Background: an optimization exercise with open tools, aiming at small area, a short achievable clock period and few clock cycles per item. Do not read the settings as production practice. Where RTL was checked, it was by simulation tests only, not by an equivalence proof against the original. Not every run is shown, and edits may drop behaviour that the tests do not exercise. No functional check of the RTL was part of runs 2 to 6. With no activity given, the tool overestimates toggling in this design, so its power and IR-drop figures are unreliable.

`flow/design.v`:
```
module D_FF_13b(d, q, clk, enable_ab, reset);
    input [13:0] d;
    input clk, reset, enable_ab;
    output logic [13:0] q;
    always_ff @(posedge clk) begin
        if (reset == 1)
            q <= 0;
        else if(enable_ab == 1)
            q <= d;
    end
endmodule
module D_FF_PipelineReg_28b(regProdIn, regProdOut, clk, reset);  
    input [27:0] regProdIn;
    input clk, reset;
    output logic [27:0] regProdOut;
    always_ff @(posedge clk) begin
        if (reset == 1)
            regProdOut <= 0;
        else
            regProdOut <= regProdIn;
    end
endmodule 
module D_FF_28b(sum, f, clk, enable_f, reset);
    input clk, enable_f, reset;
    input signed [27:0] sum;
    output logic signed [27:0] f;
    always_ff @(posedge clk) begin
        if(reset == 1)
            f <= 0;
        else if(enable_f == 1)
            f <= sum;
    end
endmodule
module Controller(clk, valid_in, enable_ab, enable_f, valid_out, reset);
    input clk, valid_in, reset;
    output logic enable_ab, enable_f, valid_out;
    logic vin_temp_out1, vin_temp_out2;
    logic f_temp_out1;
    always_comb begin 
        enable_ab = valid_in;
    end
    always_ff @(posedge clk) begin
        f_temp_out1 <= valid_in;
        enable_f <= f_temp_out1;
        vin_temp_out1 <= valid_in;
        vin_temp_out2 <= vin_temp_out1;
        valid_out <= vin_temp_out2; 
        if(reset == 1) begin
            vin_temp_out1 <= 0;
            vin_temp_out2 <= 0;
            valid_out <= 0;
            f_temp_out1 <= 0;
            enable_f <= 0;
        end
    end
endmodule
module part4_mac(clk, reset, a, b, f, valid_in, valid_out);
    input clk, reset, valid_in;
    input signed [13:0] a, b;
    output logic signed [27:0] f;
    output logic valid_out;
    logic enable_ab, enable_f;
    logic signed [27:0] prod, sum;
    logic signed [27:0] pipelinedRegOut;
    logic signed [13:0] q1,q2;
    Controller controller(.clk(clk), .valid_in(valid_in), .enable_ab(enable_ab), .enable_f(enable_f), .valid_out(valid_out), .reset(reset));
    D_FF_13b D1(a,q1,clk,enable_ab, reset);
    D_FF_13b D2(b,q2,clk,enable_ab, reset); 
    logic [27:0] MIN_VALUE, MAX_VALUE;
    assign MAX_VALUE = 28'h7ffffff;
    assign MIN_VALUE = 28'h8000000;   
    always_comb begin
        prod = q1 * q2;
        sum = pipelinedRegOut + f;        
        if(pipelinedRegOut[27] && f[27] && ~sum[27]) begin
            sum = MIN_VALUE;  
        end
        else if(~pipelinedRegOut[27] && ~f[27] && sum[27]) begin
            sum = MAX_VALUE;
        end
    end
    D_FF_PipelineReg_28b pipelineReg(prod, pipelinedRegOut, clk, reset);
    D_FF_28b D_FF_28b(sum, f, clk, enable_f, reset);
endmodule
```
`flow/run.sh`:
```
#!/bin/bash
# synth_recipe.tcl (not shown) runs the flow's synth.tcl, then flattens the netlist and writes it again
# the make line also repeats each setting of config.mk as NAME=value (left out here)
make -C /OpenROAD-flow-scripts/flow DESIGN_CONFIG=/design/flow/config.mk WORK_HOME=/design/flow/orfs CLKGATE_MAP_FILE= SYNTH_SCRIPT=/design/flow/synth_recipe.tcl finish
```
`flow/config.mk`:
```
export PLATFORM = sky130hd
export DESIGN_NAME = part4_mac
export DESIGN_NICKNAME = part4_mac
export VERILOG_FILES = /design/flow/design.v
export SDC_FILE = /design/flow/constraint.sdc
export NUM_CORES = 4
export LEC_CHECK = 0
export CAP_MARGIN = 20
export CORE_MARGIN = 2
export CORE_UTILIZATION = 40
export SLEW_MARGIN = 20
```
`flow/constraint.sdc`:
```
create_clock -name core_clock -period 6.0 [get_ports {clk}]
set_input_delay 1.2000 -clock core_clock [delete_from_list [all_inputs] [get_ports {clk}]]
set_output_delay 1.2000 -clock core_clock [all_outputs]
set_load 0.01 [all_outputs]
```
==> flow_metrics.env, run 1 <==
export IMPL_sh_seq_area_pct=12.7
export IMPL_critPathBufInv=6
export IMPL_slowest_delay_ns=0.55
export IMPL_die_area_um2=31300
export IMPL_cts_tree="built"
export IMPL_core_um2=29600
export IMPL_num_nonclk_inverters=231
export IMPL_final_common_cell="inv_1"
export IMPL_relSlewSlack_pct=29.7
export IMPL_grt_pass1_vias=9937
export IMPL_clock_sinks=87
export IMPL_syn_to_final_growth_pct=14.7
export IMPL_wl_per_cell_um=15.6
export IMPL_max_cap_viol_count=0
export IMPL_final_cells=1819
export IMPL_syn_area_um2=12000
export IMPL_cts_resized=2
export IMPL_synthesis_nets=1666
export IMPL_fin_nets=1747
export IMPL_worstPathRequired_ns=6.25
export IMPL_globalplace_congestion=0.875
export IMPL_first_pass_iters=5
export IMPL_antenna_cells=0
export IMPL_routed_via_density=5.11
export IMPL_root_buffer="clkbuf_16"
export IMPL_postPlaceCellArea_um2=13300
export IMPL_seqCellArea_um2=1750
export IMPL_async_reset_ff_share_pct=0
export IMPL_yosysUniqueCellTypes=68
export IMPL_ctsHtreeMaxLevel=3
export IMPL_rrSetupSlack_ns=0.17
export IMPL_nFlopsAndLatches=87
export IMPL_endpoint="pipelineReg.regProdOut[20]"
export IMPL_ys_top_cells_by_count="230 x inv_1, 196 x fa_1, 118 x nand2_1"
export IMPL_dp_hpwl_mm=23.1
export IMPL_post_place_ws_ns=-0.0475
export IMPL_fin_area_um2=13700
export IMPL_path_class="reg -> reg"
export IMPL_n_fill_cell=2872
export IMPL_synth_warnings=5
export IMPL_r2r_end="pipelineReg.regProdOut[20]"
export IMPL_yosys_mux_area_fraction_pct=2.71
export IMPL_crit_start="D2.q[2]"
export IMPL_ys_seq_elements=87
export IMPL_crit_arrival_ns=6.08
export IMPL_buf_share_pct=8.02
export IMPL_die_h_um=177
export IMPL_crit_slowest_cell="fa_1"
export IMPL_setup_violations_final=0
export IMPL_drive_above_1_share_pct=8.12
export IMPL_hold_depth=1
export IMPL_rsz0062_at_grt="false"
export IMPL_vias=9289
export IMPL_reg2reg_depth=21
export IMPL_cts_buffers=9
export IMPL_period_share_pct=97.2
export IMPL_synth_most_common_cell="inv_1"
export IMPL_antenna_found_initial=0
export IMPL_fmax_mhz=172
export IMPL_clk_latency_ns=0.37
export IMPL_grt_pass1_wl_mm=48.9
export IMPL_crit_path_cell_trace="and2_1, fa_1, inv_1, fa_1, inv_1, fa_1, inv_1, fa_1, inv_1, fa_1, inv_1, fa_1, inv_1, ha_1, or4_1, a21oi_2, nor3_2, nor3_2, o31ai_1, a31oi_1, mux2_2"
export IMPL_start_util_pct=40.5
export IMPL_synth_area_top_cells="fa_1 33%, dfxtp_1 15%, ha_1 10%"
export IMPL_hold_ws_ns=0.438
export IMPL_crit_path_start_kind="register"
export IMPL_yosysTopAreaCellShare_pct=32.8
export IMPL_synthSimpleGateAreaFrac_pct=17.4
export IMPL_ys_seq_area_share_pct=14.6
export IMPL_synthCells=1343
export IMPL_well_tap_count=390
export IMPL_finalWirelength_mm=28.3
export IMPL_gr_usage_met3_pct=1.93
export IMPL_drtIter0Drc=551
export IMPL_tightest_slew_ns=1.05
export IMPL_fin_worst_skew_ns=0.0183
export IMPL_hold_class="reg -> reg"
export IMPL_dp_cells=1802
export IMPL_cts_path_max_buffers=2
export IMPL_setup_tns_ns=0
export IMPL_synth_main_ff_cell="dfxtp_1"
export IMPL_drtAntennaViolNets=0
export IMPL_end_kind="register"
export IMPL_path_clk_slew_ns=0.07
export IMPL_dr_max_layer_used="met4"
export IMPL_top_regs="D_FF_28b.f x28, pipelineReg.regProdOut x28"
export IMPL_mostFrequentLayoutCells="230 x inv_1, 195 x fa_1, 118 x nand2_1, 106 x and2_1, 95 x ha_1"
export IMPL_min_to="controller.enable_f"
export IMPL_multi_input_area_um2=9220
export IMPL_drc=0
export IMPL_wl_met3_um=765
export IMPL_multi_input_comb_cells=973
export IMPL_clock_cell_area_share_pct=2.15
export IMPL_wl_met2_mm=14.5
export IMPL_die_x_um=177
export IMPL_synth_top_cell_by_area="fa_1"
export IMPL_path_max_fanout=4
export IMPL_synth_top_family_by_area="adder cells"
export IMPL_synth_fa_ha_area_share_pct=42.8
export IMPL_port_buffer_count=59
export IMPL_synth_area_per_cell_um2=8.91
export IMPL_synth_compound_area_share_pct=10.5
export IMPL_slew_violations=0
export IMPL_multi_input_area_share_pct=67.2
export IMPL_area_dominant_class="multi-input combinational cells"
export IMPL_wl_met1_mm=12.5
export IMPL_run_status="complete, no violations"
export IMPL_grt_max_degree=57
export IMPL_num_io_pins=60
export IMPL_hold_viol_final=0
export IMPL_fin_ws_ns=0.169
export IMPL_grt_overflow=0
export IMPL_synth_xor_area_share_pct=3.00
export IMPL_buffers_excl_clock=122
export IMPL_min_period_ns=5.83
export IMPL_ctsHoldBuffers=0
export IMPL_n_clock_buffer=10
export IMPL_min_from="controller.vin_temp_out1"
export IMPL_r2r_start="D2.q[2]"
export IMPL_synth_edf_count=0
export IMPL_crit_family="adder cells"
export IMPL_rows=63
export IMPL_cts_setup_buffers=0
export IMPL_path_depth=21
Testbench counts for the RTL of run 1, summed over its fixed seeds: cycles 4,824, items 4,800.
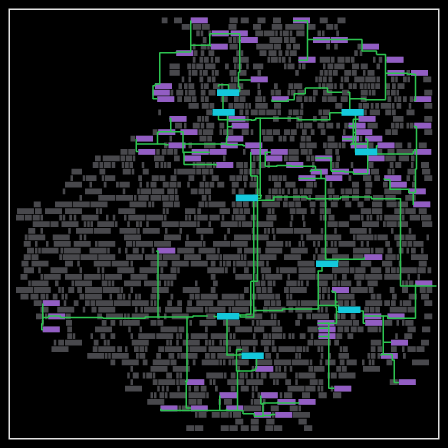
**Above:** run 1 (clock wires, drivers and flops).
Cyan marks clock-net drivers, count 9. Green marks clock wires, length 1580 um. Purple marks flip-flops, count 87.
There are 10 routed clock nets.

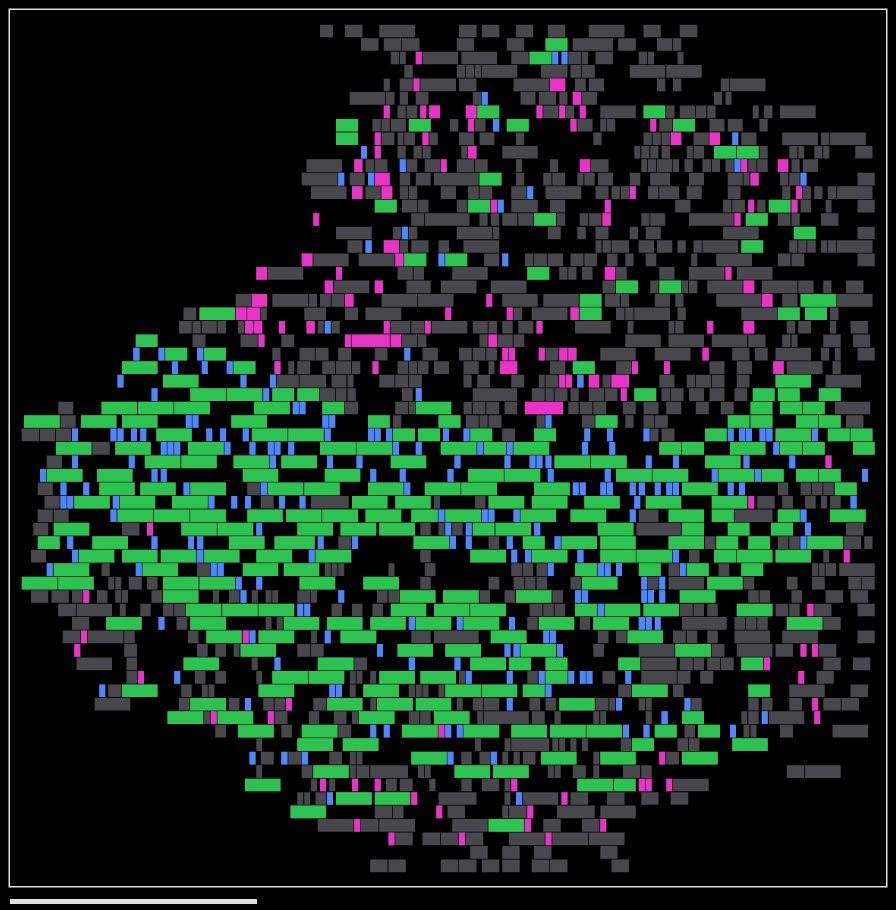
**Above:** run 1 (gate-type map).
Scale bar: 50 um.
Green marks fa/ha/maj cells, cells 292, most used fa_1. Blue marks inv cells, cells 231, most used inv_1. Magenta marks nor cells, cells 127, most used nor2_1.

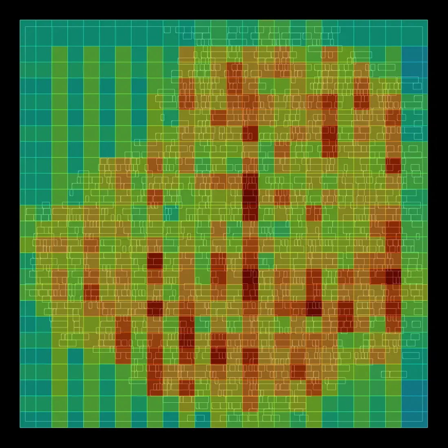
**Above:** run 1 (routing congestion).
gr busiest metal: met2
met2 GRT Util: 35.4%
final core utilization: 46.4%
GRT Resource Usage Total: 19.6%
GRT met1 Usage: 24.9%

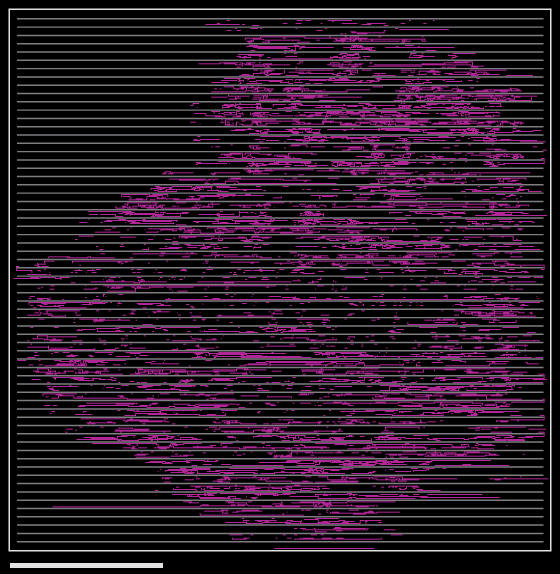
**Above:** run 1 (signal wires on met1).
Scale bar: 50 um. Supply wires on this layer in gray.
The longest straight run is 103 um. The layer carries 12500 um of wire. 1615 nets have wire on it. The layer holds 44% of the routed length. The wires run mostly horizontal.

**Run 1: sequential cells colored by netlist name**

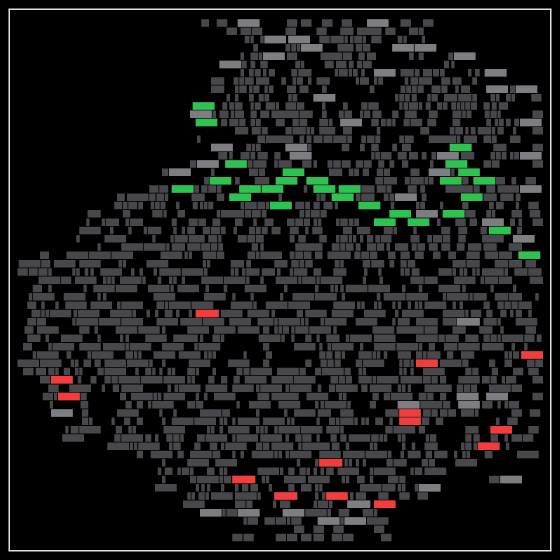

--- run 2 (changed files replaced; the others as in run 1) ---
==> flow/design.v <==
module part4_mac(clk, reset, a, b, f, valid_in, valid_out);
    input clk, reset, valid_in;
    input signed [13:0] a, b;
    output logic signed [27:0] f;
    output logic valid_out;
  logic [13:0] a_r;
  logic [13:0] b_r;
  logic one1;
  logic two2;
  logic pp0_3;
  logic pp0_4;
  logic pp0_5;
  logic pp0_6;
  logic pp0_7;
  logic pp0_8;
  logic pp0_9;
  logic pp0_10;
  logic pp0_11;
  logic pp0_12;
  logic pp0_13;
  logic pp0_14;
  logic pp0_15;
  logic pp0_16;
  logic pp0_17;
  logic ps0_18;
  logic one19;
  logic two20;
  logic pp1_21;
  logic pp1_22;
  logic pp1_23;
  logic pp1_24;
  logic pp1_25;
  logic pp1_26;
  logic pp1_27;
  logic pp1_28;
  logic pp1_29;
  logic pp1_30;
  logic pp1_31;
  logic pp1_32;
  logic pp1_33;
  logic pp1_34;
  logic pp1_35;
  logic ps1_36;
  logic one37;
  logic two38;
  logic pp2_39;
  logic pp2_40;
  logic pp2_41;
  logic pp2_42;
  logic pp2_43;
  logic pp2_44;
  logic pp2_45;
  logic pp2_46;
  logic pp2_47;
  logic pp2_48;
  logic pp2_49;
  logic pp2_50;
  logic pp2_51;
  logic pp2_52;
  logic pp2_53;
  logic ps2_54;
  logic one55;
  logic two56;
  logic pp3_57;
  logic pp3_58;
  logic pp3_59;
  logic pp3_60;
  logic pp3_61;
  logic pp3_62;
  logic pp3_63;
  logic pp3_64;
  logic pp3_65;
  logic pp3_66;
  logic pp3_67;
  logic pp3_68;
  logic pp3_69;
  logic pp3_70;
  logic pp3_71;
  logic ps3_72;
  logic one73;
  logic two74;
  logic pp4_75;
  logic pp4_76;
  logic pp4_77;
  logic pp4_78;
  logic pp4_79;
  logic pp4_80;
  logic pp4_81;
  logic pp4_82;
  logic pp4_83;
  logic pp4_84;
  logic pp4_85;
  logic pp4_86;
  logic pp4_87;
  logic pp4_88;
  logic pp4_89;
  logic ps4_90;
  logic one91;
  logic two92;
  logic pp5_93;
  logic pp5_94;
  logic pp5_95;
  logic pp5_96;
  logic pp5_97;
  logic pp5_98;
  logic pp5_99;
  logic pp5_100;
  logic pp5_101;
  logic pp5_102;
  logic pp5_103;
  logic pp5_104;
  logic pp5_105;
  logic pp5_106;
  logic pp5_107;
  logic ps5_108;
  logic one109;
  logic two110;
  logic pp6_111;
  logic pp6_112;
  logic pp6_113;
  logic pp6_114;
  logic pp6_115;
  logic pp6_116;
  logic pp6_117;
  logic pp6_118;
  logic pp6_119;
  logic pp6_120;
  logic pp6_121;
  logic pp6_122;
  logic pp6_123;
  logic pp6_124;
  logic pp6_125;
  logic ps6_126;
  logic s127;
  logic c128;
  logic s129;
  logic c130;
  logic s131;
  logic c132;
  logic s133;
  logic c134;
  logic s135;
  logic c136;
  logic s137;
  logic c138;
  logic s139;
  logic c140;
  logic s141;
  logic c142;
  logic s143;
  logic c144;
  logic s145;
  logic c146;
  logic s147;
  logic c148;
  logic s149;
  logic c150;
  logic s151;
  logic c152;
  logic s153;
  logic c154;
  logic s155;
  logic c156;
  logic s157;
  logic c158;
  logic s159;
  logic c160;
  logic s161;
  logic c162;
  logic s163;
  logic c164;
  logic s165;
  logic c166;
  logic s167;
  logic c168;
  logic s169;
  logic c170;
  logic s171;
  logic c172;
  logic s173;
  logic c174;
  logic s175;
  logic c176;
  logic s177;
  logic c178;
  logic s179;
  logic c180;
  logic s181;
  logic c182;
  logic s183;
  logic c184;
  logic s185;
  logic c186;
  logic s187;
  logic c188;
  logic s189;
  logic c190;
  logic s191;
  logic c192;
  logic s193;
  logic c194;
  logic s195;
  logic c196;
  logic s197;
  logic c198;
  logic s199;
  logic c200;
  logic s201;
  logic c202;
  logic s203;
  logic c204;
  logic s205;
  logic c206;
  logic s207;
  logic c208;
  logic s209;
  logic c210;
  logic s211;
  logic c212;
  logic s213;
  logic c214;
  logic s215;
  logic c216;
  logic s217;
  logic c218;
  logic s219;
  logic c220;
  logic s221;
  logic c222;
  logic s223;
  logic c224;
  logic s225;
  logic c226;
  logic s227;
  logic c228;
  logic s229;
  logic c230;
  logic s231;
  logic c232;
  logic s233;
  logic c234;
  logic s235;
  logic c236;
  logic s237;
  logic c238;
  logic s239;
  logic c240;
  logic s241;
  logic c242;
  logic s243;
  logic c244;
  logic s245;
  logic c246;
  logic s247;
  logic c248;
  logic s249;
  logic c250;
  logic s251;
  logic c252;
  logic s253;
  logic c254;
  logic s255;
  logic c256;
  logic s257;
  logic c258;
  logic s259;
  logic c260;
  logic s261;
  logic c262;
  logic s263;
  logic c264;
  logic s265;
  logic c266;
  logic s267;
  logic c268;
  logic s269;
  logic c270;
  logic s271;
  logic c272;
  logic s273;
  logic c274;
  logic s275;
  logic c276;
  logic s277;
  logic c278;
  logic s279;
  logic c280;
  logic s281;
  logic c282;
  logic s283;
  logic c284;
  logic s285;
  logic c286;
  logic s287;
  logic c288;
  logic s289;
  logic c290;
  logic s291;
  logic c292;
  logic s293;
  logic c294;
  logic [27:0] sS, sC, prod;
  logic [27:0] p_r;
  logic r1_c0_0;
  logic r1_c0_1;
  logic r1_c1_0;
  logic r1_c2_0;
  logic r1_c2_1;
  logic r1_c2_2;
  logic r1_c3_0;
  logic r1_c3_1;
  logic r1_c4_0;
  logic r1_c4_1;
  logic r1_c4_2;
  logic r1_c4_3;
  logic r1_c5_0;
  logic r1_c5_1;
  logic r1_c5_2;
  logic r1_c6_0;
  logic r1_c6_1;
  logic r1_c6_2;
  logic r1_c6_3;
  logic r1_c7_0;
  logic r1_c7_1;
  logic r1_c7_2;
  logic r1_c7_3;
  logic r1_c8_0;
  logic r1_c8_1;
  logic r1_c8_2;
  logic r1_c8_3;
  logic r1_c9_0;
  logic r1_c9_1;
  logic r1_c9_2;
  logic r1_c9_3;
  logic r1_c10_0;
  logic r1_c10_1;
  logic r1_c10_2;
  logic r1_c10_3;
  logic r1_c11_0;
  logic r1_c11_1;
  logic r1_c11_2;
  logic r1_c11_3;
  logic r1_c12_0;
  logic r1_c12_1;
  logic r1_c12_2;
  logic r1_c12_3;
  logic r1_c13_0;
  logic r1_c13_1;
  logic r1_c13_2;
  logic r1_c13_3;
  logic r1_c14_0;
  logic r1_c14_1;
  logic r1_c14_2;
  logic r1_c14_3;
  logic r1_c15_0;
  logic r1_c15_1;
  logic r1_c15_2;
  logic r1_c15_3;
  logic r1_c16_0;
  logic r1_c16_1;
  logic r1_c16_2;
  logic r1_c16_3;
  logic r1_c17_0;
  logic r1_c17_1;
  logic r1_c17_2;
  logic r1_c17_3;
  logic r1_c18_0;
  logic r1_c18_1;
  logic r1_c18_2;
  logic r1_c18_3;
  logic r1_c19_0;
  logic r1_c19_1;
  logic r1_c19_2;
  logic r1_c19_3;
  logic r1_c20_0;
  logic r1_c20_1;
  logic r1_c20_2;
  logic r1_c20_3;
  logic r1_c21_0;
  logic r1_c21_1;
  logic r1_c21_2;
  logic r1_c21_3;
  logic r1_c22_0;
  logic r1_c22_1;
  logic r1_c22_2;
  logic r1_c22_3;
  logic r1_c23_0;
  logic r1_c23_1;
  logic r1_c24_0;
  logic r1_c24_1;
  logic r1_c25_0;
  logic r1_c26_0;
  assign one1 = b_r[0] ^ 1'b0;
  assign two2 = (b_r[1] ^ b_r[0]) & ~(b_r[0] ^ 1'b0);
  assign pp0_3 = (one1 & a_r[0]) ^ b_r[1];
  assign pp0_4 = ((one1 & a_r[1]) | (two2 & a_r[0])) ^ b_r[1];
  assign pp0_5 = ((one1 & a_r[2]) | (two2 & a_r[1])) ^ b_r[1];
  assign pp0_6 = ((one1 & a_r[3]) | (two2 & a_r[2])) ^ b_r[1];
  assign pp0_7 = ((one1 & a_r[4]) | (two2 & a_r[3])) ^ b_r[1];
  assign pp0_8 = ((one1 & a_r[5]) | (two2 & a_r[4])) ^ b_r[1];
  assign pp0_9 = ((one1 & a_r[6]) | (two2 & a_r[5])) ^ b_r[1];
  assign pp0_10 = ((one1 & a_r[7]) | (two2 & a_r[6])) ^ b_r[1];
  assign pp0_11 = ((one1 & a_r[8]) | (two2 & a_r[7])) ^ b_r[1];
  assign pp0_12 = ((one1 & a_r[9]) | (two2 & a_r[8])) ^ b_r[1];
  assign pp0_13 = ((one1 & a_r[10]) | (two2 & a_r[9])) ^ b_r[1];
  assign pp0_14 = ((one1 & a_r[11]) | (two2 & a_r[10])) ^ b_r[1];
  assign pp0_15 = ((one1 & a_r[12]) | (two2 & a_r[11])) ^ b_r[1];
  assign pp0_16 = ((one1 & a_r[13]) | (two2 & a_r[12])) ^ b_r[1];
  assign pp0_17 = ((one1 & a_r[13]) | (two2 & a_r[13])) ^ b_r[1];
  assign ps0_18 = ~pp0_17;
  assign one19 = b_r[2] ^ b_r[1];
  assign two20 = (b_r[3] ^ b_r[2]) & ~(b_r[2] ^ b_r[1]);
  assign pp1_21 = (one19 & a_r[0]) ^ b_r[3];
  assign pp1_22 = ((one19 & a_r[1]) | (two20 & a_r[0])) ^ b_r[3];
  assign pp1_23 = ((one19 & a_r[2]) | (two20 & a_r[1])) ^ b_r[3];
  assign pp1_24 = ((one19 & a_r[3]) | (two20 & a_r[2])) ^ b_r[3];
  assign pp1_25 = ((one19 & a_r[4]) | (two20 & a_r[3])) ^ b_r[3];
  assign pp1_26 = ((one19 & a_r[5]) | (two20 & a_r[4])) ^ b_r[3];
  assign pp1_27 = ((one19 & a_r[6]) | (two20 & a_r[5])) ^ b_r[3];
  assign pp1_28 = ((one19 & a_r[7]) | (two20 & a_r[6])) ^ b_r[3];
  assign pp1_29 = ((one19 & a_r[8]) | (two20 & a_r[7])) ^ b_r[3];
  assign pp1_30 = ((one19 & a_r[9]) | (two20 & a_r[8])) ^ b_r[3];
  assign pp1_31 = ((one19 & a_r[10]) | (two20 & a_r[9])) ^ b_r[3];
  assign pp1_32 = ((one19 & a_r[11]) | (two20 & a_r[10])) ^ b_r[3];
  assign pp1_33 = ((one19 & a_r[12]) | (two20 & a_r[11])) ^ b_r[3];
  assign pp1_34 = ((one19 & a_r[13]) | (two20 & a_r[12])) ^ b_r[3];
  assign pp1_35 = ((one19 & a_r[13]) | (two20 & a_r[13])) ^ b_r[3];
  assign ps1_36 = ~pp1_35;
  assign one37 = b_r[4] ^ b_r[3];
  assign two38 = (b_r[5] ^ b_r[4]) & ~(b_r[4] ^ b_r[3]);
  assign pp2_39 = (one37 & a_r[0]) ^ b_r[5];
  assign pp2_40 = ((one37 & a_r[1]) | (two38 & a_r[0])) ^ b_r[5];
  assign pp2_41 = ((one37 & a_r[2]) | (two38 & a_r[1])) ^ b_r[5];
  assign pp2_42 = ((one37 & a_r[3]) | (two38 & a_r[2])) ^ b_r[5];
  assign pp2_43 = ((one37 & a_r[4]) | (two38 & a_r[3])) ^ b_r[5];
  assign pp2_44 = ((one37 & a_r[5]) | (two38 & a_r[4])) ^ b_r[5];
  assign pp2_45 = ((one37 & a_r[6]) | (two38 & a_r[5])) ^ b_r[5];
  assign pp2_46 = ((one37 & a_r[7]) | (two38 & a_r[6])) ^ b_r[5];
  assign pp2_47 = ((one37 & a_r[8]) | (two38 & a_r[7])) ^ b_r[5];
  assign pp2_48 = ((one37 & a_r[9]) | (two38 & a_r[8])) ^ b_r[5];
  assign pp2_49 = ((one37 & a_r[10]) | (two38 & a_r[9])) ^ b_r[5];
  assign pp2_50 = ((one37 & a_r[11]) | (two38 & a_r[10])) ^ b_r[5];
  assign pp2_51 = ((one37 & a_r[12]) | (two38 & a_r[11])) ^ b_r[5];
  assign pp2_52 = ((one37 & a_r[13]) | (two38 & a_r[12])) ^ b_r[5];
  assign pp2_53 = ((one37 & a_r[13]) | (two38 & a_r[13])) ^ b_r[5];
  assign ps2_54 = ~pp2_53;
  assign one55 = b_r[6] ^ b_r[5];
  assign two56 = (b_r[7] ^ b_r[6]) & ~(b_r[6] ^ b_r[5]);
  assign pp3_57 = (one55 & a_r[0]) ^ b_r[7];
  assign pp3_58 = ((one55 & a_r[1]) | (two56 & a_r[0])) ^ b_r[7];
  assign pp3_59 = ((one55 & a_r[2]) | (two56 & a_r[1])) ^ b_r[7];
  assign pp3_60 = ((one55 & a_r[3]) | (two56 & a_r[2])) ^ b_r[7];
  assign pp3_61 = ((one55 & a_r[4]) | (two56 & a_r[3])) ^ b_r[7];
  assign pp3_62 = ((one55 & a_r[5]) | (two56 & a_r[4])) ^ b_r[7];
  assign pp3_63 = ((one55 & a_r[6]) | (two56 & a_r[5])) ^ b_r[7];
  assign pp3_64 = ((one55 & a_r[7]) | (two56 & a_r[6])) ^ b_r[7];
  assign pp3_65 = ((one55 & a_r[8]) | (two56 & a_r[7])) ^ b_r[7];
  assign pp3_66 = ((one55 & a_r[9]) | (two56 & a_r[8])) ^ b_r[7];
  assign pp3_67 = ((one55 & a_r[10]) | (two56 & a_r[9])) ^ b_r[7];
  assign pp3_68 = ((one55 & a_r[11]) | (two56 & a_r[10])) ^ b_r[7];
  assign pp3_69 = ((one55 & a_r[12]) | (two56 & a_r[11])) ^ b_r[7];
  assign pp3_70 = ((one55 & a_r[13]) | (two56 & a_r[12])) ^ b_r[7];
  assign pp3_71 = ((one55 & a_r[13]) | (two56 & a_r[13])) ^ b_r[7];
  assign ps3_72 = ~pp3_71;
  assign one73 = b_r[8] ^ b_r[7];
  assign two74 = (b_r[9] ^ b_r[8]) & ~(b_r[8] ^ b_r[7]);
  assign pp4_75 = (one73 & a_r[0]) ^ b_r[9];
  assign pp4_76 = ((one73 & a_r[1]) | (two74 & a_r[0])) ^ b_r[9];
  assign pp4_77 = ((one73 & a_r[2]) | (two74 & a_r[1])) ^ b_r[9];
  assign pp4_78 = ((one73 & a_r[3]) | (two74 & a_r[2])) ^ b_r[9];
  assign pp4_79 = ((one73 & a_r[4]) | (two74 & a_r[3])) ^ b_r[9];
  assign pp4_80 = ((one73 & a_r[5]) | (two74 & a_r[4])) ^ b_r[9];
  assign pp4_81 = ((one73 & a_r[6]) | (two74 & a_r[5])) ^ b_r[9];
  assign pp4_82 = ((one73 & a_r[7]) | (two74 & a_r[6])) ^ b_r[9];
  assign pp4_83 = ((one73 & a_r[8]) | (two74 & a_r[7])) ^ b_r[9];
  assign pp4_84 = ((one73 & a_r[9]) | (two74 & a_r[8])) ^ b_r[9];
  assign pp4_85 = ((one73 & a_r[10]) | (two74 & a_r[9])) ^ b_r[9];
  assign pp4_86 = ((one73 & a_r[11]) | (two74 & a_r[10])) ^ b_r[9];
  assign pp4_87 = ((one73 & a_r[12]) | (two74 & a_r[11])) ^ b_r[9];
  assign pp4_88 = ((one73 & a_r[13]) | (two74 & a_r[12])) ^ b_r[9];
  assign pp4_89 = ((one73 & a_r[13]) | (two74 & a_r[13])) ^ b_r[9];
  assign ps4_90 = ~pp4_89;
  assign one91 = b_r[10] ^ b_r[9];
  assign two92 = (b_r[11] ^ b_r[10]) & ~(b_r[10] ^ b_r[9]);
  assign pp5_93 = (one91 & a_r[0]) ^ b_r[11];
  assign pp5_94 = ((one91 & a_r[1]) | (two92 & a_r[0])) ^ b_r[11];
  assign pp5_95 = ((one91 & a_r[2]) | (two92 & a_r[1])) ^ b_r[11];
  assign pp5_96 = ((one91 & a_r[3]) | (two92 & a_r[2])) ^ b_r[11];
  assign pp5_97 = ((one91 & a_r[4]) | (two92 & a_r[3])) ^ b_r[11];
  assign pp5_98 = ((one91 & a_r[5]) | (two92 & a_r[4])) ^ b_r[11];
  assign pp5_99 = ((one91 & a_r[6]) | (two92 & a_r[5])) ^ b_r[11];
  assign pp5_100 = ((one91 & a_r[7]) | (two92 & a_r[6])) ^ b_r[11];
  assign pp5_101 = ((one91 & a_r[8]) | (two92 & a_r[7])) ^ b_r[11];
  assign pp5_102 = ((one91 & a_r[9]) | (two92 & a_r[8])) ^ b_r[11];
  assign pp5_103 = ((one91 & a_r[10]) | (two92 & a_r[9])) ^ b_r[11];
  assign pp5_104 = ((one91 & a_r[11]) | (two92 & a_r[10])) ^ b_r[11];
  assign pp5_105 = ((one91 & a_r[12]) | (two92 & a_r[11])) ^ b_r[11];
  assign pp5_106 = ((one91 & a_r[13]) | (two92 & a_r[12])) ^ b_r[11];
  assign pp5_107 = ((one91 & a_r[13]) | (two92 & a_r[13])) ^ b_r[11];
  assign ps5_108 = ~pp5_107;
  assign one109 = b_r[12] ^ b_r[11];
  assign two110 = (b_r[13] ^ b_r[12]) & ~(b_r[12] ^ b_r[11]);
  assign pp6_111 = (one109 & a_r[0]) ^ b_r[13];
  assign pp6_112 = ((one109 & a_r[1]) | (two110 & a_r[0])) ^ b_r[13];
  assign pp6_113 = ((one109 & a_r[2]) | (two110 & a_r[1])) ^ b_r[13];
  assign pp6_114 = ((one109 & a_r[3]) | (two110 & a_r[2])) ^ b_r[13];
  assign pp6_115 = ((one109 & a_r[4]) | (two110 & a_r[3])) ^ b_r[13];
  assign pp6_116 = ((one109 & a_r[5]) | (two110 & a_r[4])) ^ b_r[13];
  assign pp6_117 = ((one109 & a_r[6]) | (two110 & a_r[5])) ^ b_r[13];
  assign pp6_118 = ((one109 & a_r[7]) | (two110 & a_r[6])) ^ b_r[13];
  assign pp6_119 = ((one109 & a_r[8]) | (two110 & a_r[7])) ^ b_r[13];
  assign pp6_120 = ((one109 & a_r[9]) | (two110 & a_r[8])) ^ b_r[13];
  assign pp6_121 = ((one109 & a_r[10]) | (two110 & a_r[9])) ^ b_r[13];
  assign pp6_122 = ((one109 & a_r[11]) | (two110 & a_r[10])) ^ b_r[13];
  assign pp6_123 = ((one109 & a_r[12]) | (two110 & a_r[11])) ^ b_r[13];
  assign pp6_124 = ((one109 & a_r[13]) | (two110 & a_r[12])) ^ b_r[13];
  assign pp6_125 = ((one109 & a_r[13]) | (two110 & a_r[13])) ^ b_r[13];
  assign ps6_126 = ~pp6_125;
  assign s127 = b_r[11] ^ pp5_93;
  assign c128 = b_r[11] & pp5_93;
  assign s129 = pp5_94 ^ pp4_78;
  assign c130 = pp5_94 & pp4_78;
  assign s131 = b_r[13] ^ pp6_111 ^ pp5_95;
  assign c132 = (b_r[13] & pp6_111) | (b_r[13] & pp5_95) | (pp6_111 & pp5_95);
  assign s133 = pp4_79 ^ pp3_63;
  assign c134 = pp4_79 & pp3_63;
  assign s135 = pp6_112 ^ pp5_96 ^ pp4_80;
  assign c136 = (pp6_112 & pp5_96) | (pp6_112 & pp4_80) | (pp5_96 & pp4_80);
  assign s137 = pp3_64 ^ pp2_48;
  assign c138 = pp3_64 & pp2_48;
  assign s139 = 1'b1 ^ pp6_113 ^ pp5_97;
  assign c140 = (1'b1 & pp6_113) | (1'b1 & pp5_97) | (pp6_113 & pp5_97);
  assign s141 = pp4_81 ^ pp3_65 ^ pp2_49;
  assign c142 = (pp4_81 & pp3_65) | (pp4_81 & pp2_49) | (pp3_65 & pp2_49);
  assign s143 = 1'b1 ^ pp6_114 ^ pp5_98;
  assign c144 = (1'b1 & pp6_114) | (1'b1 & pp5_98) | (pp6_114 & pp5_98);
  assign s145 = pp4_82 ^ pp3_66;
  assign c146 = pp4_82 & pp3_66;
  assign s147 = pp6_115 ^ pp5_99 ^ pp4_83;
  assign c148 = (pp6_115 & pp5_99) | (pp6_115 & pp4_83) | (pp5_99 & pp4_83);
  assign s149 = 1'b1 ^ pp6_116;
  assign c150 = 1'b1 & pp6_116;
  assign s151 = b_r[7] ^ pp3_57;
  assign c152 = b_r[7] & pp3_57;
  assign s153 = pp3_58 ^ pp2_42;
  assign c154 = pp3_58 & pp2_42;
  assign s155 = b_r[9] ^ pp4_75 ^ pp3_59;
  assign c156 = (b_r[9] & pp4_75) | (b_r[9] & pp3_59) | (pp4_75 & pp3_59);
  assign s157 = pp2_43 ^ pp1_27;
  assign c158 = pp2_43 & pp1_27;
  assign s159 = pp4_76 ^ pp3_60 ^ pp2_44;
  assign c160 = (pp4_76 & pp3_60) | (pp4_76 & pp2_44) | (pp3_60 & pp2_44);
  assign s161 = pp1_28 ^ pp0_12;
  assign c162 = pp1_28 & pp0_12;
  assign s163 = pp4_77 ^ pp3_61 ^ pp2_45;
  assign c164 = (pp4_77 & pp3_61) | (pp4_77 & pp2_45) | (pp3_61 & pp2_45);
  assign s165 = pp1_29 ^ pp0_13 ^ s127;
  assign c166 = (pp1_29 & pp0_13) | (pp1_29 & s127) | (pp0_13 & s127);
  assign s167 = pp3_62 ^ pp2_46 ^ pp1_30;
  assign c168 = (pp3_62 & pp2_46) | (pp3_62 & pp1_30) | (pp2_46 & pp1_30);
  assign s169 = pp0_14 ^ s129 ^ c128;
  assign c170 = (pp0_14 & s129) | (pp0_14 & c128) | (s129 & c128);
  assign s171 = pp2_47 ^ pp1_31 ^ pp0_15;
  assign c172 = (pp2_47 & pp1_31) | (pp2_47 & pp0_15) | (pp1_31 & pp0_15);
  assign s173 = s133 ^ s131 ^ c130;
  assign c174 = (s133 & s131) | (s133 & c130) | (s131 & c130);
  assign s175 = pp1_32 ^ pp0_16 ^ s137;
  assign c176 = (pp1_32 & pp0_16) | (pp1_32 & s137) | (pp0_16 & s137);
  assign s177 = s135 ^ c134 ^ c132;
  assign c178 = (s135 & c134) | (s135 & c132) | (c134 & c132);
  assign s179 = pp1_33 ^ ps0_18 ^ s141;
  assign c180 = (pp1_33 & ps0_18) | (pp1_33 & s141) | (ps0_18 & s141);
  assign s181 = s139 ^ c138 ^ c136;
  assign c182 = (s139 & c138) | (s139 & c136) | (c138 & c136);
  assign s183 = pp2_50 ^ pp1_34 ^ s145;
  assign c184 = (pp2_50 & pp1_34) | (pp2_50 & s145) | (pp1_34 & s145);
  assign s185 = s143 ^ c142 ^ c140;
  assign c186 = (s143 & c142) | (s143 & c140) | (c142 & c140);
  assign s187 = pp3_67 ^ pp2_51 ^ ps1_36;
  assign c188 = (pp3_67 & pp2_51) | (pp3_67 & ps1_36) | (pp2_51 & ps1_36);
  assign s189 = s147 ^ c146 ^ c144;
  assign c190 = (s147 & c146) | (s147 & c144) | (c146 & c144);
  assign s191 = pp5_100 ^ pp4_84 ^ pp3_68;
  assign c192 = (pp5_100 & pp4_84) | (pp5_100 & pp3_68) | (pp4_84 & pp3_68);
  assign s193 = pp2_52 ^ s149 ^ c148;
  assign c194 = (pp2_52 & s149) | (pp2_52 & c148) | (s149 & c148);
  assign s195 = pp6_117 ^ pp5_101 ^ pp4_85;
  assign c196 = (pp6_117 & pp5_101) | (pp6_117 & pp4_85) | (pp5_101 & pp4_85);
  assign s197 = pp3_69 ^ ps2_54 ^ c150;
  assign c198 = (pp3_69 & ps2_54) | (pp3_69 & c150) | (ps2_54 & c150);
  assign s199 = 1'b1 ^ pp6_118 ^ pp5_102;
  assign c200 = (1'b1 & pp6_118) | (1'b1 & pp5_102) | (pp6_118 & pp5_102);
  assign s201 = pp4_86 ^ pp3_70;
  assign c202 = pp4_86 & pp3_70;
  assign s203 = pp6_119 ^ pp5_103 ^ pp4_87;
  assign c204 = (pp6_119 & pp5_103) | (pp6_119 & pp4_87) | (pp5_103 & pp4_87);
  assign s205 = 1'b1 ^ pp6_120;
  assign c206 = 1'b1 & pp6_120;
  assign s207 = r1_c4_3 ^ r1_c4_2;
  assign c208 = r1_c4_3 & r1_c4_2;
  assign s209 = r1_c5_2 ^ r1_c5_1;
  assign c210 = r1_c5_2 & r1_c5_1;
  assign s211 = r1_c6_3 ^ r1_c6_2 ^ r1_c6_1;
  assign c212 = (r1_c6_3 & r1_c6_2) | (r1_c6_3 & r1_c6_1) | (r1_c6_2 & r1_c6_1);
  assign s213 = r1_c7_3 ^ r1_c7_2 ^ r1_c7_1;
  assign c214 = (r1_c7_3 & r1_c7_2) | (r1_c7_3 & r1_c7_1) | (r1_c7_2 & r1_c7_1);
  assign s215 = r1_c8_3 ^ r1_c8_2 ^ r1_c8_1;
  assign c216 = (r1_c8_3 & r1_c8_2) | (r1_c8_3 & r1_c8_1) | (r1_c8_2 & r1_c8_1);
  assign s217 = r1_c9_3 ^ r1_c9_2 ^ r1_c9_1;
  assign c218 = (r1_c9_3 & r1_c9_2) | (r1_c9_3 & r1_c9_1) | (r1_c9_2 & r1_c9_1);
  assign s219 = r1_c10_3 ^ r1_c10_2 ^ r1_c10_1;
  assign c220 = (r1_c10_3 & r1_c10_2) | (r1_c10_3 & r1_c10_1) | (r1_c10_2 & r1_c10_1);
  assign s221 = r1_c11_3 ^ r1_c11_2 ^ r1_c11_1;
  assign c222 = (r1_c11_3 & r1_c11_2) | (r1_c11_3 & r1_c11_1) | (r1_c11_2 & r1_c11_1);
  assign s223 = r1_c12_3 ^ r1_c12_2 ^ r1_c12_1;
  assign c224 = (r1_c12_3 & r1_c12_2) | (r1_c12_3 & r1_c12_1) | (r1_c12_2 & r1_c12_1);
  assign s225 = r1_c13_3 ^ r1_c13_2 ^ r1_c13_1;
  assign c226 = (r1_c13_3 & r1_c13_2) | (r1_c13_3 & r1_c13_1) | (r1_c13_2 & r1_c13_1);
  assign s227 = r1_c14_3 ^ r1_c14_2 ^ r1_c14_1;
  assign c228 = (r1_c14_3 & r1_c14_2) | (r1_c14_3 & r1_c14_1) | (r1_c14_2 & r1_c14_1);
  assign s229 = r1_c15_3 ^ r1_c15_2 ^ r1_c15_1;
  assign c230 = (r1_c15_3 & r1_c15_2) | (r1_c15_3 & r1_c15_1) | (r1_c15_2 & r1_c15_1);
  assign s231 = r1_c16_3 ^ r1_c16_2 ^ r1_c16_1;
  assign c232 = (r1_c16_3 & r1_c16_2) | (r1_c16_3 & r1_c16_1) | (r1_c16_2 & r1_c16_1);
  assign s233 = r1_c17_3 ^ r1_c17_2 ^ r1_c17_1;
  assign c234 = (r1_c17_3 & r1_c17_2) | (r1_c17_3 & r1_c17_1) | (r1_c17_2 & r1_c17_1);
  assign s235 = r1_c18_3 ^ r1_c18_2 ^ r1_c18_1;
  assign c236 = (r1_c18_3 & r1_c18_2) | (r1_c18_3 & r1_c18_1) | (r1_c18_2 & r1_c18_1);
  assign s237 = r1_c19_3 ^ r1_c19_2 ^ r1_c19_1;
  assign c238 = (r1_c19_3 & r1_c19_2) | (r1_c19_3 & r1_c19_1) | (r1_c19_2 & r1_c19_1);
  assign s239 = r1_c20_3 ^ r1_c20_2 ^ r1_c20_1;
  assign c240 = (r1_c20_3 & r1_c20_2) | (r1_c20_3 & r1_c20_1) | (r1_c20_2 & r1_c20_1);
  assign s241 = r1_c21_3 ^ r1_c21_2 ^ r1_c21_1;
  assign c242 = (r1_c21_3 & r1_c21_2) | (r1_c21_3 & r1_c21_1) | (r1_c21_2 & r1_c21_1);
  assign s243 = r1_c22_3 ^ r1_c22_2 ^ r1_c22_1;
  assign c244 = (r1_c22_3 & r1_c22_2) | (r1_c22_3 & r1_c22_1) | (r1_c22_2 & r1_c22_1);
  assign s245 = 1'b1 ^ r1_c23_1;
  assign c246 = 1'b1 & r1_c23_1;
  assign s247 = r1_c2_2 ^ r1_c2_1;
  assign c248 = r1_c2_2 & r1_c2_1;
  assign s249 = r1_c3_1 ^ r1_c3_0;
  assign c250 = r1_c3_1 & r1_c3_0;
  assign s251 = r1_c4_1 ^ r1_c4_0 ^ s207;
  assign c252 = (r1_c4_1 & r1_c4_0) | (r1_c4_1 & s207) | (r1_c4_0 & s207);
  assign s253 = r1_c5_0 ^ s209 ^ c208;
  assign c254 = (r1_c5_0 & s209) | (r1_c5_0 & c208) | (s209 & c208);
  assign s255 = r1_c6_0 ^ s211 ^ c210;
  assign c256 = (r1_c6_0 & s211) | (r1_c6_0 & c210) | (s211 & c210);
  assign s257 = r1_c7_0 ^ s213 ^ c212;
  assign c258 = (r1_c7_0 & s213) | (r1_c7_0 & c212) | (s213 & c212);
  assign s259 = r1_c8_0 ^ s215 ^ c214;
  assign c260 = (r1_c8_0 & s215) | (r1_c8_0 & c214) | (s215 & c214);
  assign s261 = r1_c9_0 ^ s217 ^ c216;
  assign c262 = (r1_c9_0 & s217) | (r1_c9_0 & c216) | (s217 & c216);
  assign s263 = r1_c10_0 ^ s219 ^ c218;
  assign c264 = (r1_c10_0 & s219) | (r1_c10_0 & c218) | (s219 & c218);
  assign s265 = r1_c11_0 ^ s221 ^ c220;
  assign c266 = (r1_c11_0 & s221) | (r1_c11_0 & c220) | (s221 & c220);
  assign s267 = r1_c12_0 ^ s223 ^ c222;
  assign c268 = (r1_c12_0 & s223) | (r1_c12_0 & c222) | (s223 & c222);
  assign s269 = r1_c13_0 ^ s225 ^ c224;
  assign c270 = (r1_c13_0 & s225) | (r1_c13_0 & c224) | (s225 & c224);
  assign s271 = r1_c14_0 ^ s227 ^ c226;
  assign c272 = (r1_c14_0 & s227) | (r1_c14_0 & c226) | (s227 & c226);
  assign s273 = r1_c15_0 ^ s229 ^ c228;
  assign c274 = (r1_c15_0 & s229) | (r1_c15_0 & c228) | (s229 & c228);
  assign s275 = r1_c16_0 ^ s231 ^ c230;
  assign c276 = (r1_c16_0 & s231) | (r1_c16_0 & c230) | (s231 & c230);
  assign s277 = r1_c17_0 ^ s233 ^ c232;
  assign c278 = (r1_c17_0 & s233) | (r1_c17_0 & c232) | (s233 & c232);
  assign s279 = r1_c18_0 ^ s235 ^ c234;
  assign c280 = (r1_c18_0 & s235) | (r1_c18_0 & c234) | (s235 & c234);
  assign s281 = r1_c19_0 ^ s237 ^ c236;
  assign c282 = (r1_c19_0 & s237) | (r1_c19_0 & c236) | (s237 & c236);
  assign s283 = r1_c20_0 ^ s239 ^ c238;
  assign c284 = (r1_c20_0 & s239) | (r1_c20_0 & c238) | (s239 & c238);
  assign s285 = r1_c21_0 ^ s241 ^ c240;
  assign c286 = (r1_c21_0 & s241) | (r1_c21_0 & c240) | (s241 & c240);
  assign s287 = r1_c22_0 ^ s243 ^ c242;
  assign c288 = (r1_c22_0 & s243) | (r1_c22_0 & c242) | (s243 & c242);
  assign s289 = r1_c23_0 ^ s245 ^ c244;
  assign c290 = (r1_c23_0 & s245) | (r1_c23_0 & c244) | (s245 & c244);
  assign s291 = r1_c24_1 ^ r1_c24_0 ^ c246;
  assign c292 = (r1_c24_1 & r1_c24_0) | (r1_c24_1 & c246) | (r1_c24_0 & c246);
  assign s293 = 1'b1 ^ r1_c25_0;
  assign c294 = 1'b1 & r1_c25_0;
  assign sS = {1'b1, c294, c292, c290, c288, c286, c284, c282, c280, c278, c276, c274, c272, c270, c268, c266, c264, c262, c260, c258, c256, c254, c252, c250, c248, s247, r1_c1_0, r1_c0_0};
  assign sC = {1'b0, r1_c26_0, s293, s291, s289, s287, s285, s283, s281, s279, s277, s275, s273, s271, s269, s267, s265, s263, s261, s259, s257, s255, s253, s251, s249, r1_c2_0, 1'b0, r1_c0_1};
  assign prod = sS + sC;
  logic [2:0] v;
  logic [1:0] rd;    
  logic take;
  assign take = valid_in & ~reset;
  always_ff @(posedge clk) begin
    a_r <= take ? a : 14'd0;
    b_r <= b;
    r1_c0_0 <= pp0_3;
    r1_c0_1 <= b_r[1];
    r1_c1_0 <= pp0_4;
    r1_c2_0 <= pp0_5;
    r1_c2_1 <= pp1_21;
    r1_c2_2 <= b_r[3];
    r1_c3_0 <= pp0_6;
    r1_c3_1 <= pp1_22;
    r1_c4_0 <= pp0_7;
    r1_c4_1 <= pp1_23;
    r1_c4_2 <= pp2_39;
    r1_c4_3 <= b_r[5];
    r1_c5_0 <= pp0_8;
    r1_c5_1 <= pp1_24;
    r1_c5_2 <= pp2_40;
    r1_c6_0 <= s151;
    r1_c6_1 <= pp0_9;
    r1_c6_2 <= pp1_25;
    r1_c6_3 <= pp2_41;
    r1_c7_0 <= c152;
    r1_c7_1 <= s153;
    r1_c7_2 <= pp0_10;
    r1_c7_3 <= pp1_26;
    r1_c8_0 <= c154;
    r1_c8_1 <= s155;
    r1_c8_2 <= s157;
    r1_c8_3 <= pp0_11;
    r1_c9_0 <= c156;
    r1_c9_1 <= c158;
    r1_c9_2 <= s159;
    r1_c9_3 <= s161;
    r1_c10_0 <= c160;
    r1_c10_1 <= c162;
    r1_c10_2 <= s163;
    r1_c10_3 <= s165;
    r1_c11_0 <= c164;
    r1_c11_1 <= c166;
    r1_c11_2 <= s167;
    r1_c11_3 <= s169;
    r1_c12_0 <= c168;
    r1_c12_1 <= c170;
    r1_c12_2 <= s171;
    r1_c12_3 <= s173;
    r1_c13_0 <= c172;
    r1_c13_1 <= c174;
    r1_c13_2 <= s175;
    r1_c13_3 <= s177;
    r1_c14_0 <= c176;
    r1_c14_1 <= c178;
    r1_c14_2 <= s179;
    r1_c14_3 <= s181;
    r1_c15_0 <= c180;
    r1_c15_1 <= c182;
    r1_c15_2 <= s183;
    r1_c15_3 <= s185;
    r1_c16_0 <= c184;
    r1_c16_1 <= c186;
    r1_c16_2 <= s187;
    r1_c16_3 <= s189;
    r1_c17_0 <= c188;
    r1_c17_1 <= c190;
    r1_c17_2 <= s191;
    r1_c17_3 <= s193;
    r1_c18_0 <= c192;
    r1_c18_1 <= c194;
    r1_c18_2 <= s195;
    r1_c18_3 <= s197;
    r1_c19_0 <= c196;
    r1_c19_1 <= c198;
    r1_c19_2 <= s199;
    r1_c19_3 <= s201;
    r1_c20_0 <= c200;
    r1_c20_1 <= c202;
    r1_c20_2 <= s203;
    r1_c20_3 <= ps3_72;
    r1_c21_0 <= c204;
    r1_c21_1 <= s205;
    r1_c21_2 <= pp4_88;
    r1_c21_3 <= pp5_104;
    r1_c22_0 <= c206;
    r1_c22_1 <= ps4_90;
    r1_c22_2 <= pp5_105;
    r1_c22_3 <= pp6_121;
    r1_c23_0 <= pp5_106;
    r1_c23_1 <= pp6_122;
    r1_c24_0 <= ps5_108;
    r1_c24_1 <= pp6_123;
    r1_c25_0 <= pp6_124;
    r1_c26_0 <= ps6_126;
    p_r <= prod;
  end
  always_ff @(posedge clk) begin
    if (reset) begin
      v <= '0;
      valid_out <= 1'b0;
    end else begin
      v <= {v, valid_in};
      valid_out <= v[2];
    end
    rd <= {rd, reset};
  end
  logic [27:0] sum;
  logic ovp, ovn, clr;
  assign sum = f + p_r;
  assign ovp = ~f[27] & ~p_r[27] & sum[27];
  assign ovn = f[27] & p_r[27] & ~sum[27];
  assign clr = reset | (|rd);
  always_ff @(posedge clk) begin
    if (clr)
      f <= 28'd0;
    else if (ovp)
      f <= 28'h7ffffff;
    else if (ovn)
      f <= 28'h8000000;
    else
      f <= sum;
  end
endmodule
==> flow/config.mk <==
export PLATFORM = sky130hd
export DESIGN_NAME = part4_mac
export DESIGN_NICKNAME = part4_mac
export VERILOG_FILES = /design/flow/design.v
export SDC_FILE = /design/flow/constraint.sdc
export NUM_CORES = 4
export LEC_CHECK = 0
export CAP_MARGIN = 20
export CORE_MARGIN = 2
export CORE_UTILIZATION = 40
export SETUP_SLACK_MARGIN = 3.9
export SLEW_MARGIN = 20
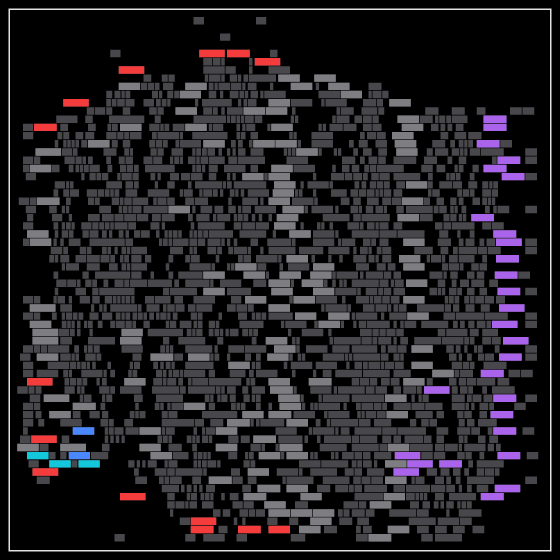
**Above:** run 2 (sequential cells colored by netlist name).
Blue marks `rd`, placed flops 2. Cyan marks `v`, placed flops 3. Red marks `b_r`, placed flops 14. Purple marks `f`, placed flops 28.
Another 132 sequential cells are not colored.

==> flow_metrics.env, run 2 <==
export IMPL_hold_ws_ns=0.390
export IMPL_setup_tns_ns=0
export IMPL_cts_resized=367
export IMPL_fin_nets=1787
export IMPL_synthesis_nets=1693
export IMPL_fin_worst_skew_ns=0.0151
export IMPL_syn_area_um2=12200
export IMPL_reg2reg_depth=13
export IMPL_rsz0062_at_grt="true"
export IMPL_use_met2_pct=34.0
export IMPL_crit_path_cell_trace="inv_2, fa_2, fa_1, inv_2, ha_4, inv_2, o32a_1, a21bo_2, buf_6, o211ai_1, a21o_1, a21oi_2, xnor2_1"
export IMPL_synth_warnings=1
export IMPL_endpoint="p_r[20]"
export IMPL_final_common_cell="nand2_1"
export IMPL_postPlaceCellArea_um2=13300
export IMPL_period_share_pct=52.9
export IMPL_rows=64
export IMPL_slowest_delay_ns=0.51
export IMPL_end_kind="register"
export IMPL_rrSetupSlack_ns=2.83
export IMPL_routed_via_density=5.42
export IMPL_relSlewSlack_pct=61.2
export IMPL_top_regs="f x28, p_r x28"
export IMPL_num_io_pins=60
export IMPL_sh_seq_area_pct=22.4
export IMPL_post_place_ws_ns=2.60
export IMPL_ys_top_cells_by_count="179 x dfxtp_1, 156 x nand2_1, 149 x inv_1"
export IMPL_antenna_cells=0
export IMPL_synth_top_cell_by_area="dfxtp_1"
export IMPL_die_x_um=179
export IMPL_yosysUniqueCellTypes=65
export IMPL_cts_path_max_buffers=2
export IMPL_critPathBufInv=4
export IMPL_antenna_found_initial=0
export IMPL_dp_hpwl_mm=20.6
export IMPL_ys_seq_area_share_pct=29.3
export IMPL_crit_slowest_cell="fa_1"
export IMPL_core_um2=30300
export IMPL_wl_met3_mm=1.41
export IMPL_r2r_end="p_r[20]"
export IMPL_nFlopsAndLatches=179
export IMPL_crit_path_start_kind="register"
export IMPL_clock_cell_area_share_pct=4.03
export IMPL_n_clock_buffer=17
export IMPL_max_cap_viol_count=0
export IMPL_n_fill_cell=2660
export IMPL_area_dominant_class="multi-input combinational cells"
export IMPL_buffers_excl_clock=194
export IMPL_min_from="rd[0]"
export IMPL_synth_area_per_cell_um2=8.02
export IMPL_synth_top_family_by_area="compound AO/OA/AOI/OAI gates"
export IMPL_multi_input_area_um2=9050
export IMPL_hold_class="reg -> reg"
export IMPL_dr_max_layer_used="met4"
export IMPL_finalWirelength_mm=33.7
export IMPL_run_status="complete, no violations"
export IMPL_ctsHtreeMaxLevel=4
export IMPL_wl_met1_mm=15.4
export IMPL_setup_violations_final=0
export IMPL_grt_usage_pct=20.5
export IMPL_drc=0
export IMPL_grt_max_degree=45
export IMPL_crit_start="r1_c6_3"
export IMPL_synth_xor_area_share_pct=3.93
export IMPL_path_max_fanout=3
export IMPL_synth_main_ff_cell="dfxtp_1"
export IMPL_well_tap_count=396
export IMPL_synthSimpleGateAreaFrac_pct=14.4
export IMPL_cts_buffers=17
export IMPL_grt_pass1_vias=9948
export IMPL_met1_usage_pct=27.9
export IMPL_buf_share_pct=12.7
export IMPL_drive_above_1_share_pct=29.6
export IMPL_num_nonclk_inverters=149
export IMPL_path_depth=13
export IMPL_dp_cells=1875
export IMPL_tightest_slew_ns=0.581
export IMPL_port_buffer_count=59
export IMPL_synth_most_common_cell="dfxtp_1"
export IMPL_grt_overflow=0
export IMPL_start_util_pct=40.4
export IMPL_path_clk_slew_ns=0.07
export IMPL_ctsHoldBuffers=0
export IMPL_drtAntennaViolNets=0
export IMPL_die_area_um2=32000
export IMPL_utilization_pct=54.7
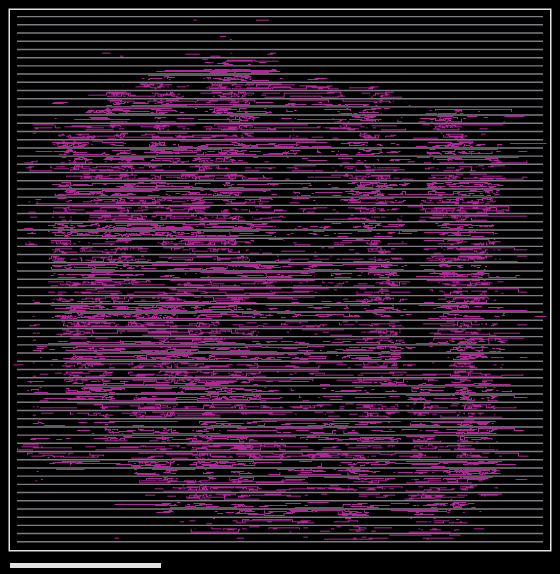
**Above:** run 2 (signal wires on met1).
Scale bar: 50 um. Supply wires on this layer in gray.
The layer carries 15400 um of wire. The wires run mostly horizontal. The layer holds 46% of the routed length.

**Run 2: gate-type map**

Scale bar: 50 um.
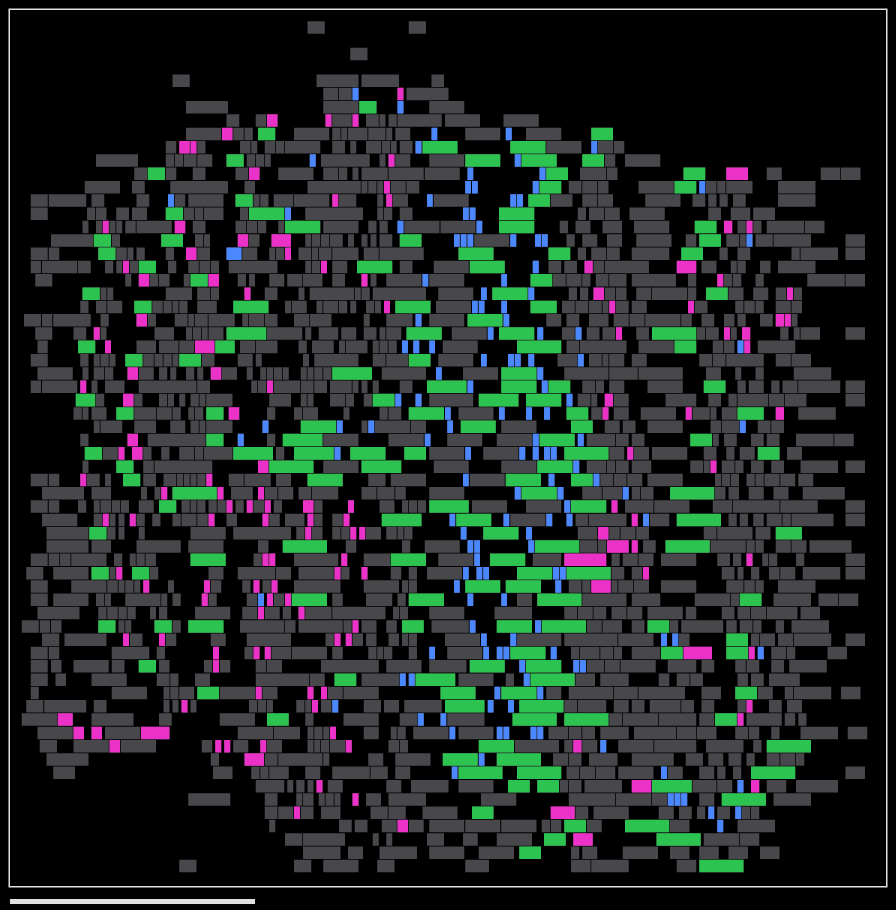

--- run 3 (diff from run 2) ---
--- a/flow/config.mk
+++ b/flow/config.mk
@@ -9,4 +9,3 @@
 export CORE_MARGIN = 2
 export CORE_UTILIZATION = 40
-export SETUP_SLACK_MARGIN = 3.9
 export SLEW_MARGIN = 20
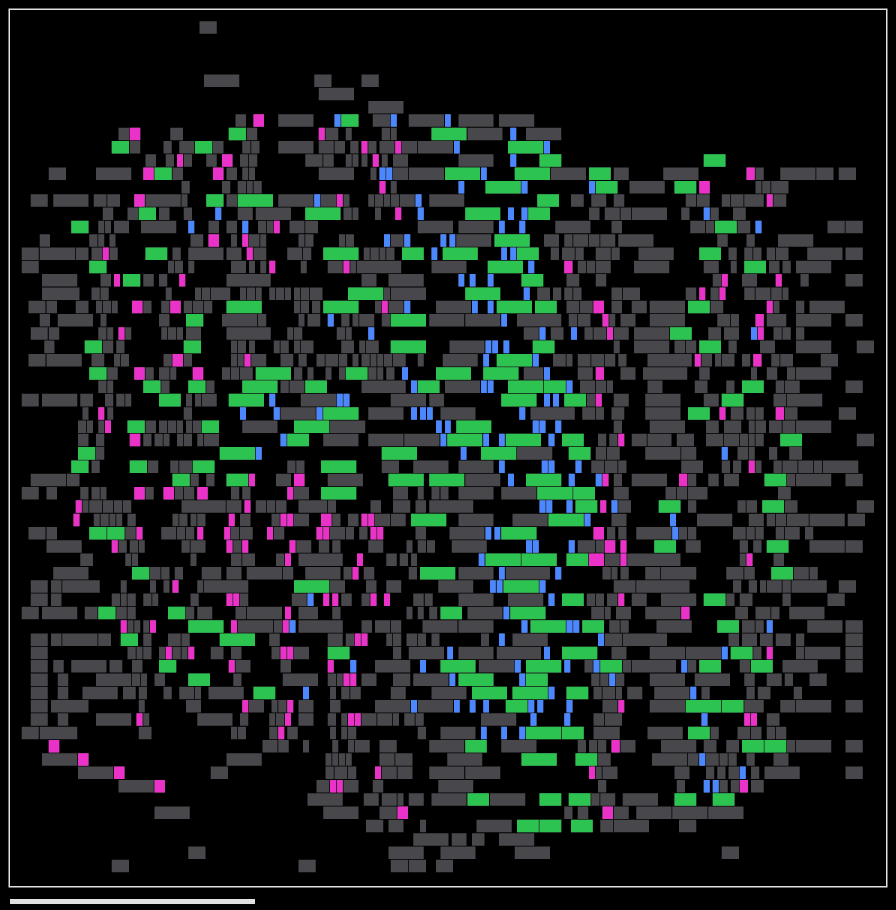
**Above:** run 3 (gate-type map).
Scale bar: 50 um.
Green marks fa/ha/maj cells, cells 164, most used ha_1. Magenta marks nor cells, cells 142, most used nor2_1. Blue marks inv cells, cells 149, most used inv_1.

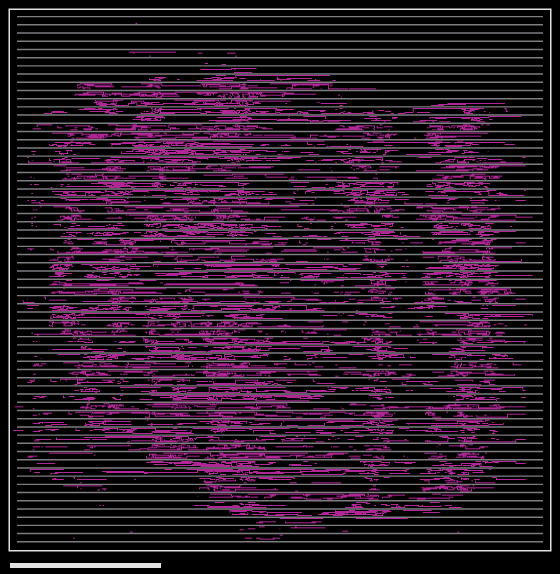
**Above:** run 3 (signal wires on met1).
Scale bar: 50 um. Supply wires on this layer in gray.
The longest straight run is 41.4 um. The wires run mostly horizontal.

==> flow_metrics.env, run 3 <==
export IMPL_relSlewSlack_pct=26.5
export IMPL_multi_input_comb_cells=1074
export IMPL_buf_share_pct=5.49
export IMPL_path_clk_slew_ns=0.08
export IMPL_slew_violations=0
export IMPL_drc=0
export IMPL_start_util_pct=40.4
export IMPL_utilization_pct=44.9
export IMPL_drtIter0Drc=757
export IMPL_port_buffer_count=59
export IMPL_path_class="reg -> reg"
export IMPL_cts_tree="built"
export IMPL_antenna_found_initial=0
export IMPL_nFlopsAndLatches=179
export IMPL_antenna_cells=0
export IMPL_well_tap_count=396
export IMPL_synth_most_common_cell="dfxtp_1"
export IMPL_period_share_pct=58.6
export IMPL_multi_input_area_um2=7620
export IMPL_core_um2=30300
export IMPL_synth_area_per_cell_um2=8.02
export IMPL_slowest_delay_ns=0.51
export IMPL_routed_via_density=5.30
export IMPL_die_x_um=179
export IMPL_grt_usage_pct=18.4
export IMPL_gr_usage_met3_pct=2.91
export IMPL_finalWirelength_mm=27.9
export IMPL_synth_fa_ha_area_share_pct=20.0
export IMPL_cts_buffers=17
export IMPL_fmax_mhz=285
export IMPL_min_period_ns=3.51
export IMPL_vias=10100
export IMPL_hold_ws_ns=0.369
export IMPL_num_nonclk_inverters=149
export IMPL_rsz0062_at_grt="false"
export IMPL_post_place_ws_ns=2.53
export IMPL_synthSimpleGateAreaFrac_pct=14.4
export IMPL_run_status="complete, no violations"
export IMPL_seqCellArea_um2=3590
export IMPL_final_cells=1910
export IMPL_reg2reg_depth=13
export IMPL_r2r_start="r1_c8_1"
export IMPL_synth_top_cell_by_area="dfxtp_1"
export IMPL_synth_area_top_cells="dfxtp_1 29%, fa_1 10%, ha_1 7.5%"
export IMPL_num_io_pins=60
export IMPL_clk_latency_ns=0.44
export IMPL_fin_area_um2=13600
export IMPL_ys_seq_elements=179
export IMPL_synth_edf_count=0
export IMPL_rrSetupSlack_ns=2.49
export IMPL_crit_start="r1_c8_1"
export IMPL_final_common_cell="dfxtp_1"
export IMPL_r2r_end="p_r[26]"
export IMPL_min_from="rd[0]"
export IMPL_synth_xor_area_share_pct=3.93
**Run 3: IR drop map**

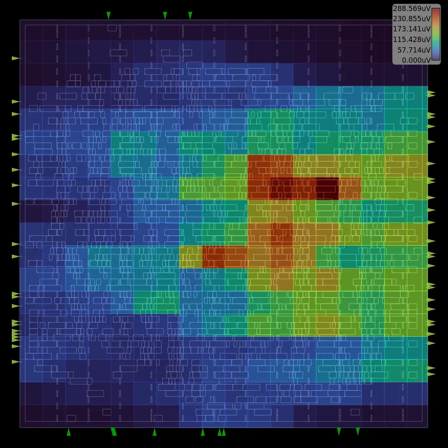

==> run 4: too many edits to list; what changed since run 3 <==
flow/design.v: 814 -> 1766 lines; modules unchanged: 0
  part4_mac: edited, 814 -> 1766 lines
--- a/flow/config.mk
+++ b/flow/config.mk
@@ -9,3 +9,4 @@
 export CORE_MARGIN = 2
 export CORE_UTILIZATION = 40
+export SETUP_SLACK_MARGIN = 3.4
 export SLEW_MARGIN = 20
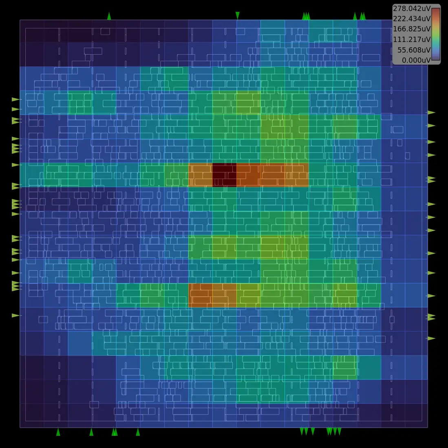
**Above:** run 4 (IR drop map).

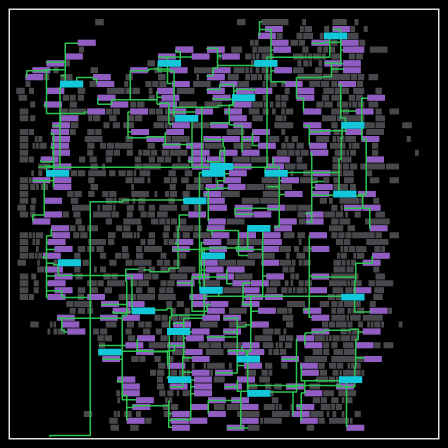
**Above:** run 4 (clock wires, drivers and flops).
Green marks clock wires, length 2850 um. Purple marks flip-flops, count 245. Cyan marks clock-net drivers, count 25.
Position of the flops: spread over the die.

==> flow_metrics.env, run 4 <==
export IMPL_drc=0
export IMPL_end_kind="register"
export IMPL_drtIter0Drc=303
export IMPL_cts_buffers=25
export IMPL_path_depth=12
export IMPL_utilization_pct=49.6
export IMPL_crit_path_start_kind="register"
export IMPL_die_area_um2=28700
export IMPL_fin_ws_ns=3.09
export IMPL_num_io_pins=60
export IMPL_fin_area_um2=13300
export IMPL_synth_main_ff_cell="dfxtp_1"
export IMPL_antenna_cells=0
export IMPL_synth_top_family_by_area="adder cells"
export IMPL_synthCells=953
export IMPL_tightest_slew_ns=0.977
export IMPL_synth_edf_count=0
export IMPL_min_to="r2_c0_1"
export IMPL_dp_cells=1307
export IMPL_synth_top_cell_by_area="dfxtp_1"
export IMPL_port_buffer_count=59
export IMPL_r2r_end="raw[27]"
export IMPL_buffers_excl_clock=101
export IMPL_start_util_pct=40.7
export IMPL_synth_warnings=1
export IMPL_hold_ws_ns=0.323
export IMPL_setup_violations_final=0
export IMPL_multi_input_area_um2=5900
export IMPL_core_um2=26900
export IMPL_worstPathRequired_ns=6.45
export IMPL_rsz0062_at_grt="true"
export IMPL_clock_cell_area_share_pct=6.89
export IMPL_hold_depth=0
export IMPL_fmax_mhz=343
export IMPL_multi_input_comb_cells=613
export IMPL_hold_viol_final=0
export IMPL_grt_busiest_layer="met2"
export IMPL_cts_resized=124
export IMPL_die_x_um=169
export IMPL_crit_slowest_cell="or4b_1"
export IMPL_sh_seq_area_pct=36.8
export IMPL_met1_usage_pct=21.4
export IMPL_nFlopsAndLatches=245
export IMPL_drtAntennaViolNets=0
export IMPL_synthesis_nets=1122
export IMPL_first_pass_iters=4
export IMPL_vias=6662
export IMPL_drive_above_1_share_pct=14.8
export IMPL_gr_usage_met3_pct=2.36
export IMPL_grt_max_degree=17
export IMPL_slew_violations=0
export IMPL_rows=60
export IMPL_async_reset_ff_share_pct=0
export IMPL_buf_share_pct=7.53
export IMPL_ctsHtreeMaxLevel=1
export IMPL_n_fill_cell=2407
export IMPL_mostFrequentLayoutCells="243 x dfxtp_1, 102 x xnor2_1, 91 x a22oi_1, 67 x fa_1, 63 x ha_1"
export IMPL_fin_worst_skew_ns=0.0111
export IMPL_synth_area_top_cells="dfxtp_1 45%, fa_1 13%, xnor2_1 8.2%"
export IMPL_path_class="reg -> reg"
export IMPL_yosysTopAreaCellShare_pct=44.9
export IMPL_dp_hpwl_mm=14.4
export IMPL_period_share_pct=48.6
export IMPL_globalplace_congestion=0.819
export IMPL_num_nonclk_inverters=46
export IMPL_syn_to_final_growth_pct=22.0
export IMPL_crit_family="simple AND/OR/NAND/NOR gates"
export IMPL_seqCellArea_um2=4910
export IMPL_wl_met2_mm=9.53
export IMPL_root_buffer="clkbuf_16"
export IMPL_synth_most_common_cell="dfxtp_1"
export IMPL_final_cells=1389
export IMPL_use_met2_pct=24.2
export IMPL_postPlaceCellArea_um2=11800
export IMPL_endpoint="raw[27]"
export IMPL_top_regs="p_r x28, raw x28, a_r x14"
export IMPL_path_clk_slew_ns=0.06
export IMPL_synth_xor_area_share_pct=11.7
export IMPL_synth_area_per_cell_um2=11.5
export IMPL_clock_sinks=245
export IMPL_critPathBufInv=2
export IMPL_yosysUniqueCellTypes=50
export IMPL_ctsHoldBuffers=0
export IMPL_ys_seq_elements=245
export IMPL_run_status="complete, no violations"
**Run 4: routing congestion**

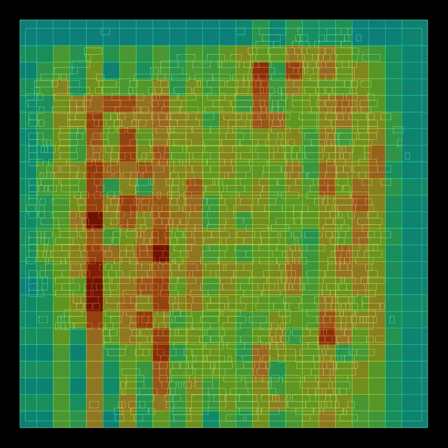

--- run 5: outline of the changes from run 4 ---
flow/design.v: 1766 -> 1871 lines; modules unchanged: 0
  part4_mac: edited, 1766 -> 1871 lines
--- a/flow/config.mk
+++ b/flow/config.mk
@@ -9,4 +9,3 @@
 export CORE_MARGIN = 2
 export CORE_UTILIZATION = 40
-export SETUP_SLACK_MARGIN = 3.4
 export SLEW_MARGIN = 20
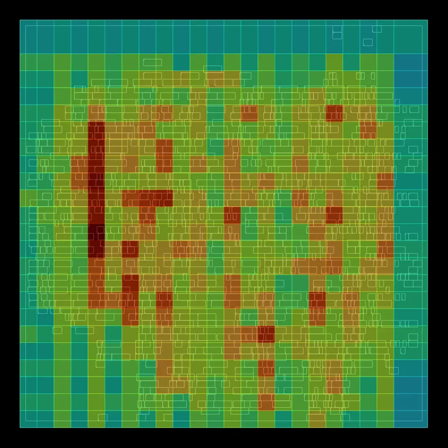
**Above:** run 5 (routing congestion).
GRT Resource Usage Total: 16.5%
GRT met1 Usage: 22.6%
final core utilization: 45.9%
wire per inst: 14.5 um
met2 GRT Util: 25.9%

==> flow_metrics.env, run 5 <==
export IMPL_cts_setup_buffers=0
export IMPL_wl_met1_mm=10.5
export IMPL_well_tap_count=335
export IMPL_nFlopsAndLatches=173
export IMPL_slew_violations=0
export IMPL_dr_max_layer_used="met4"
export IMPL_dp_cells=1415
export IMPL_first_pass_iters=5
export IMPL_rrSetupSlack_ns=2.70
export IMPL_grt_busiest_layer="met2"
export IMPL_crit_family="compound AO/OA/AOI/OAI gates"
export IMPL_path_class="reg -> reg"
export IMPL_yosysUniqueCellTypes=53
export IMPL_ctsHoldBuffers=0
export IMPL_critPathBufInv=0
export IMPL_clock_sinks=173
export IMPL_slowest_delay_ns=0.59
export IMPL_clk_latency_ns=0.43
export IMPL_die_area_um2=27400
export IMPL_fin_worst_skew_ns=0.0133
export IMPL_run_status="complete, no violations"
export IMPL_r2r_start="r1_c4_0"
export IMPL_root_buffer="clkbuf_16"
export IMPL_cts_buffers=17
export IMPL_synth_edf_count=0
export IMPL_crit_start="r1_c4_0"
export IMPL_mostFrequentLayoutCells="172 x dfxtp_1, 92 x a22oi_1, 87 x xnor2_1, 86 x inv_1, 82 x xor2_1"
export IMPL_hold_class="reg -> reg"
export IMPL_buffers_excl_clock=62
export IMPL_synth_warnings=1
export IMPL_max_cap_viol_count=0
export IMPL_vias=7218
export IMPL_num_nonclk_inverters=87
export IMPL_die_h_um=165
export IMPL_n_fill_cell=2503
export IMPL_finalWirelength_mm=21.1
export IMPL_synthesis_nets=1257
export IMPL_synth_fa_ha_area_share_pct=22.8
export IMPL_crit_path_cell_trace="fa_1, ha_1, a21oi_1, nor2b_1, o31ai_1, a211oi_1, a31oi_1, a211oi_1, o31ai_1, nand2b_1, xor2_1"
export IMPL_crit_slowest_cell="fa_1"
export IMPL_seqCellArea_um2=3460
export IMPL_n_clock_buffer=22
export IMPL_hold_depth=0
export IMPL_start_util_pct=40.4
export IMPL_globalplace_congestion=0.844
export IMPL_synth_area_top_cells="dfxtp_1 33%, fa_1 13%, ha_1 9.4%"
export IMPL_synth_area_per_cell_um2=9.68
export IMPL_cts_path_max_buffers=2
export IMPL_wl_met2_mm=9.25
export IMPL_postPlaceCellArea_um2=11200
export IMPL_drtIter0Drc=341
export IMPL_setup_tns_ns=0
export IMPL_end_kind="register"
export IMPL_port_buffer_count=59
export IMPL_syn_area_um2=10400
export IMPL_multi_input_area_um2=6420
export IMPL_grt_overflow=0
export IMPL_grt_max_degree=51
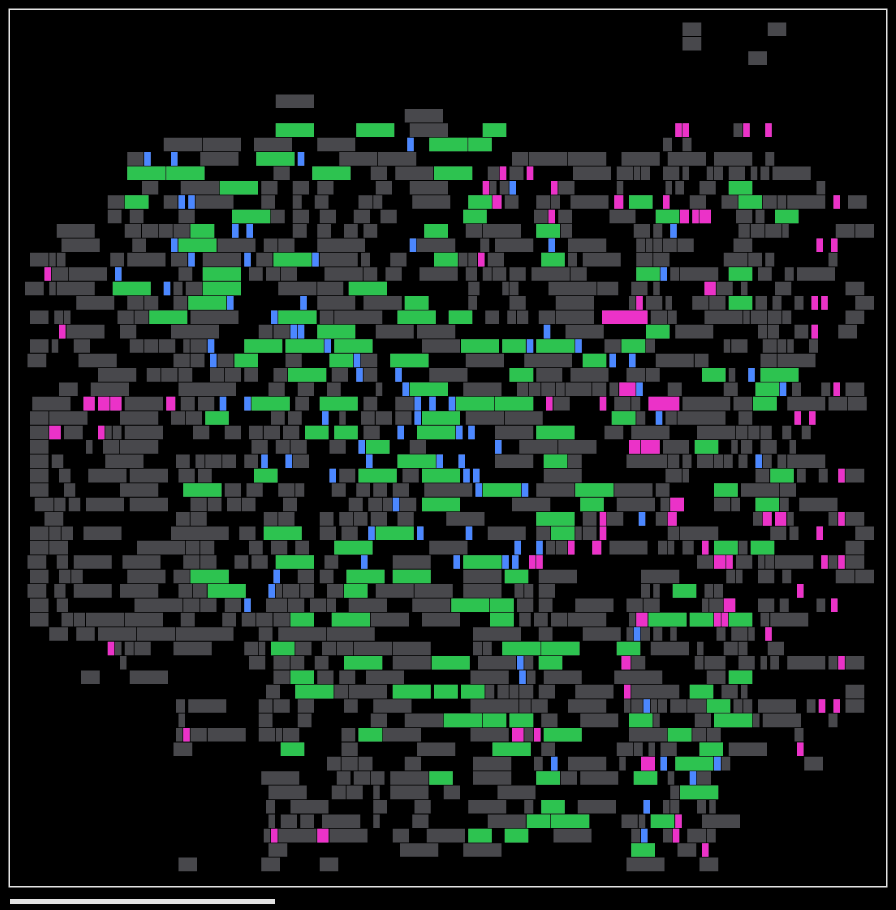
**Above:** run 5 (gate-type map).
Scale bar: 50 um.
Blue marks inv cells, cells 87, most used inv_1. Magenta marks nor cells, cells 83, most used nor2_1, where spread over the die. Green marks fa/ha/maj cells, cells 148, most used ha_1.

**Run 5: clock wires, drivers and flops**

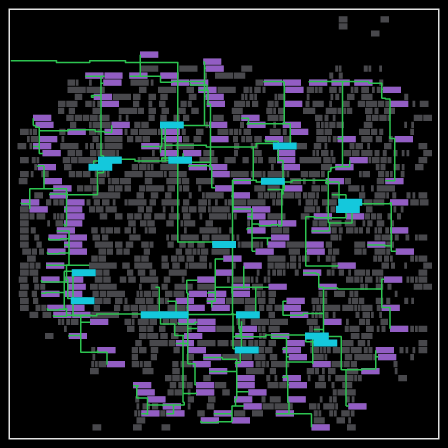

--- run 6 (diff from run 5) ---
--- a/flow/config.mk
+++ b/flow/config.mk
@@ -9,3 +9,4 @@
 export CORE_MARGIN = 2
 export CORE_UTILIZATION = 40
+export SETUP_SLACK_MARGIN = 3.3
 export SLEW_MARGIN = 20
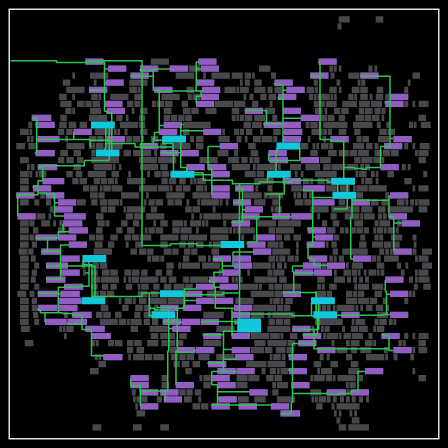
**Above:** run 6 (clock wires, drivers and flops).
Worst Clk Skew: 0.0106 ns
Worst-Skew Late Latency: 0.42 ns

==> flow_metrics.env, run 6 <==
export IMPL_fin_ws_ns=3.12
export IMPL_synth_top_family_by_area="adder cells"
export IMPL_n_fill_cell=2416
export IMPL_synthCells=1078
export IMPL_wl_met3_mm=1.08
export IMPL_crit_arrival_ns=3.19
export IMPL_run_status="complete, no violations"
export IMPL_cts_path_max_buffers=2
export IMPL_rsz0062_at_grt="true"
export IMPL_crit_slowest_cell="fa_2"
export IMPL_drive_above_1_share_pct=13.9
export IMPL_cts_resized=131
export IMPL_fmax_mhz=347
export IMPL_crit_family="compound AO/OA/AOI/OAI gates"
export IMPL_worstPathRequired_ns=6.31
export IMPL_min_to="rd[1]"
export IMPL_ctsHtreeMaxLevel=4
export IMPL_relSlewSlack_pct=40.0
export IMPL_area_dominant_class="multi-input combinational cells"
export IMPL_grt_pass1_vias=7394
export IMPL_crit_start="r1_c4_1"
export IMPL_ys_top_cells_by_count="173 x dfxtp_1, 92 x a22oi_1, 87 x xnor2_1"
export IMPL_setup_tns_ns=0
export IMPL_num_io_pins=60
export IMPL_synth_area_per_cell_um2=9.68
export IMPL_core_um2=25800
export IMPL_num_nonclk_inverters=88
export IMPL_postPlaceCellArea_um2=11300
export IMPL_antenna_found_initial=0
export IMPL_buf_share_pct=6.27
export IMPL_antenna_cells=0
export IMPL_tightest_slew_ns=0.899
export IMPL_first_pass_iters=5
export IMPL_wl_met1_mm=10.9
export IMPL_drc=0
export IMPL_hold_depth=0
export IMPL_synth_xor_area_share_pct=14.2
export IMPL_synth_main_ff_cell="dfxtp_1"
export IMPL_ys_seq_elements=173
export IMPL_hold_class="reg -> reg"
export IMPL_sh_seq_area_pct=28.4
export IMPL_synth_area_top_cells="dfxtp_1 33%, fa_1 13%, ha_1 9.4%"
export IMPL_well_tap_count=335
export IMPL_clock_cell_area_share_pct=4.71
export IMPL_ys_seq_area_share_pct=33.2
export IMPL_endpoint="p_r[26]"
export IMPL_die_x_um=165
export IMPL_path_clk_slew_ns=0.06
export IMPL_drtAntennaViolNets=0
export IMPL_multi_input_comb_cells=758
export IMPL_max_cap_viol_count=0
export IMPL_min_period_ns=2.88
export IMPL_nFlopsAndLatches=173
export IMPL_crit_path_start_kind="register"
export IMPL_synth_warnings=1
export IMPL_dp_hpwl_mm=15.7
export IMPL_r2r_end="p_r[26]"
export IMPL_r2r_start="r1_c4_1"
export IMPL_synthesis_nets=1257
export IMPL_reg2reg_depth=11
export IMPL_dp_cells=1414
export IMPL_top_regs="p_r x28, raw x28, a_r x14"
export IMPL_drtIter0Drc=394
export IMPL_mostFrequentLayoutCells="141 x dfxtp_1, 92 x a22oi_1, 86 x xnor2_1, 84 x inv_1, 82 x xor2_1"
export IMPL_hold_viol_final=0
export IMPL_root_buffer="clkbuf_16"
export IMPL_cts_setup_buffers=13
export IMPL_end_kind="register"
export IMPL_synth_fa_ha_area_share_pct=22.8
export IMPL_use_met2_pct=28.0
export IMPL_cts_buffers=17
export IMPL_critPathBufInv=0
export IMPL_synthSimpleGateAreaFrac_pct=8.82
export IMPL_gr_usage_met3_pct=3.57
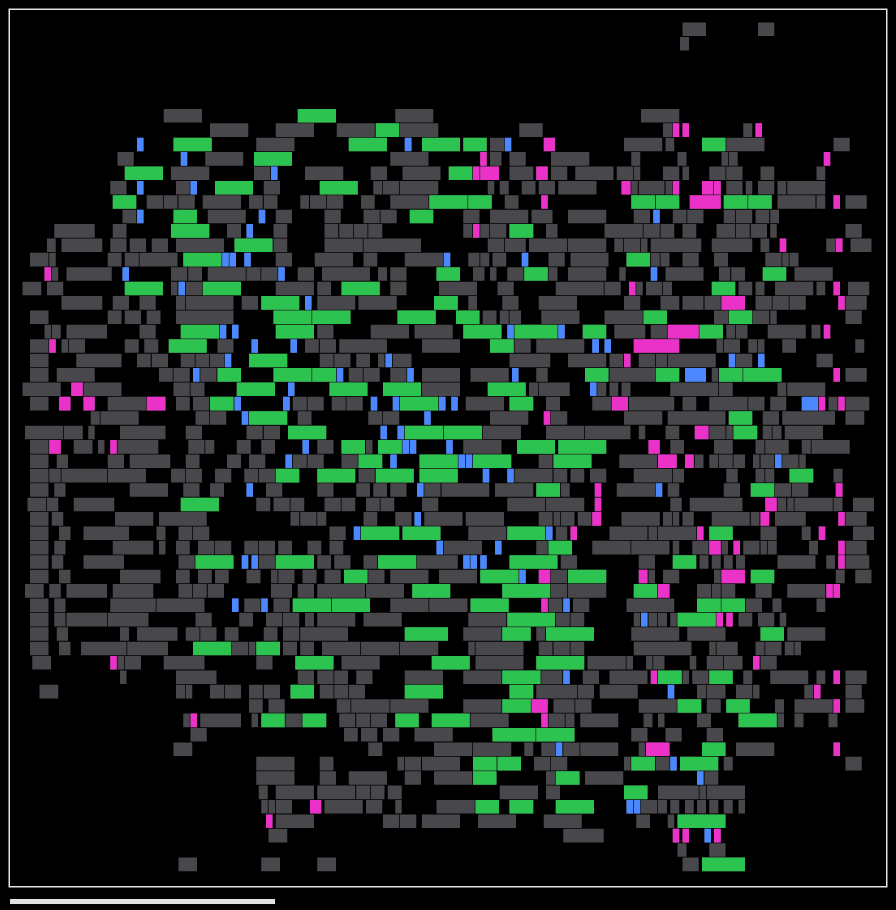
**Above:** run 6 (gate-type map).
Scale bar: 50 um.
Final Non-Filler Cells: 1461
commonest non-fill, non-tap cell in the layout: dfxtp_1
multi-input combinational area share: 54.5%

**Run 6: signal wires on met1**

Scale bar: 50 um. Supply wires on this layer in gray.
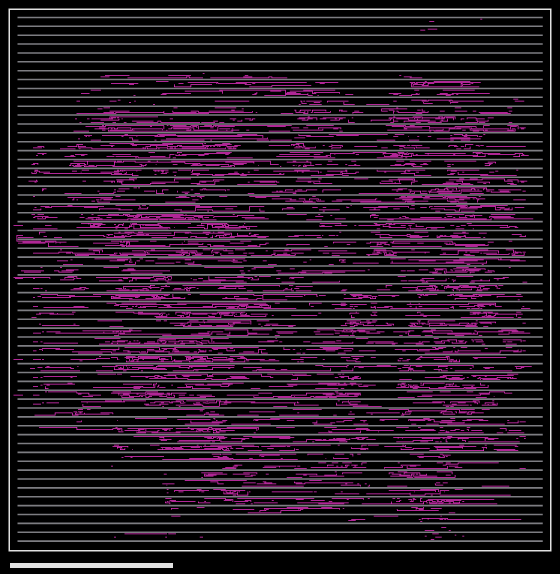

--- run 7: outline of the changes from run 6 ---
flow/design.v: 1871 -> 1253 lines; modules unchanged: 0
  part4_mac: edited, 1871 -> 1253 lines
--- a/flow/config.mk
+++ b/flow/config.mk
@@ -9,4 +9,4 @@
 export CORE_MARGIN = 2
 export CORE_UTILIZATION = 40
-export SETUP_SLACK_MARGIN = 3.3
+export SETUP_SLACK_MARGIN = 3.1
 export SLEW_MARGIN = 20
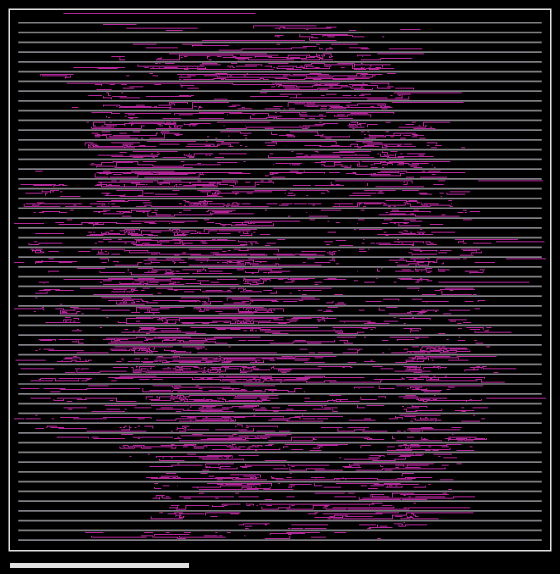
**Above:** run 7 (signal wires on met1).
Scale bar: 50 um. Supply wires on this layer in gray.
The wires run mostly horizontal. 1047 nets have wire on it. The layer carries 9790 um of wire. The layer holds 49% of the routed length.

==> flow_metrics.env, run 7 <==
export IMPL_run_status="complete, no violations"
export IMPL_syn_area_um2=8580
export IMPL_synth_warnings=1
export IMPL_drtIter0Drc=431
export IMPL_fmax_mhz=305
export IMPL_core_um2=21000
export IMPL_synth_top_cell_by_area="dfxtp_1"
export IMPL_slowest_delay_ns=0.50
export IMPL_synth_main_ff_cell="dfxtp_1"
export IMPL_vias=5985
export IMPL_synth_area_top_cells="dfxtp_1 29%, fa_1 21%, xnor2_1 8.3%"
export IMPL_hold_class="reg -> reg"
export IMPL_async_reset_ff_share_pct=0
export IMPL_clock_cell_area_share_pct=5.57
export IMPL_met1_usage_pct=27.5
export IMPL_root_buffer="clkbuf_16"
export IMPL_n_fill_cell=1852
export IMPL_top_regs="raw x28, a_r x14"
export IMPL_tightest_slew_ns=0.692
export IMPL_crit_arrival_ns=3.58
export IMPL_buffers_excl_clock=114
export IMPL_grt_overflow=0
export IMPL_synth_xor_area_share_pct=13.3
export IMPL_die_x_um=150
export IMPL_post_place_ws_ns=2.14
export IMPL_r2r_start="keep"
export IMPL_grt_usage_pct=18.4
export IMPL_min_period_ns=3.28
export IMPL_cts_path_max_buffers=2
export IMPL_drive_above_1_share_pct=19.6
export IMPL_fin_area_um2=10800
export IMPL_ys_seq_area_share_pct=29.4
export IMPL_ys_top_cells_by_count="186 x inv_1, 126 x dfxtp_1, 91 x a22oi_1, 91 x fa_1, 81 x xnor2_1"
export IMPL_area_dominant_class="multi-input combinational cells"
export IMPL_grt_pass1_vias=6005
export IMPL_multi_input_area_um2=5530
export IMPL_wl_met2_mm=8.89
export IMPL_cts_buffers=17
export IMPL_multi_input_comb_cells=517
export IMPL_synth_fa_ha_area_share_pct=27.1
export IMPL_dp_cells=1163
export IMPL_die_area_um2=22600
export IMPL_end_kind="register"
export IMPL_final_cells=1250
export IMPL_critPathBufInv=3
export IMPL_synth_edf_count=0
export IMPL_globalplace_congestion=0.846
export IMPL_dp_hpwl_mm=13.8
export IMPL_buf_share_pct=9.61
export IMPL_wl_met1_mm=9.79
export IMPL_crit_path_cell_trace="buf_12, a21o_1, inv_1, fa_1, inv_2, ha_4, a2111o_1, a21oi_4, o2bb2ai_4, and3b_4, o2111a_2, o21a_1, o31a_1"
export IMPL_path_class="reg -> reg"
export IMPL_hold_ws_ns=0.342
export IMPL_r2r_end="keep"
export IMPL_setup_violations_final=0
export IMPL_rrSetupSlack_ns=2.72
export IMPL_die_h_um=150
export IMPL_drc=0
export IMPL_synthesis_nets=1042
export IMPL_worstPathRequired_ns=6.30
export IMPL_yosysTopAreaCellShare_pct=29.4
export IMPL_mostFrequentLayoutCells="181 x inv_1, 93 x dfxtp_1, 88 x fa_1, 80 x xnor2_1, 73 x a22oi_1"
Testbench counts for the RTL of run 7, summed over its fixed seeds: cycles 4,824, items 4,800.
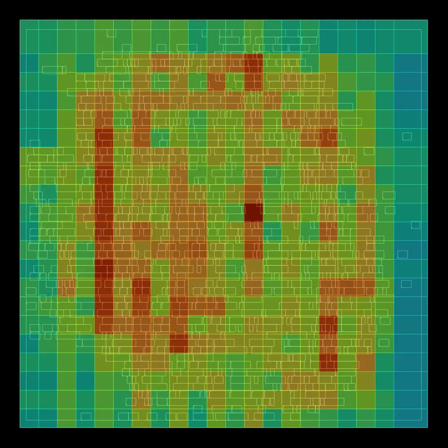
**Above:** run 7 (routing congestion).
gr busiest metal: met1
final core utilization: 51.6%
GR Layer Usage met3: 3.36%

**Run 7: IR drop map**

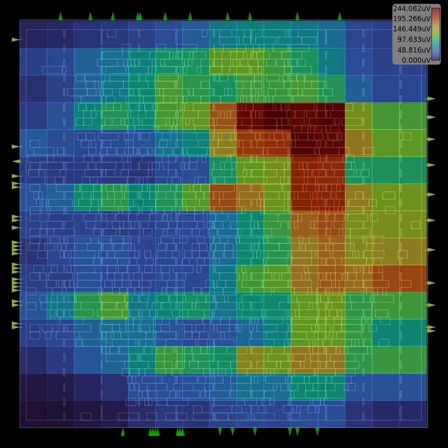

--- run 8 (diff from run 7) ---
--- a/flow/config.mk
+++ b/flow/config.mk
@@ -9,4 +9,4 @@
 export CORE_MARGIN = 2
 export CORE_UTILIZATION = 40
-export SETUP_SLACK_MARGIN = 3.1
+export SETUP_SLACK_MARGIN = 2.8
 export SLEW_MARGIN = 20
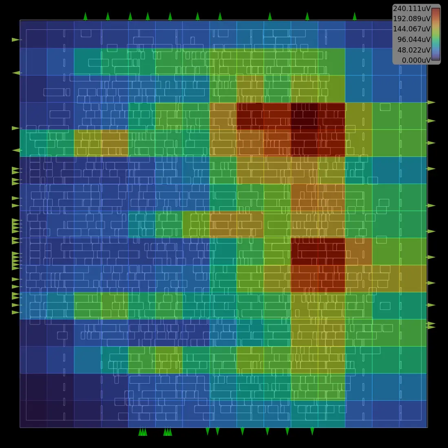
**Above:** run 8 (IR drop map).

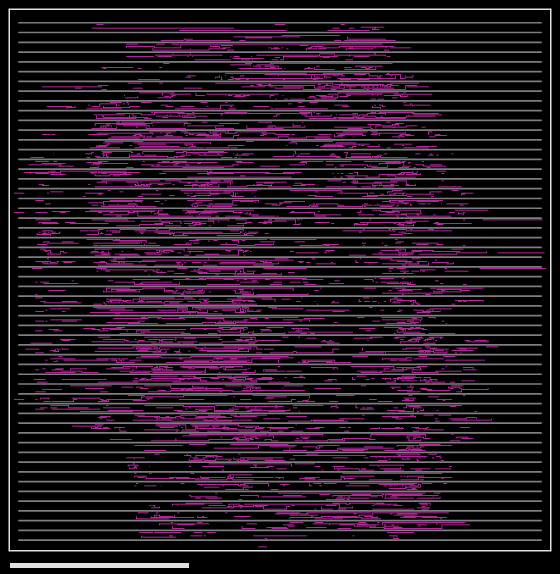
**Above:** run 8 (signal wires on met1).
Scale bar: 50 um. Supply wires on this layer in gray.
1017 nets have wire on it. The wires run mostly horizontal. The layer carries 9560 um of wire. The layer holds 48% of the routed length. The longest straight run is 56.1 um.

==> flow_metrics.env, run 8 <==
export IMPL_ys_seq_elements=126
export IMPL_hold_depth=0
export IMPL_multi_input_area_share_pct=51.4
export IMPL_dp_cells=1163
export IMPL_synth_edf_count=0
export IMPL_rows=53
export IMPL_synth_compound_area_share_pct=14.6
export IMPL_seqCellArea_um2=2610
export IMPL_dr_max_layer_used="met4"
export IMPL_path_depth=13
export IMPL_die_area_um2=22600
export IMPL_hold_ws_ns=0.336
export IMPL_ys_top_cells_by_count="186 x inv_1, 126 x dfxtp_1, 91 x a22oi_1, 91 x fa_1, 81 x xnor2_1"
export IMPL_period_share_pct=55.6
export IMPL_critPathBufInv=4
export IMPL_min_period_ns=3.34
export IMPL_synth_main_ff_cell="dfxtp_1"
export IMPL_ctsHtreeMaxLevel=4
export IMPL_fmax_mhz=300
export IMPL_dp_hpwl_mm=13.5
export IMPL_area_dominant_class="multi-input combinational cells"
export IMPL_finalWirelength_mm=20.0
export IMPL_reg2reg_depth=13
export IMPL_synth_area_per_cell_um2=9.75
export IMPL_syn_to_final_growth_pct=24.1
export IMPL_synth_xor_area_share_pct=13.3
export IMPL_grt_overflow=0
export IMPL_fin_ws_ns=2.66
export IMPL_start_util_pct=40.8
export IMPL_die_x_um=150
export IMPL_postPlaceCellArea_um2=9350
export IMPL_slowest_delay_ns=0.51
export IMPL_crit_path_start_kind="register"
export IMPL_synth_area_top_cells="dfxtp_1 29%, fa_1 21%, xnor2_1 8.3%"
export IMPL_rrSetupSlack_ns=2.66
export IMPL_rsz0062_at_grt="true"
export IMPL_wl_met3_mm=1.06
export IMPL_gr_usage_met3_pct=4.67
export IMPL_drtAntennaViolNets=0
export IMPL_run_status="complete, no violations"
export IMPL_endpoint="raw[22]"
export IMPL_r2r_start="keep"
export IMPL_setup_tns_ns=0
export IMPL_post_place_ws_ns=2.06
export IMPL_synthCells=880
export IMPL_crit_path_cell_trace="buf_4, buf_4, a21o_1, fa_1, ha_4, inv_1, a2111o_1, o2bb2ai_4, buf_4, a41oi_4, o31ai_4, a21oi_1, xnor2_1"
export IMPL_drive_above_1_share_pct=15.1
export IMPL_num_nonclk_inverters=186
export IMPL_crit_arrival_ns=3.64
export IMPL_clock_sinks=126
export IMPL_fin_area_um2=10600
export IMPL_grt_usage_pct=18.5
export IMPL_relSlewSlack_pct=41.6
export IMPL_wl_met1_mm=9.56
export IMPL_async_reset_ff_share_pct=0
export IMPL_yosysUniqueCellTypes=45
export IMPL_grt_max_degree=17
export IMPL_crit_family="compound AO/OA/AOI/OAI gates"
export IMPL_first_pass_iters=5
export IMPL_sh_seq_area_pct=24.5
export IMPL_multi_input_comb_cells=517
export IMPL_path_clk_slew_ns=0.06
export IMPL_yosysTopAreaCellShare_pct=29.4
export IMPL_clock_cell_area_share_pct=5.28
**Run 8: gate-type map**

Scale bar: 50 um.
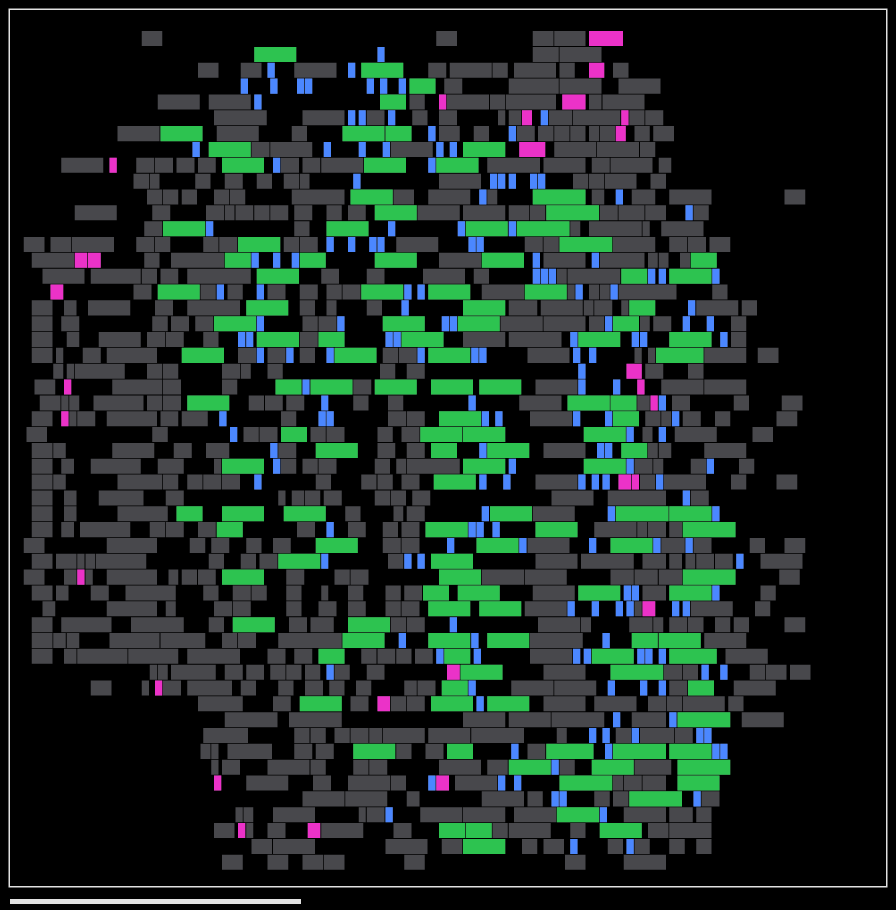

--- run 9 (diff from run 8) ---
==> flow/flow/run.sh (new file) <==
#!/bin/bash
# The standard layout, with the I/O ports buffered by buf_2 cells.
set -uo pipefail
bash standard.sh BUFFER_PORTS_ARGS="-buffer_cell sky130_fd_sc_hd__buf_2" finish > standard.log 2>&1
==> flow/standard.sh (new file) <==
#!/bin/bash
# synth_recipe.tcl (not shown) runs the flow's synth.tcl, then flattens the netlist and writes it again
# the make line also repeats each setting of config.mk as NAME=value (left out here)
make -C /OpenROAD-flow-scripts/flow DESIGN_CONFIG=/design/flow/config.mk WORK_HOME=/design/flow/orfs CLKGATE_MAP_FILE= SYNTH_SCRIPT=/design/flow/synth_recipe.tcl "${@:-finish}"
--- a/flow/config.mk
+++ b/flow/config.mk
@@ -9,4 +9,4 @@
 export CORE_MARGIN = 2
 export CORE_UTILIZATION = 40
-export SETUP_SLACK_MARGIN = 2.8
+export SETUP_SLACK_MARGIN = 3.1
 export SLEW_MARGIN = 20
removed: flow/run.sh
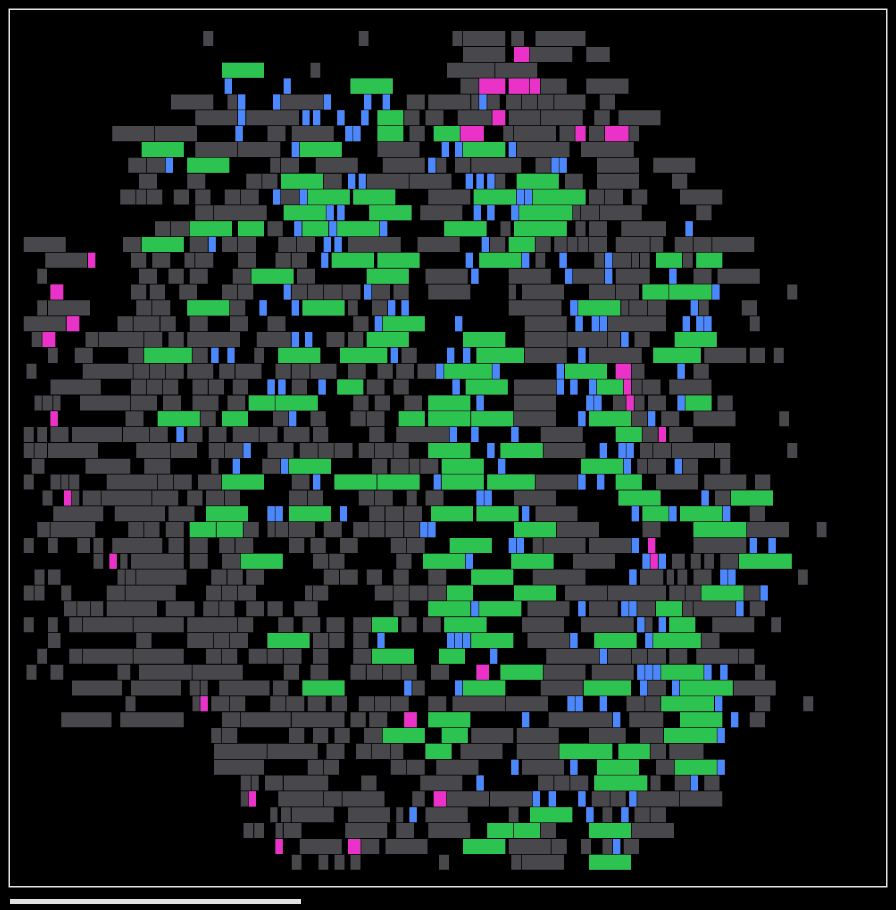
**Above:** run 9 (gate-type map).
Scale bar: 50 um.
Blue marks inv cells, cells 186, most used inv_1. Magenta marks nor cells, cells 28, most used nor2_1, where spread over the die. Green marks fa/ha/maj cells, cells 131, most used fa_1.

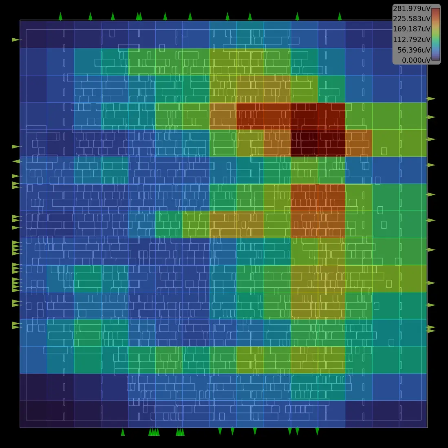
**Above:** run 9 (IR drop map).

==> flow_metrics.env, run 9 <==
export IMPL_run_status="complete, no violations"
export IMPL_multi_input_area_um2=5590
export IMPL_hold_depth=0
export IMPL_area_dominant_class="multi-input combinational cells"
export IMPL_num_io_pins=60
export IMPL_antenna_cells=0
export IMPL_die_h_um=150
export IMPL_cts_path_max_buffers=2
export IMPL_crit_start="keep"
export IMPL_synth_most_common_cell="inv_1"
export IMPL_rsz0062_at_grt="true"
export IMPL_syn_area_um2=8580
export IMPL_cts_buffers=17
export IMPL_dp_cells=1163
export IMPL_antenna_found_initial=0
export IMPL_buffers_excl_clock=129
export IMPL_core_um2=21000
export IMPL_largest_reg_flops=28
export IMPL_num_nonclk_inverters=186
export IMPL_grt_pass1_wl_mm=32.4
export IMPL_synth_edf_count=0
export IMPL_use_met2_pct=27.8
export IMPL_gr_usage_met3_pct=4.03
export IMPL_fin_ws_ns=2.71
export IMPL_end_kind="register"
export IMPL_largest_register="raw"
export IMPL_max_cap_viol_count=0
export IMPL_wl_met2_mm=9.17
export IMPL_wl_met1_mm=9.73
export IMPL_hold_viol_final=0
export IMPL_path_max_fanout=7
export IMPL_hold_class="reg -> reg"
export IMPL_globalplace_congestion=0.854
export IMPL_drtIter0Drc=359
export IMPL_path_class="reg -> reg"
export IMPL_reg2reg_depth=12
export IMPL_r2r_start="keep"
export IMPL_synth_main_ff_cell="dfxtp_1"
export IMPL_fmax_mhz=304
export IMPL_yosys_mux_area_fraction_pct=0.263
export IMPL_crit_slowest_cell="a2111o_1"
export IMPL_port_buffer_count=59
export IMPL_grt_max_degree=17
export IMPL_die_area_um2=22600
export IMPL_nFlopsAndLatches=126
export IMPL_r2r_end="keep"
export IMPL_postPlaceCellArea_um2=9140
export IMPL_crit_path_cell_trace="buf_12, clkbuf_16, a21o_1, fa_2, ha_4, a2111o_1, a21oi_4, o2bb2ai_4, and3b_4, o2111a_2, o21a_1, o31a_1"
export IMPL_routed_via_density=4.85
export IMPL_synth_fa_ha_area_share_pct=27.1
export IMPL_critPathBufInv=2
export IMPL_relSlewSlack_pct=38.4
export IMPL_setup_violations_final=0
export IMPL_cts_setup_buffers=34
export IMPL_slew_violations=0
export IMPL_synth_top_cell_by_area="dfxtp_1"
export IMPL_wl_per_cell_um=16.1
export IMPL_synthSimpleGateAreaFrac_pct=4.87
export IMPL_multi_input_comb_cells=517
export IMPL_crit_arrival_ns=3.60
export IMPL_first_pass_iters=5
export IMPL_path_clk_slew_ns=0.06
export IMPL_grt_pass1_vias=6059
export IMPL_buf_share_pct=8.29
export IMPL_clk_latency_ns=0.43
export IMPL_synth_area_per_cell_um2=9.75
export IMPL_rows=53
export IMPL_dr_max_layer_used="met4"
export IMPL_well_tap_count=275
export IMPL_final_cells=1265
export IMPL_crit_family="compound AO/OA/AOI/OAI gates"
export IMPL_async_reset_ff_share_pct=0
export IMPL_min_period_ns=3.29
export IMPL_fin_worst_skew_ns=0.0167
export IMPL_hold_ws_ns=0.336
export IMPL_drive_above_1_share_pct=28.2
export IMPL_drtAntennaViolNets=0
export IMPL_synth_compound_area_share_pct=14.6
export IMPL_synth_area_top_cells="dfxtp_1 29%, fa_1 21%, xnor2_1 8.3%"
export IMPL_ys_seq_area_share_pct=29.4
export IMPL_min_from="sgn[0]"
export IMPL_drc=0
export IMPL_wl_met3_mm=1.20
export IMPL_syn_to_final_growth_pct=25.3
export IMPL_finalWirelength_mm=20.4
export IMPL_clock_cell_area_share_pct=5.52
export IMPL_ctsHoldBuffers=0
export IMPL_yosysUniqueCellTypes=45
export IMPL_min_to="sgn[1]"
export IMPL_period_share_pct=54.9
export IMPL_rrSetupSlack_ns=2.71
export IMPL_endpoint="keep"
export IMPL_synth_xor_area_share_pct=13.3
export IMPL_sh_seq_area_pct=24.5
export IMPL_worstPathRequired_ns=6.31
export IMPL_n_clock_buffer=20
export IMPL_synth_top_family_by_area="adder cells"
export IMPL_path_depth=12
export IMPL_synthesis_nets=1042
export IMPL_ctsHtreeMaxLevel=4
export IMPL_fin_area_um2=10700
export IMPL_n_fill_cell=1832
export IMPL_slowest_delay_ns=0.44
export IMPL_root_buffer="clkbuf_16"
export IMPL_mostFrequentLayoutCells="174 x inv_1, 93 x dfxtp_1, 83 x fa_1, 78 x xnor2_1, 75 x a22oi_1"
export IMPL_start_util_pct=40.8
export IMPL_post_place_ws_ns=2.16
export IMPL_final_common_cell="inv_1"
export IMPL_setup_tns_ns=0
export IMPL_grt_usage_pct=18.7
export IMPL_dp_hpwl_mm=13.8
export IMPL_grt_overflow=0
export IMPL_yosysTopAreaCellShare_pct=29.4
export IMPL_ys_top_cells_by_count="186 x inv_1, 126 x dfxtp_1, 91 x a22oi_1, 91 x fa_1, 81 x xnor2_1"
export IMPL_utilization_pct=51.1
export IMPL_multi_input_area_share_pct=52.0
export IMPL_cts_tree="built"
export IMPL_crit_path_start_kind="register"
export IMPL_grt_busiest_layer="met2"
export IMPL_seqCellArea_um2=2630
export IMPL_ys_seq_elements=126
export IMPL_clock_sinks=126
export IMPL_vias=6132
export IMPL_die_x_um=150
export IMPL_synthCells=880
export IMPL_synth_warnings=1
export IMPL_top_regs="raw x28, a_r x14"
export IMPL_met1_usage_pct=26.7
export IMPL_tightest_slew_ns=0.922
export IMPL_cts_resized=63
export IMPL_fin_nets=1139
**Run 9: signal wires on met1**

Scale bar: 50 um. Supply wires on this layer in gray.
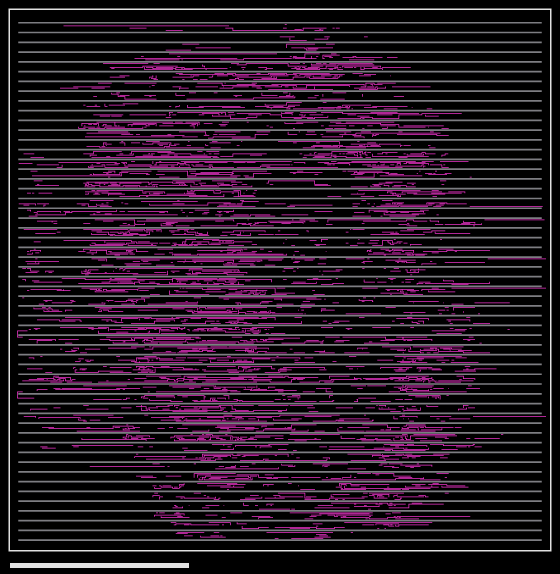

--- run 10 (diff from run 9) ---
==> flow/flow/run.sh (replaced) <==
#!/bin/bash
# The standard layout, without Yosys's full-adder extraction (the adder
# logic is left to ABC), and with the I/O ports buffered by buf_2 cells.
set -uo pipefail
bash standard.sh ADDER_MAP_FILE= BUFFER_PORTS_ARGS="-buffer_cell sky130_fd_sc_hd__buf_2" finish > standard.log 2>&1
--- a/flow/config.mk
+++ b/flow/config.mk
@@ -9,4 +9,4 @@
 export CORE_MARGIN = 2
 export CORE_UTILIZATION = 40
-export SETUP_SLACK_MARGIN = 3.1
+export SETUP_SLACK_MARGIN = 3.4
 export SLEW_MARGIN = 20
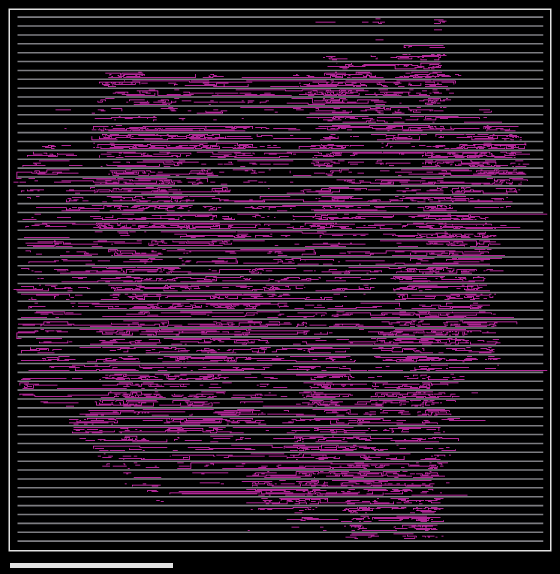
**Above:** run 10 (signal wires on met1).
Scale bar: 50 um. Supply wires on this layer in gray.
The layer holds 47% of the routed length. 1295 nets have wire on it.

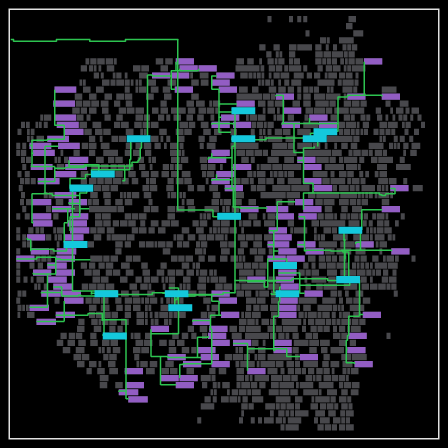
**Above:** run 10 (clock wires, drivers and flops).
Green marks clock wires, length 1850 um. Purple marks flip-flops, count 126. Cyan marks clock-net drivers, count 17.
Position of the flops: spread over the die.

==> flow_metrics.env, run 10 <==
export IMPL_crit_slowest_cell="dfxtp_4"
export IMPL_wl_met2_mm=13.3
export IMPL_crit_family="compound AO/OA/AOI/OAI gates"
export IMPL_hold_ws_ns=0.398
export IMPL_port_buffer_count=59
export IMPL_grt_usage_pct=20.3
export IMPL_buffers_excl_clock=159
export IMPL_synth_area_top_cells="dfxtp_1 24%, xnor2_1 22%, a22oi_1 6.9%"
export IMPL_buf_share_pct=9.38
export IMPL_crit_path_cell_trace="buf_8, buf_4, a21oi_4, buf_12, nor3_4, a21oi_1, o211ai_1, o2bb2ai_2, or2_1, o21a_4, buf_4, buf_6, nor3b_4, o22a_1, a221o_2, buf_6, xnor2_2"
export IMPL_num_nonclk_inverters=42
export IMPL_fin_worst_skew_ns=0.0108
export IMPL_critPathBufInv=6
export IMPL_yosysUniqueCellTypes=82
export IMPL_yosysTopAreaCellShare_pct=24.2
export IMPL_path_clk_slew_ns=0.06
export IMPL_synthCells=1274
export IMPL_antenna_cells=0
export IMPL_post_place_ws_ns=1.97
export IMPL_fin_nets=1414
export IMPL_well_tap_count=335
export IMPL_synth_edf_count=0
export IMPL_r2r_start="keep"
export IMPL_clk_latency_ns=0.42
export IMPL_relSlewSlack_pct=54.9
export IMPL_drtIter0Drc=768
export IMPL_routed_via_density=5.47
export IMPL_synthesis_nets=1305
export IMPL_vias=9476
export IMPL_nFlopsAndLatches=126
export IMPL_setup_violations_final=0
export IMPL_period_share_pct=60.8
export IMPL_top_regs="raw x28, a_r x14"
export IMPL_antenna_found_initial=0
export IMPL_synth_fa_ha_area_share_pct=5.48
export IMPL_root_buffer="clkbuf_16"
export IMPL_multi_input_area_share_pct=61.8
export IMPL_multi_input_comb_cells=1037
export IMPL_ys_seq_area_share_pct=24.2
export IMPL_gr_usage_met3_pct=3.12
export IMPL_hold_viol_final=0
export IMPL_largest_register="raw"
export IMPL_tightest_slew_ns=0.676
export IMPL_path_depth=17
export IMPL_slowest_delay_ns=0.43
export IMPL_synth_top_family_by_area="XOR/XNOR gates"
export IMPL_multi_input_area_um2=8150
export IMPL_dp_hpwl_mm=18.3
export IMPL_ys_top_cells_by_count="267 x xnor2_1, 126 x dfxtp_1, 96 x a22oi_1"
export IMPL_hold_class="reg -> reg"
export IMPL_min_to="sgn[1]"
export IMPL_n_clock_buffer=19
export IMPL_fmax_mhz=274
export IMPL_cts_tree="built"
export IMPL_grt_busiest_layer="met2"
export IMPL_grt_overflow=0
export IMPL_path_class="reg -> reg"
export IMPL_die_area_um2=27400
export IMPL_grt_max_degree=20
export IMPL_finalWirelength_mm=28.9
export IMPL_setup_tns_ns=0
export IMPL_crit_start="keep"
export IMPL_grt_pass1_vias=8732
export IMPL_endpoint="raw[18]"
export IMPL_mostFrequentLayoutCells="257 x xnor2_1, 94 x a22oi_1, 88 x dfxtp_1, 84 x nand2_1, 79 x buf_4"
export IMPL_sh_seq_area_pct=19.7
export IMPL_wl_met1_mm=13.6
export IMPL_grt_pass1_wl_mm=44.5
export IMPL_num_io_pins=60
export IMPL_fin_area_um2=13200
export IMPL_wl_met3_mm=1.56
export IMPL_max_cap_viol_count=0
export IMPL_use_met2_pct=31.4
export IMPL_async_reset_ff_share_pct=0
export IMPL_syn_to_final_growth_pct=26.7
export IMPL_globalplace_congestion=0.864
export IMPL_die_x_um=165
export IMPL_yosys_mux_area_fraction_pct=0.492
export IMPL_area_dominant_class="multi-input combinational cells"
export IMPL_cts_path_max_buffers=2
export IMPL_slew_violations=0
export IMPL_end_kind="register"
export IMPL_clock_sinks=126
export IMPL_final_cells=1731
export IMPL_largest_reg_flops=28
export IMPL_n_fill_cell=2393
export IMPL_wl_per_cell_um=16.7
export IMPL_dp_cells=1600
export IMPL_ctsHtreeMaxLevel=4
export IMPL_run_status="complete, no violations"
export IMPL_ys_seq_elements=126
export IMPL_rows=59
export IMPL_synthSimpleGateAreaFrac_pct=13.4
export IMPL_ctsHoldBuffers=0
export IMPL_worstPathRequired_ns=6.30
export IMPL_core_um2=25800
export IMPL_rsz0062_at_grt="true"
export IMPL_dr_max_layer_used="met4"
**Run 10: routing congestion**

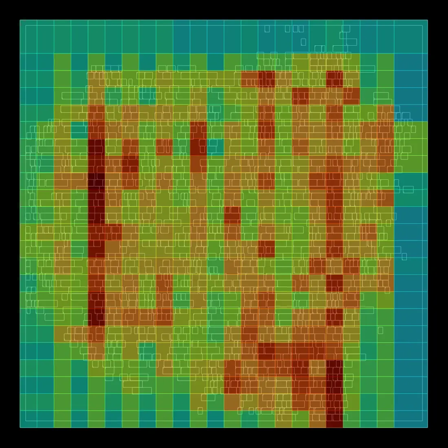

--- run 11 (diff from run 10) ---
==> flow/flow/run.sh (replaced) <==
#!/bin/bash
# The standard layout, with one extra step between synthesis and
# floorplan: flow/bubble.py removes the inverters that Yosys's full-adder
# extraction leaves around full adders (a full adder is self-dual, so it can
# work on complemented inputs and give complemented outputs instead).
# Registers and the logic function are unchanged.
set -uo pipefail
R=$PWD/orfs/results/sky130hd/part4_mac/base
bash standard.sh synth > synth.log 2>&1 || exit 1
cp "$R/1_2_yosys.v" 1_2_yosys_standard.v
python3 flow/bubble.py 1_2_yosys_standard.v "$R/1_2_yosys.v" > bubble.log 2>&1 || exit 1
touch "$R/1_2_yosys.v"
bash standard.sh finish > standard.log 2>&1
==> flow/flow/bubble.py (new file) <==
#!/usr/bin/env python3
"""Remove inverters around full-adder cells in a flat Yosys netlist.

A full adder is self-dual: FA(~a, ~b, ~c) = (~sum, ~cout). Yosys's full-adder
extraction often builds adders whose inputs and outputs all go through
inverters. This pass removes every inverter that does not drive a port,
chooses for each full adder whether it works on true or complemented
signals so that as few signals as possible are needed in both polarities,
and puts back one inverter per signal that is still needed inverted.
The logic function of every register input and output port is unchanged.

usage: bubble.py netlist.v [out.v]
"""
import re
import sys
from collections import defaultdict

OUT_PINS = {'X', 'Y', 'Q', 'Q_N', 'SUM', 'COUT', 'HI', 'LO'}
src = open(sys.argv[1]).read()
dst = sys.argv[2] if len(sys.argv) > 2 else sys.argv[1]

m = re.search(r'^\s*module\s+(\S+)\s*\((.*?)\);', src, re.S | re.M)
top = m.group(1)
# port bit names
ports = set()
for d, rng, names in re.findall(r'^\s*(input|output|inout)\s*(\[\d+:\d+\])?\s*([^;]+);', src, re.M):
    for n in names.split(','):
        n = n.strip()
        if rng:
            hi, lo = map(int, rng[1:-1].split(':'))
            for i in range(min(hi, lo), max(hi, lo) + 1):
                ports.add(f'{n}[{i}]')
        else:
            ports.add(n)

inst_re = re.compile(r'^\s*(sky130_fd_sc_hd__\w+)\s+(\S+)\s*\((.*?)\);\s*$', re.S | re.M)
pin_re = re.compile(r'\.(\w+)\((.*?)\)\s*(?:,|$)', re.S)


raw = {}


def norm(net):
    r = net.strip()
    net = r
    if net.startswith('\\'):
        net = net[1:].strip()
    raw.setdefault(net, r + (' ' if r.startswith('\\') else ''))
    return net


def vname(net):
    """net name as written in Verilog"""
    if net in raw:
        return raw[net]
    if re.fullmatch(r'[A-Za-z_][A-Za-z0-9_$]*(\[\d+\])?', net):
        return net
    if re.fullmatch(r'.*\[\d+\]', net):
        b, i = re.fullmatch(r'(.*)(\[\d+\])', net).groups()
        if re.fullmatch(r'[A-Za-z_][A-Za-z0-9_$]*', b):
            return net
        return '\\' + b + ' ' + i
    return '\\' + net + ' '


insts = []
for mm in inst_re.finditer(src):
    typ, name, body = mm.groups()
    pins = [(p, norm(n)) for p, n in pin_re.findall(body)]
    insts.append({'type': typ, 'name': name, 'pins': pins, 'span': mm.span()})

driver = {}
for k, it in enumerate(insts):
    for p, n in it['pins']:
        if p in OUT_PINS:
            driver[n] = (k, p)


def is_inv(it):
    return re.match(r'sky130_fd_sc_hd__(clk)?inv_\d+$', it['type']) is not None


def is_fa(it):
    return re.match(r'sky130_fd_sc_hd__fa_\d+$', it['type']) is not None


def pin(it, p):
    for q, n in it['pins']:
        if q == p:
            return n
    return None


removable = set()
for k, it in enumerate(insts):
    if is_inv(it) and pin(it, 'Y') not in ports and pin(it, 'A') is not None:
        removable.add(k)

memo = {}


def base(net):
    """(base net, polarity) of a net, looking through removable inverters"""
    if net in memo:
        return memo[net]
    d = driver.get(net)
    if d is not None and d[0] in removable:
        b, p = base(pin(insts[d[0]], 'A'))
        r = (b, p ^ 1)
    else:
        r = (net, 0)
    memo[net] = r
    return r


fas = [k for k, it in enumerate(insts) if is_fa(it)]
flippable = set()
for k in fas:
    outs = [pin(insts[k], 'SUM'), pin(insts[k], 'COUT')]
    if not any(o in ports for o in outs if o):
        flippable.add(k)

flip = defaultdict(int)
phys = defaultdict(int)
cnt = defaultdict(lambda: [0, 0])
demands = []          # (inst, pin, base, pol)
by_inst = defaultdict(list)
for k, it in enumerate(insts):
    if k in removable:
        continue
    for p, n in it['pins']:
        if p in OUT_PINS or n == '' or "'" in n:
            continue
        b, pol = base(n)
        demands.append([k, p, b, pol])
        by_inst[k].append(len(demands) - 1)
        cnt[b][pol] += 1


def needs(b):
    return 1 if cnt[b][phys[b] ^ 1] > 0 else 0


before = sum(needs(b) for b in list(cnt))
changed = True
passes = 0
while changed and passes < 50:
    changed = False
    passes += 1
    for k in fas:
        if k not in flippable:
            continue
        it = insts[k]
        outs = [o for o in (pin(it, 'SUM'), pin(it, 'COUT')) if o]
        aff = set(demands[i][2] for i in by_inst[k]) | set(outs)
        old = sum(needs(b) for b in aff)
        for i in by_inst[k]:
            d = demands[i]
            cnt[d[2]][d[3]] -= 1
            d[3] ^= 1
            cnt[d[2]][d[3]] += 1
        for o in outs:
            phys[o] ^= 1
        new = sum(needs(b) for b in aff)
        if new < old:
            flip[k] ^= 1
            changed = True
        else:   # undo
            for i in by_inst[k]:
                d = demands[i]
                cnt[d[2]][d[3]] -= 1
                d[3] ^= 1
                cnt[d[2]][d[3]] += 1
            for o in outs:
                phys[o] ^= 1
after = sum(needs(b) for b in list(cnt))

# rebuild
invnet = {}
newinst = []
newwires = []
conn = {}
for k, p, b, pol in demands:
    if pol == phys[b]:
        conn[(k, p)] = b
    else:
        if b not in invnet:
            j = len(invnet)
            invnet[b] = f'bbl_n{j}'
            newwires.append(f'bbl_n{j}')
            newinst.append(f'  sky130_fd_sc_hd__inv_1 bbl_i{j} (\n    .A({vname(b)}),\n    .Y(bbl_n{j})\n  );\n')
        conn[(k, p)] = invnet[b]

out = []
pos = 0
for k, it in enumerate(insts):
    s, e = it['span']
    out.append(src[pos:s])
    pos = e
    if k in removable:
        continue
    lines = [f'  {it["type"]} {it["name"]} (']
    pl = []
    for p, n in it['pins']:
        n2 = conn.get((k, p), n)
        pl.append(f'    .{p}({vname(n2) if n2 else ""})')
    lines.append(',\n'.join(pl))
    lines.append('  );')
    out.append('\n'.join(lines))
rest = src[pos:]
i = rest.rfind('endmodule')
out.append(rest[:i] + ''.join(newinst) + rest[i:])
text = ''.join(out)
# declare the new wires after the module header
hdr_end = m.end()
decl = ''.join(f'  wire {w};\n' for w in newwires)
text = text[:hdr_end] + '\n' + decl + text[hdr_end:]
open(dst, 'w').write(text)
print(f'bubble: {len(removable)} inverters removed, {len(invnet)} added '
      f'({before} -> {after} by count), {sum(flip.values())} of {len(fas)} full adders flipped',
      file=sys.stderr)
--- a/flow/config.mk
+++ b/flow/config.mk
@@ -9,4 +9,4 @@
 export CORE_MARGIN = 2
 export CORE_UTILIZATION = 40
-export SETUP_SLACK_MARGIN = 3.4
+export SETUP_SLACK_MARGIN = 3.1
 export SLEW_MARGIN = 20
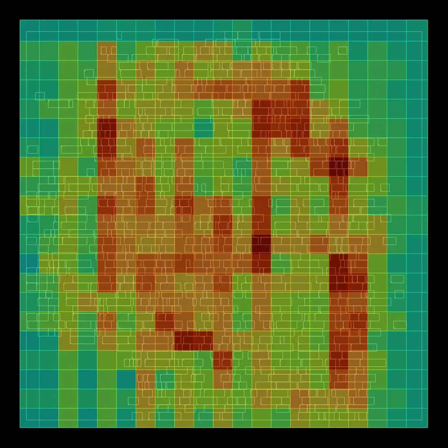
**Above:** run 11 (routing congestion).
GR Layer Usage met3: 4.70%
gr busiest metal: met2
final core utilization: 53.0%
GRT met1 Usage: 25.9%
GRT Resource Usage Total: 20.0%

==> flow_metrics.env, run 11 <==
export IMPL_endpoint="keep"
export IMPL_cts_path_max_buffers=2
export IMPL_core_um2=19600
export IMPL_die_h_um=146
export IMPL_seqCellArea_um2=2630
export IMPL_fin_area_um2=10400
export IMPL_relSlewSlack_pct=43.7
export IMPL_ctsHtreeMaxLevel=4
export IMPL_drtAntennaViolNets=0
export IMPL_hold_class="reg -> reg"
export IMPL_synthCells=731
export IMPL_synth_warnings=1
export IMPL_globalplace_congestion=0.835
export IMPL_multi_input_comb_cells=517
export IMPL_min_from="sgn[0]"
export IMPL_path_clk_slew_ns=0.06
export IMPL_grt_overflow=0
export IMPL_multi_input_area_um2=5520
export IMPL_antenna_found_initial=0
export IMPL_largest_register="raw"
export IMPL_clk_latency_ns=0.42
export IMPL_r2r_end="keep"
export IMPL_fmax_mhz=309
export IMPL_finalWirelength_mm=20.6
export IMPL_post_place_ws_ns=2.19
export IMPL_well_tap_count=265
export IMPL_first_pass_iters=5
export IMPL_cts_tree="built"
export IMPL_antenna_cells=0
export IMPL_die_x_um=146
export IMPL_top_regs="raw x28, a_r x14"
export IMPL_n_fill_cell=1677
export IMPL_drive_above_1_share_pct=23.4
export IMPL_period_share_pct=53.9
export IMPL_hold_depth=0
export IMPL_crit_slowest_cell="fa_1"
export IMPL_nFlopsAndLatches=126
export IMPL_num_io_pins=60
export IMPL_crit_start="ovp"
export IMPL_num_nonclk_inverters=37
export IMPL_wl_met2_mm=9.72
export IMPL_wl_per_cell_um=18.6
export IMPL_synthesis_nets=893
export IMPL_worstPathRequired_ns=6.30
export IMPL_start_util_pct=40.9
export IMPL_grt_max_degree=17
export IMPL_n_clock_buffer=23
export IMPL_dp_hpwl_mm=13.5
export IMPL_drtIter0Drc=393
export IMPL_grt_pass1_vias=6100
export IMPL_rows=51
export IMPL_run_status="complete, no violations"
export IMPL_routed_via_density=5.22
export IMPL_dp_cells=1004
export IMPL_min_to="sgn[1]"
export IMPL_dr_max_layer_used="met4"
export IMPL_ctsHoldBuffers=0
export IMPL_setup_violations_final=0
export IMPL_fin_worst_skew_ns=0.0106
export IMPL_mostFrequentLayoutCells="97 x dfxtp_1, 85 x fa_1, 80 x xnor2_1, 78 x a22oi_1, 62 x buf_4"
export IMPL_rsz0062_at_grt="true"
export IMPL_cts_resized=124
export IMPL_cts_setup_buffers=56
export IMPL_fin_ws_ns=2.77
export IMPL_path_class="reg -> reg"
export IMPL_reg2reg_depth=12
export IMPL_max_cap_viol_count=0
export IMPL_clock_sinks=126
export IMPL_grt_pass1_wl_mm=33.1
export IMPL_vias=5785
export IMPL_postPlaceCellArea_um2=8820
export IMPL_area_dominant_class="multi-input combinational cells"
export IMPL_buffers_excl_clock=133
export IMPL_buf_share_pct=11.6
export IMPL_crit_arrival_ns=3.53
export IMPL_setup_tns_ns=0
export IMPL_clock_cell_area_share_pct=5.44
export IMPL_r2r_start="ovp"
export IMPL_critPathBufInv=2
export IMPL_min_period_ns=3.23
export IMPL_syn_area_um2=8020
export IMPL_die_area_um2=21200
export IMPL_hold_viol_final=0
export IMPL_final_cells=1108
export IMPL_crit_family="compound AO/OA/AOI/OAI gates"
export IMPL_use_met2_pct=32.5
export IMPL_end_kind="register"
export IMPL_cts_buffers=17
export IMPL_sh_seq_area_pct=25.3
export IMPL_largest_reg_flops=28
export IMPL_slew_violations=0
export IMPL_root_buffer="clkbuf_16"
export IMPL_wl_met3_mm=1.30
export IMPL_hold_ws_ns=0.354
export IMPL_multi_input_area_share_pct=53.1
export IMPL_path_max_fanout=7
export IMPL_path_depth=12
export IMPL_wl_met1_mm=8.99
export IMPL_drc=0
export IMPL_rrSetupSlack_ns=2.77
export IMPL_fin_nets=994
export IMPL_final_common_cell="dfxtp_1"
export IMPL_syn_to_final_growth_pct=29.6
export IMPL_port_buffer_count=59
export IMPL_slowest_delay_ns=0.44
export IMPL_tightest_slew_ns=0.844
export IMPL_crit_path_cell_trace="buf_12, buf_6, a21o_1, fa_1, ha_1, a21oi_1, o21bai_1, a21oi_2, o21ai_2, o2111a_2, o21a_1, o31a_1"
export IMPL_synth_area_per_cell_um2=11.0
export IMPL_crit_path_start_kind="register"
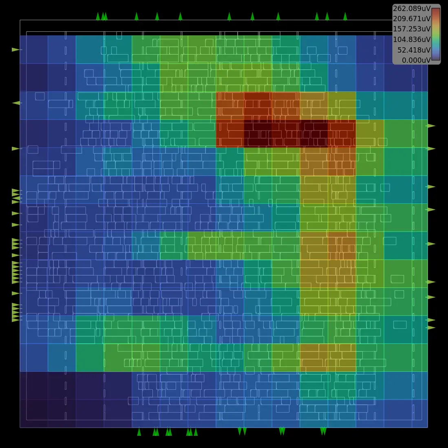
**Above:** run 11 (IR drop map).

==> port drivers added, routing unchanged <==
In the flow no input, the clock included, has a driving cell. The finished layouts below were timed again as built, in two steps.
Step 1, drivers: a clkbuf_16 drives clk and a buf_2 each remaining input, both assumed.
Step 2 adds t to the input delays and takes it off the output delays; t is the mean of the earliest and latest rising clock arrival at the registers after step 1. Input paths then give back, and output paths get back, about the clock's delay inside the block.
Slacks: ideal ports / drivers / drivers and shift; pairs: ideal ports / drivers.
run	t, ns	slack for setup (ns)	worst setup path at the end	pins driven straight from the clock port
run 1	0.405	0.169 / 0.169 / 0.169	register to register	1
run 2	0.477	2.825 / 2.825 / 2.825	register to register	1
run 3	0.482	2.485 / 2.485 / 2.485	register to register	1
run 4	0.557	3.086 / 3.086 / 3.086	register to register	1
run 5	0.465	2.699 / 2.699 / 2.699	register to register	1
run 6	0.468	3.117 / 3.117 / 3.117	register to register	1
run 7	0.453	2.722 / 2.722 / 2.722	register to register	1
run 8	0.460	2.664 / 2.664 / 2.664	register to register	1
run 9	0.469	2.709 / 2.709 / 2.709	register to register	1
run 10	0.465	2.350 / 2.350 / 2.350	register to register	1
run 11	0.459	2.768 / 2.768 / 2.768	register to register	1
After both steps setup and hold are still met in every run listed.
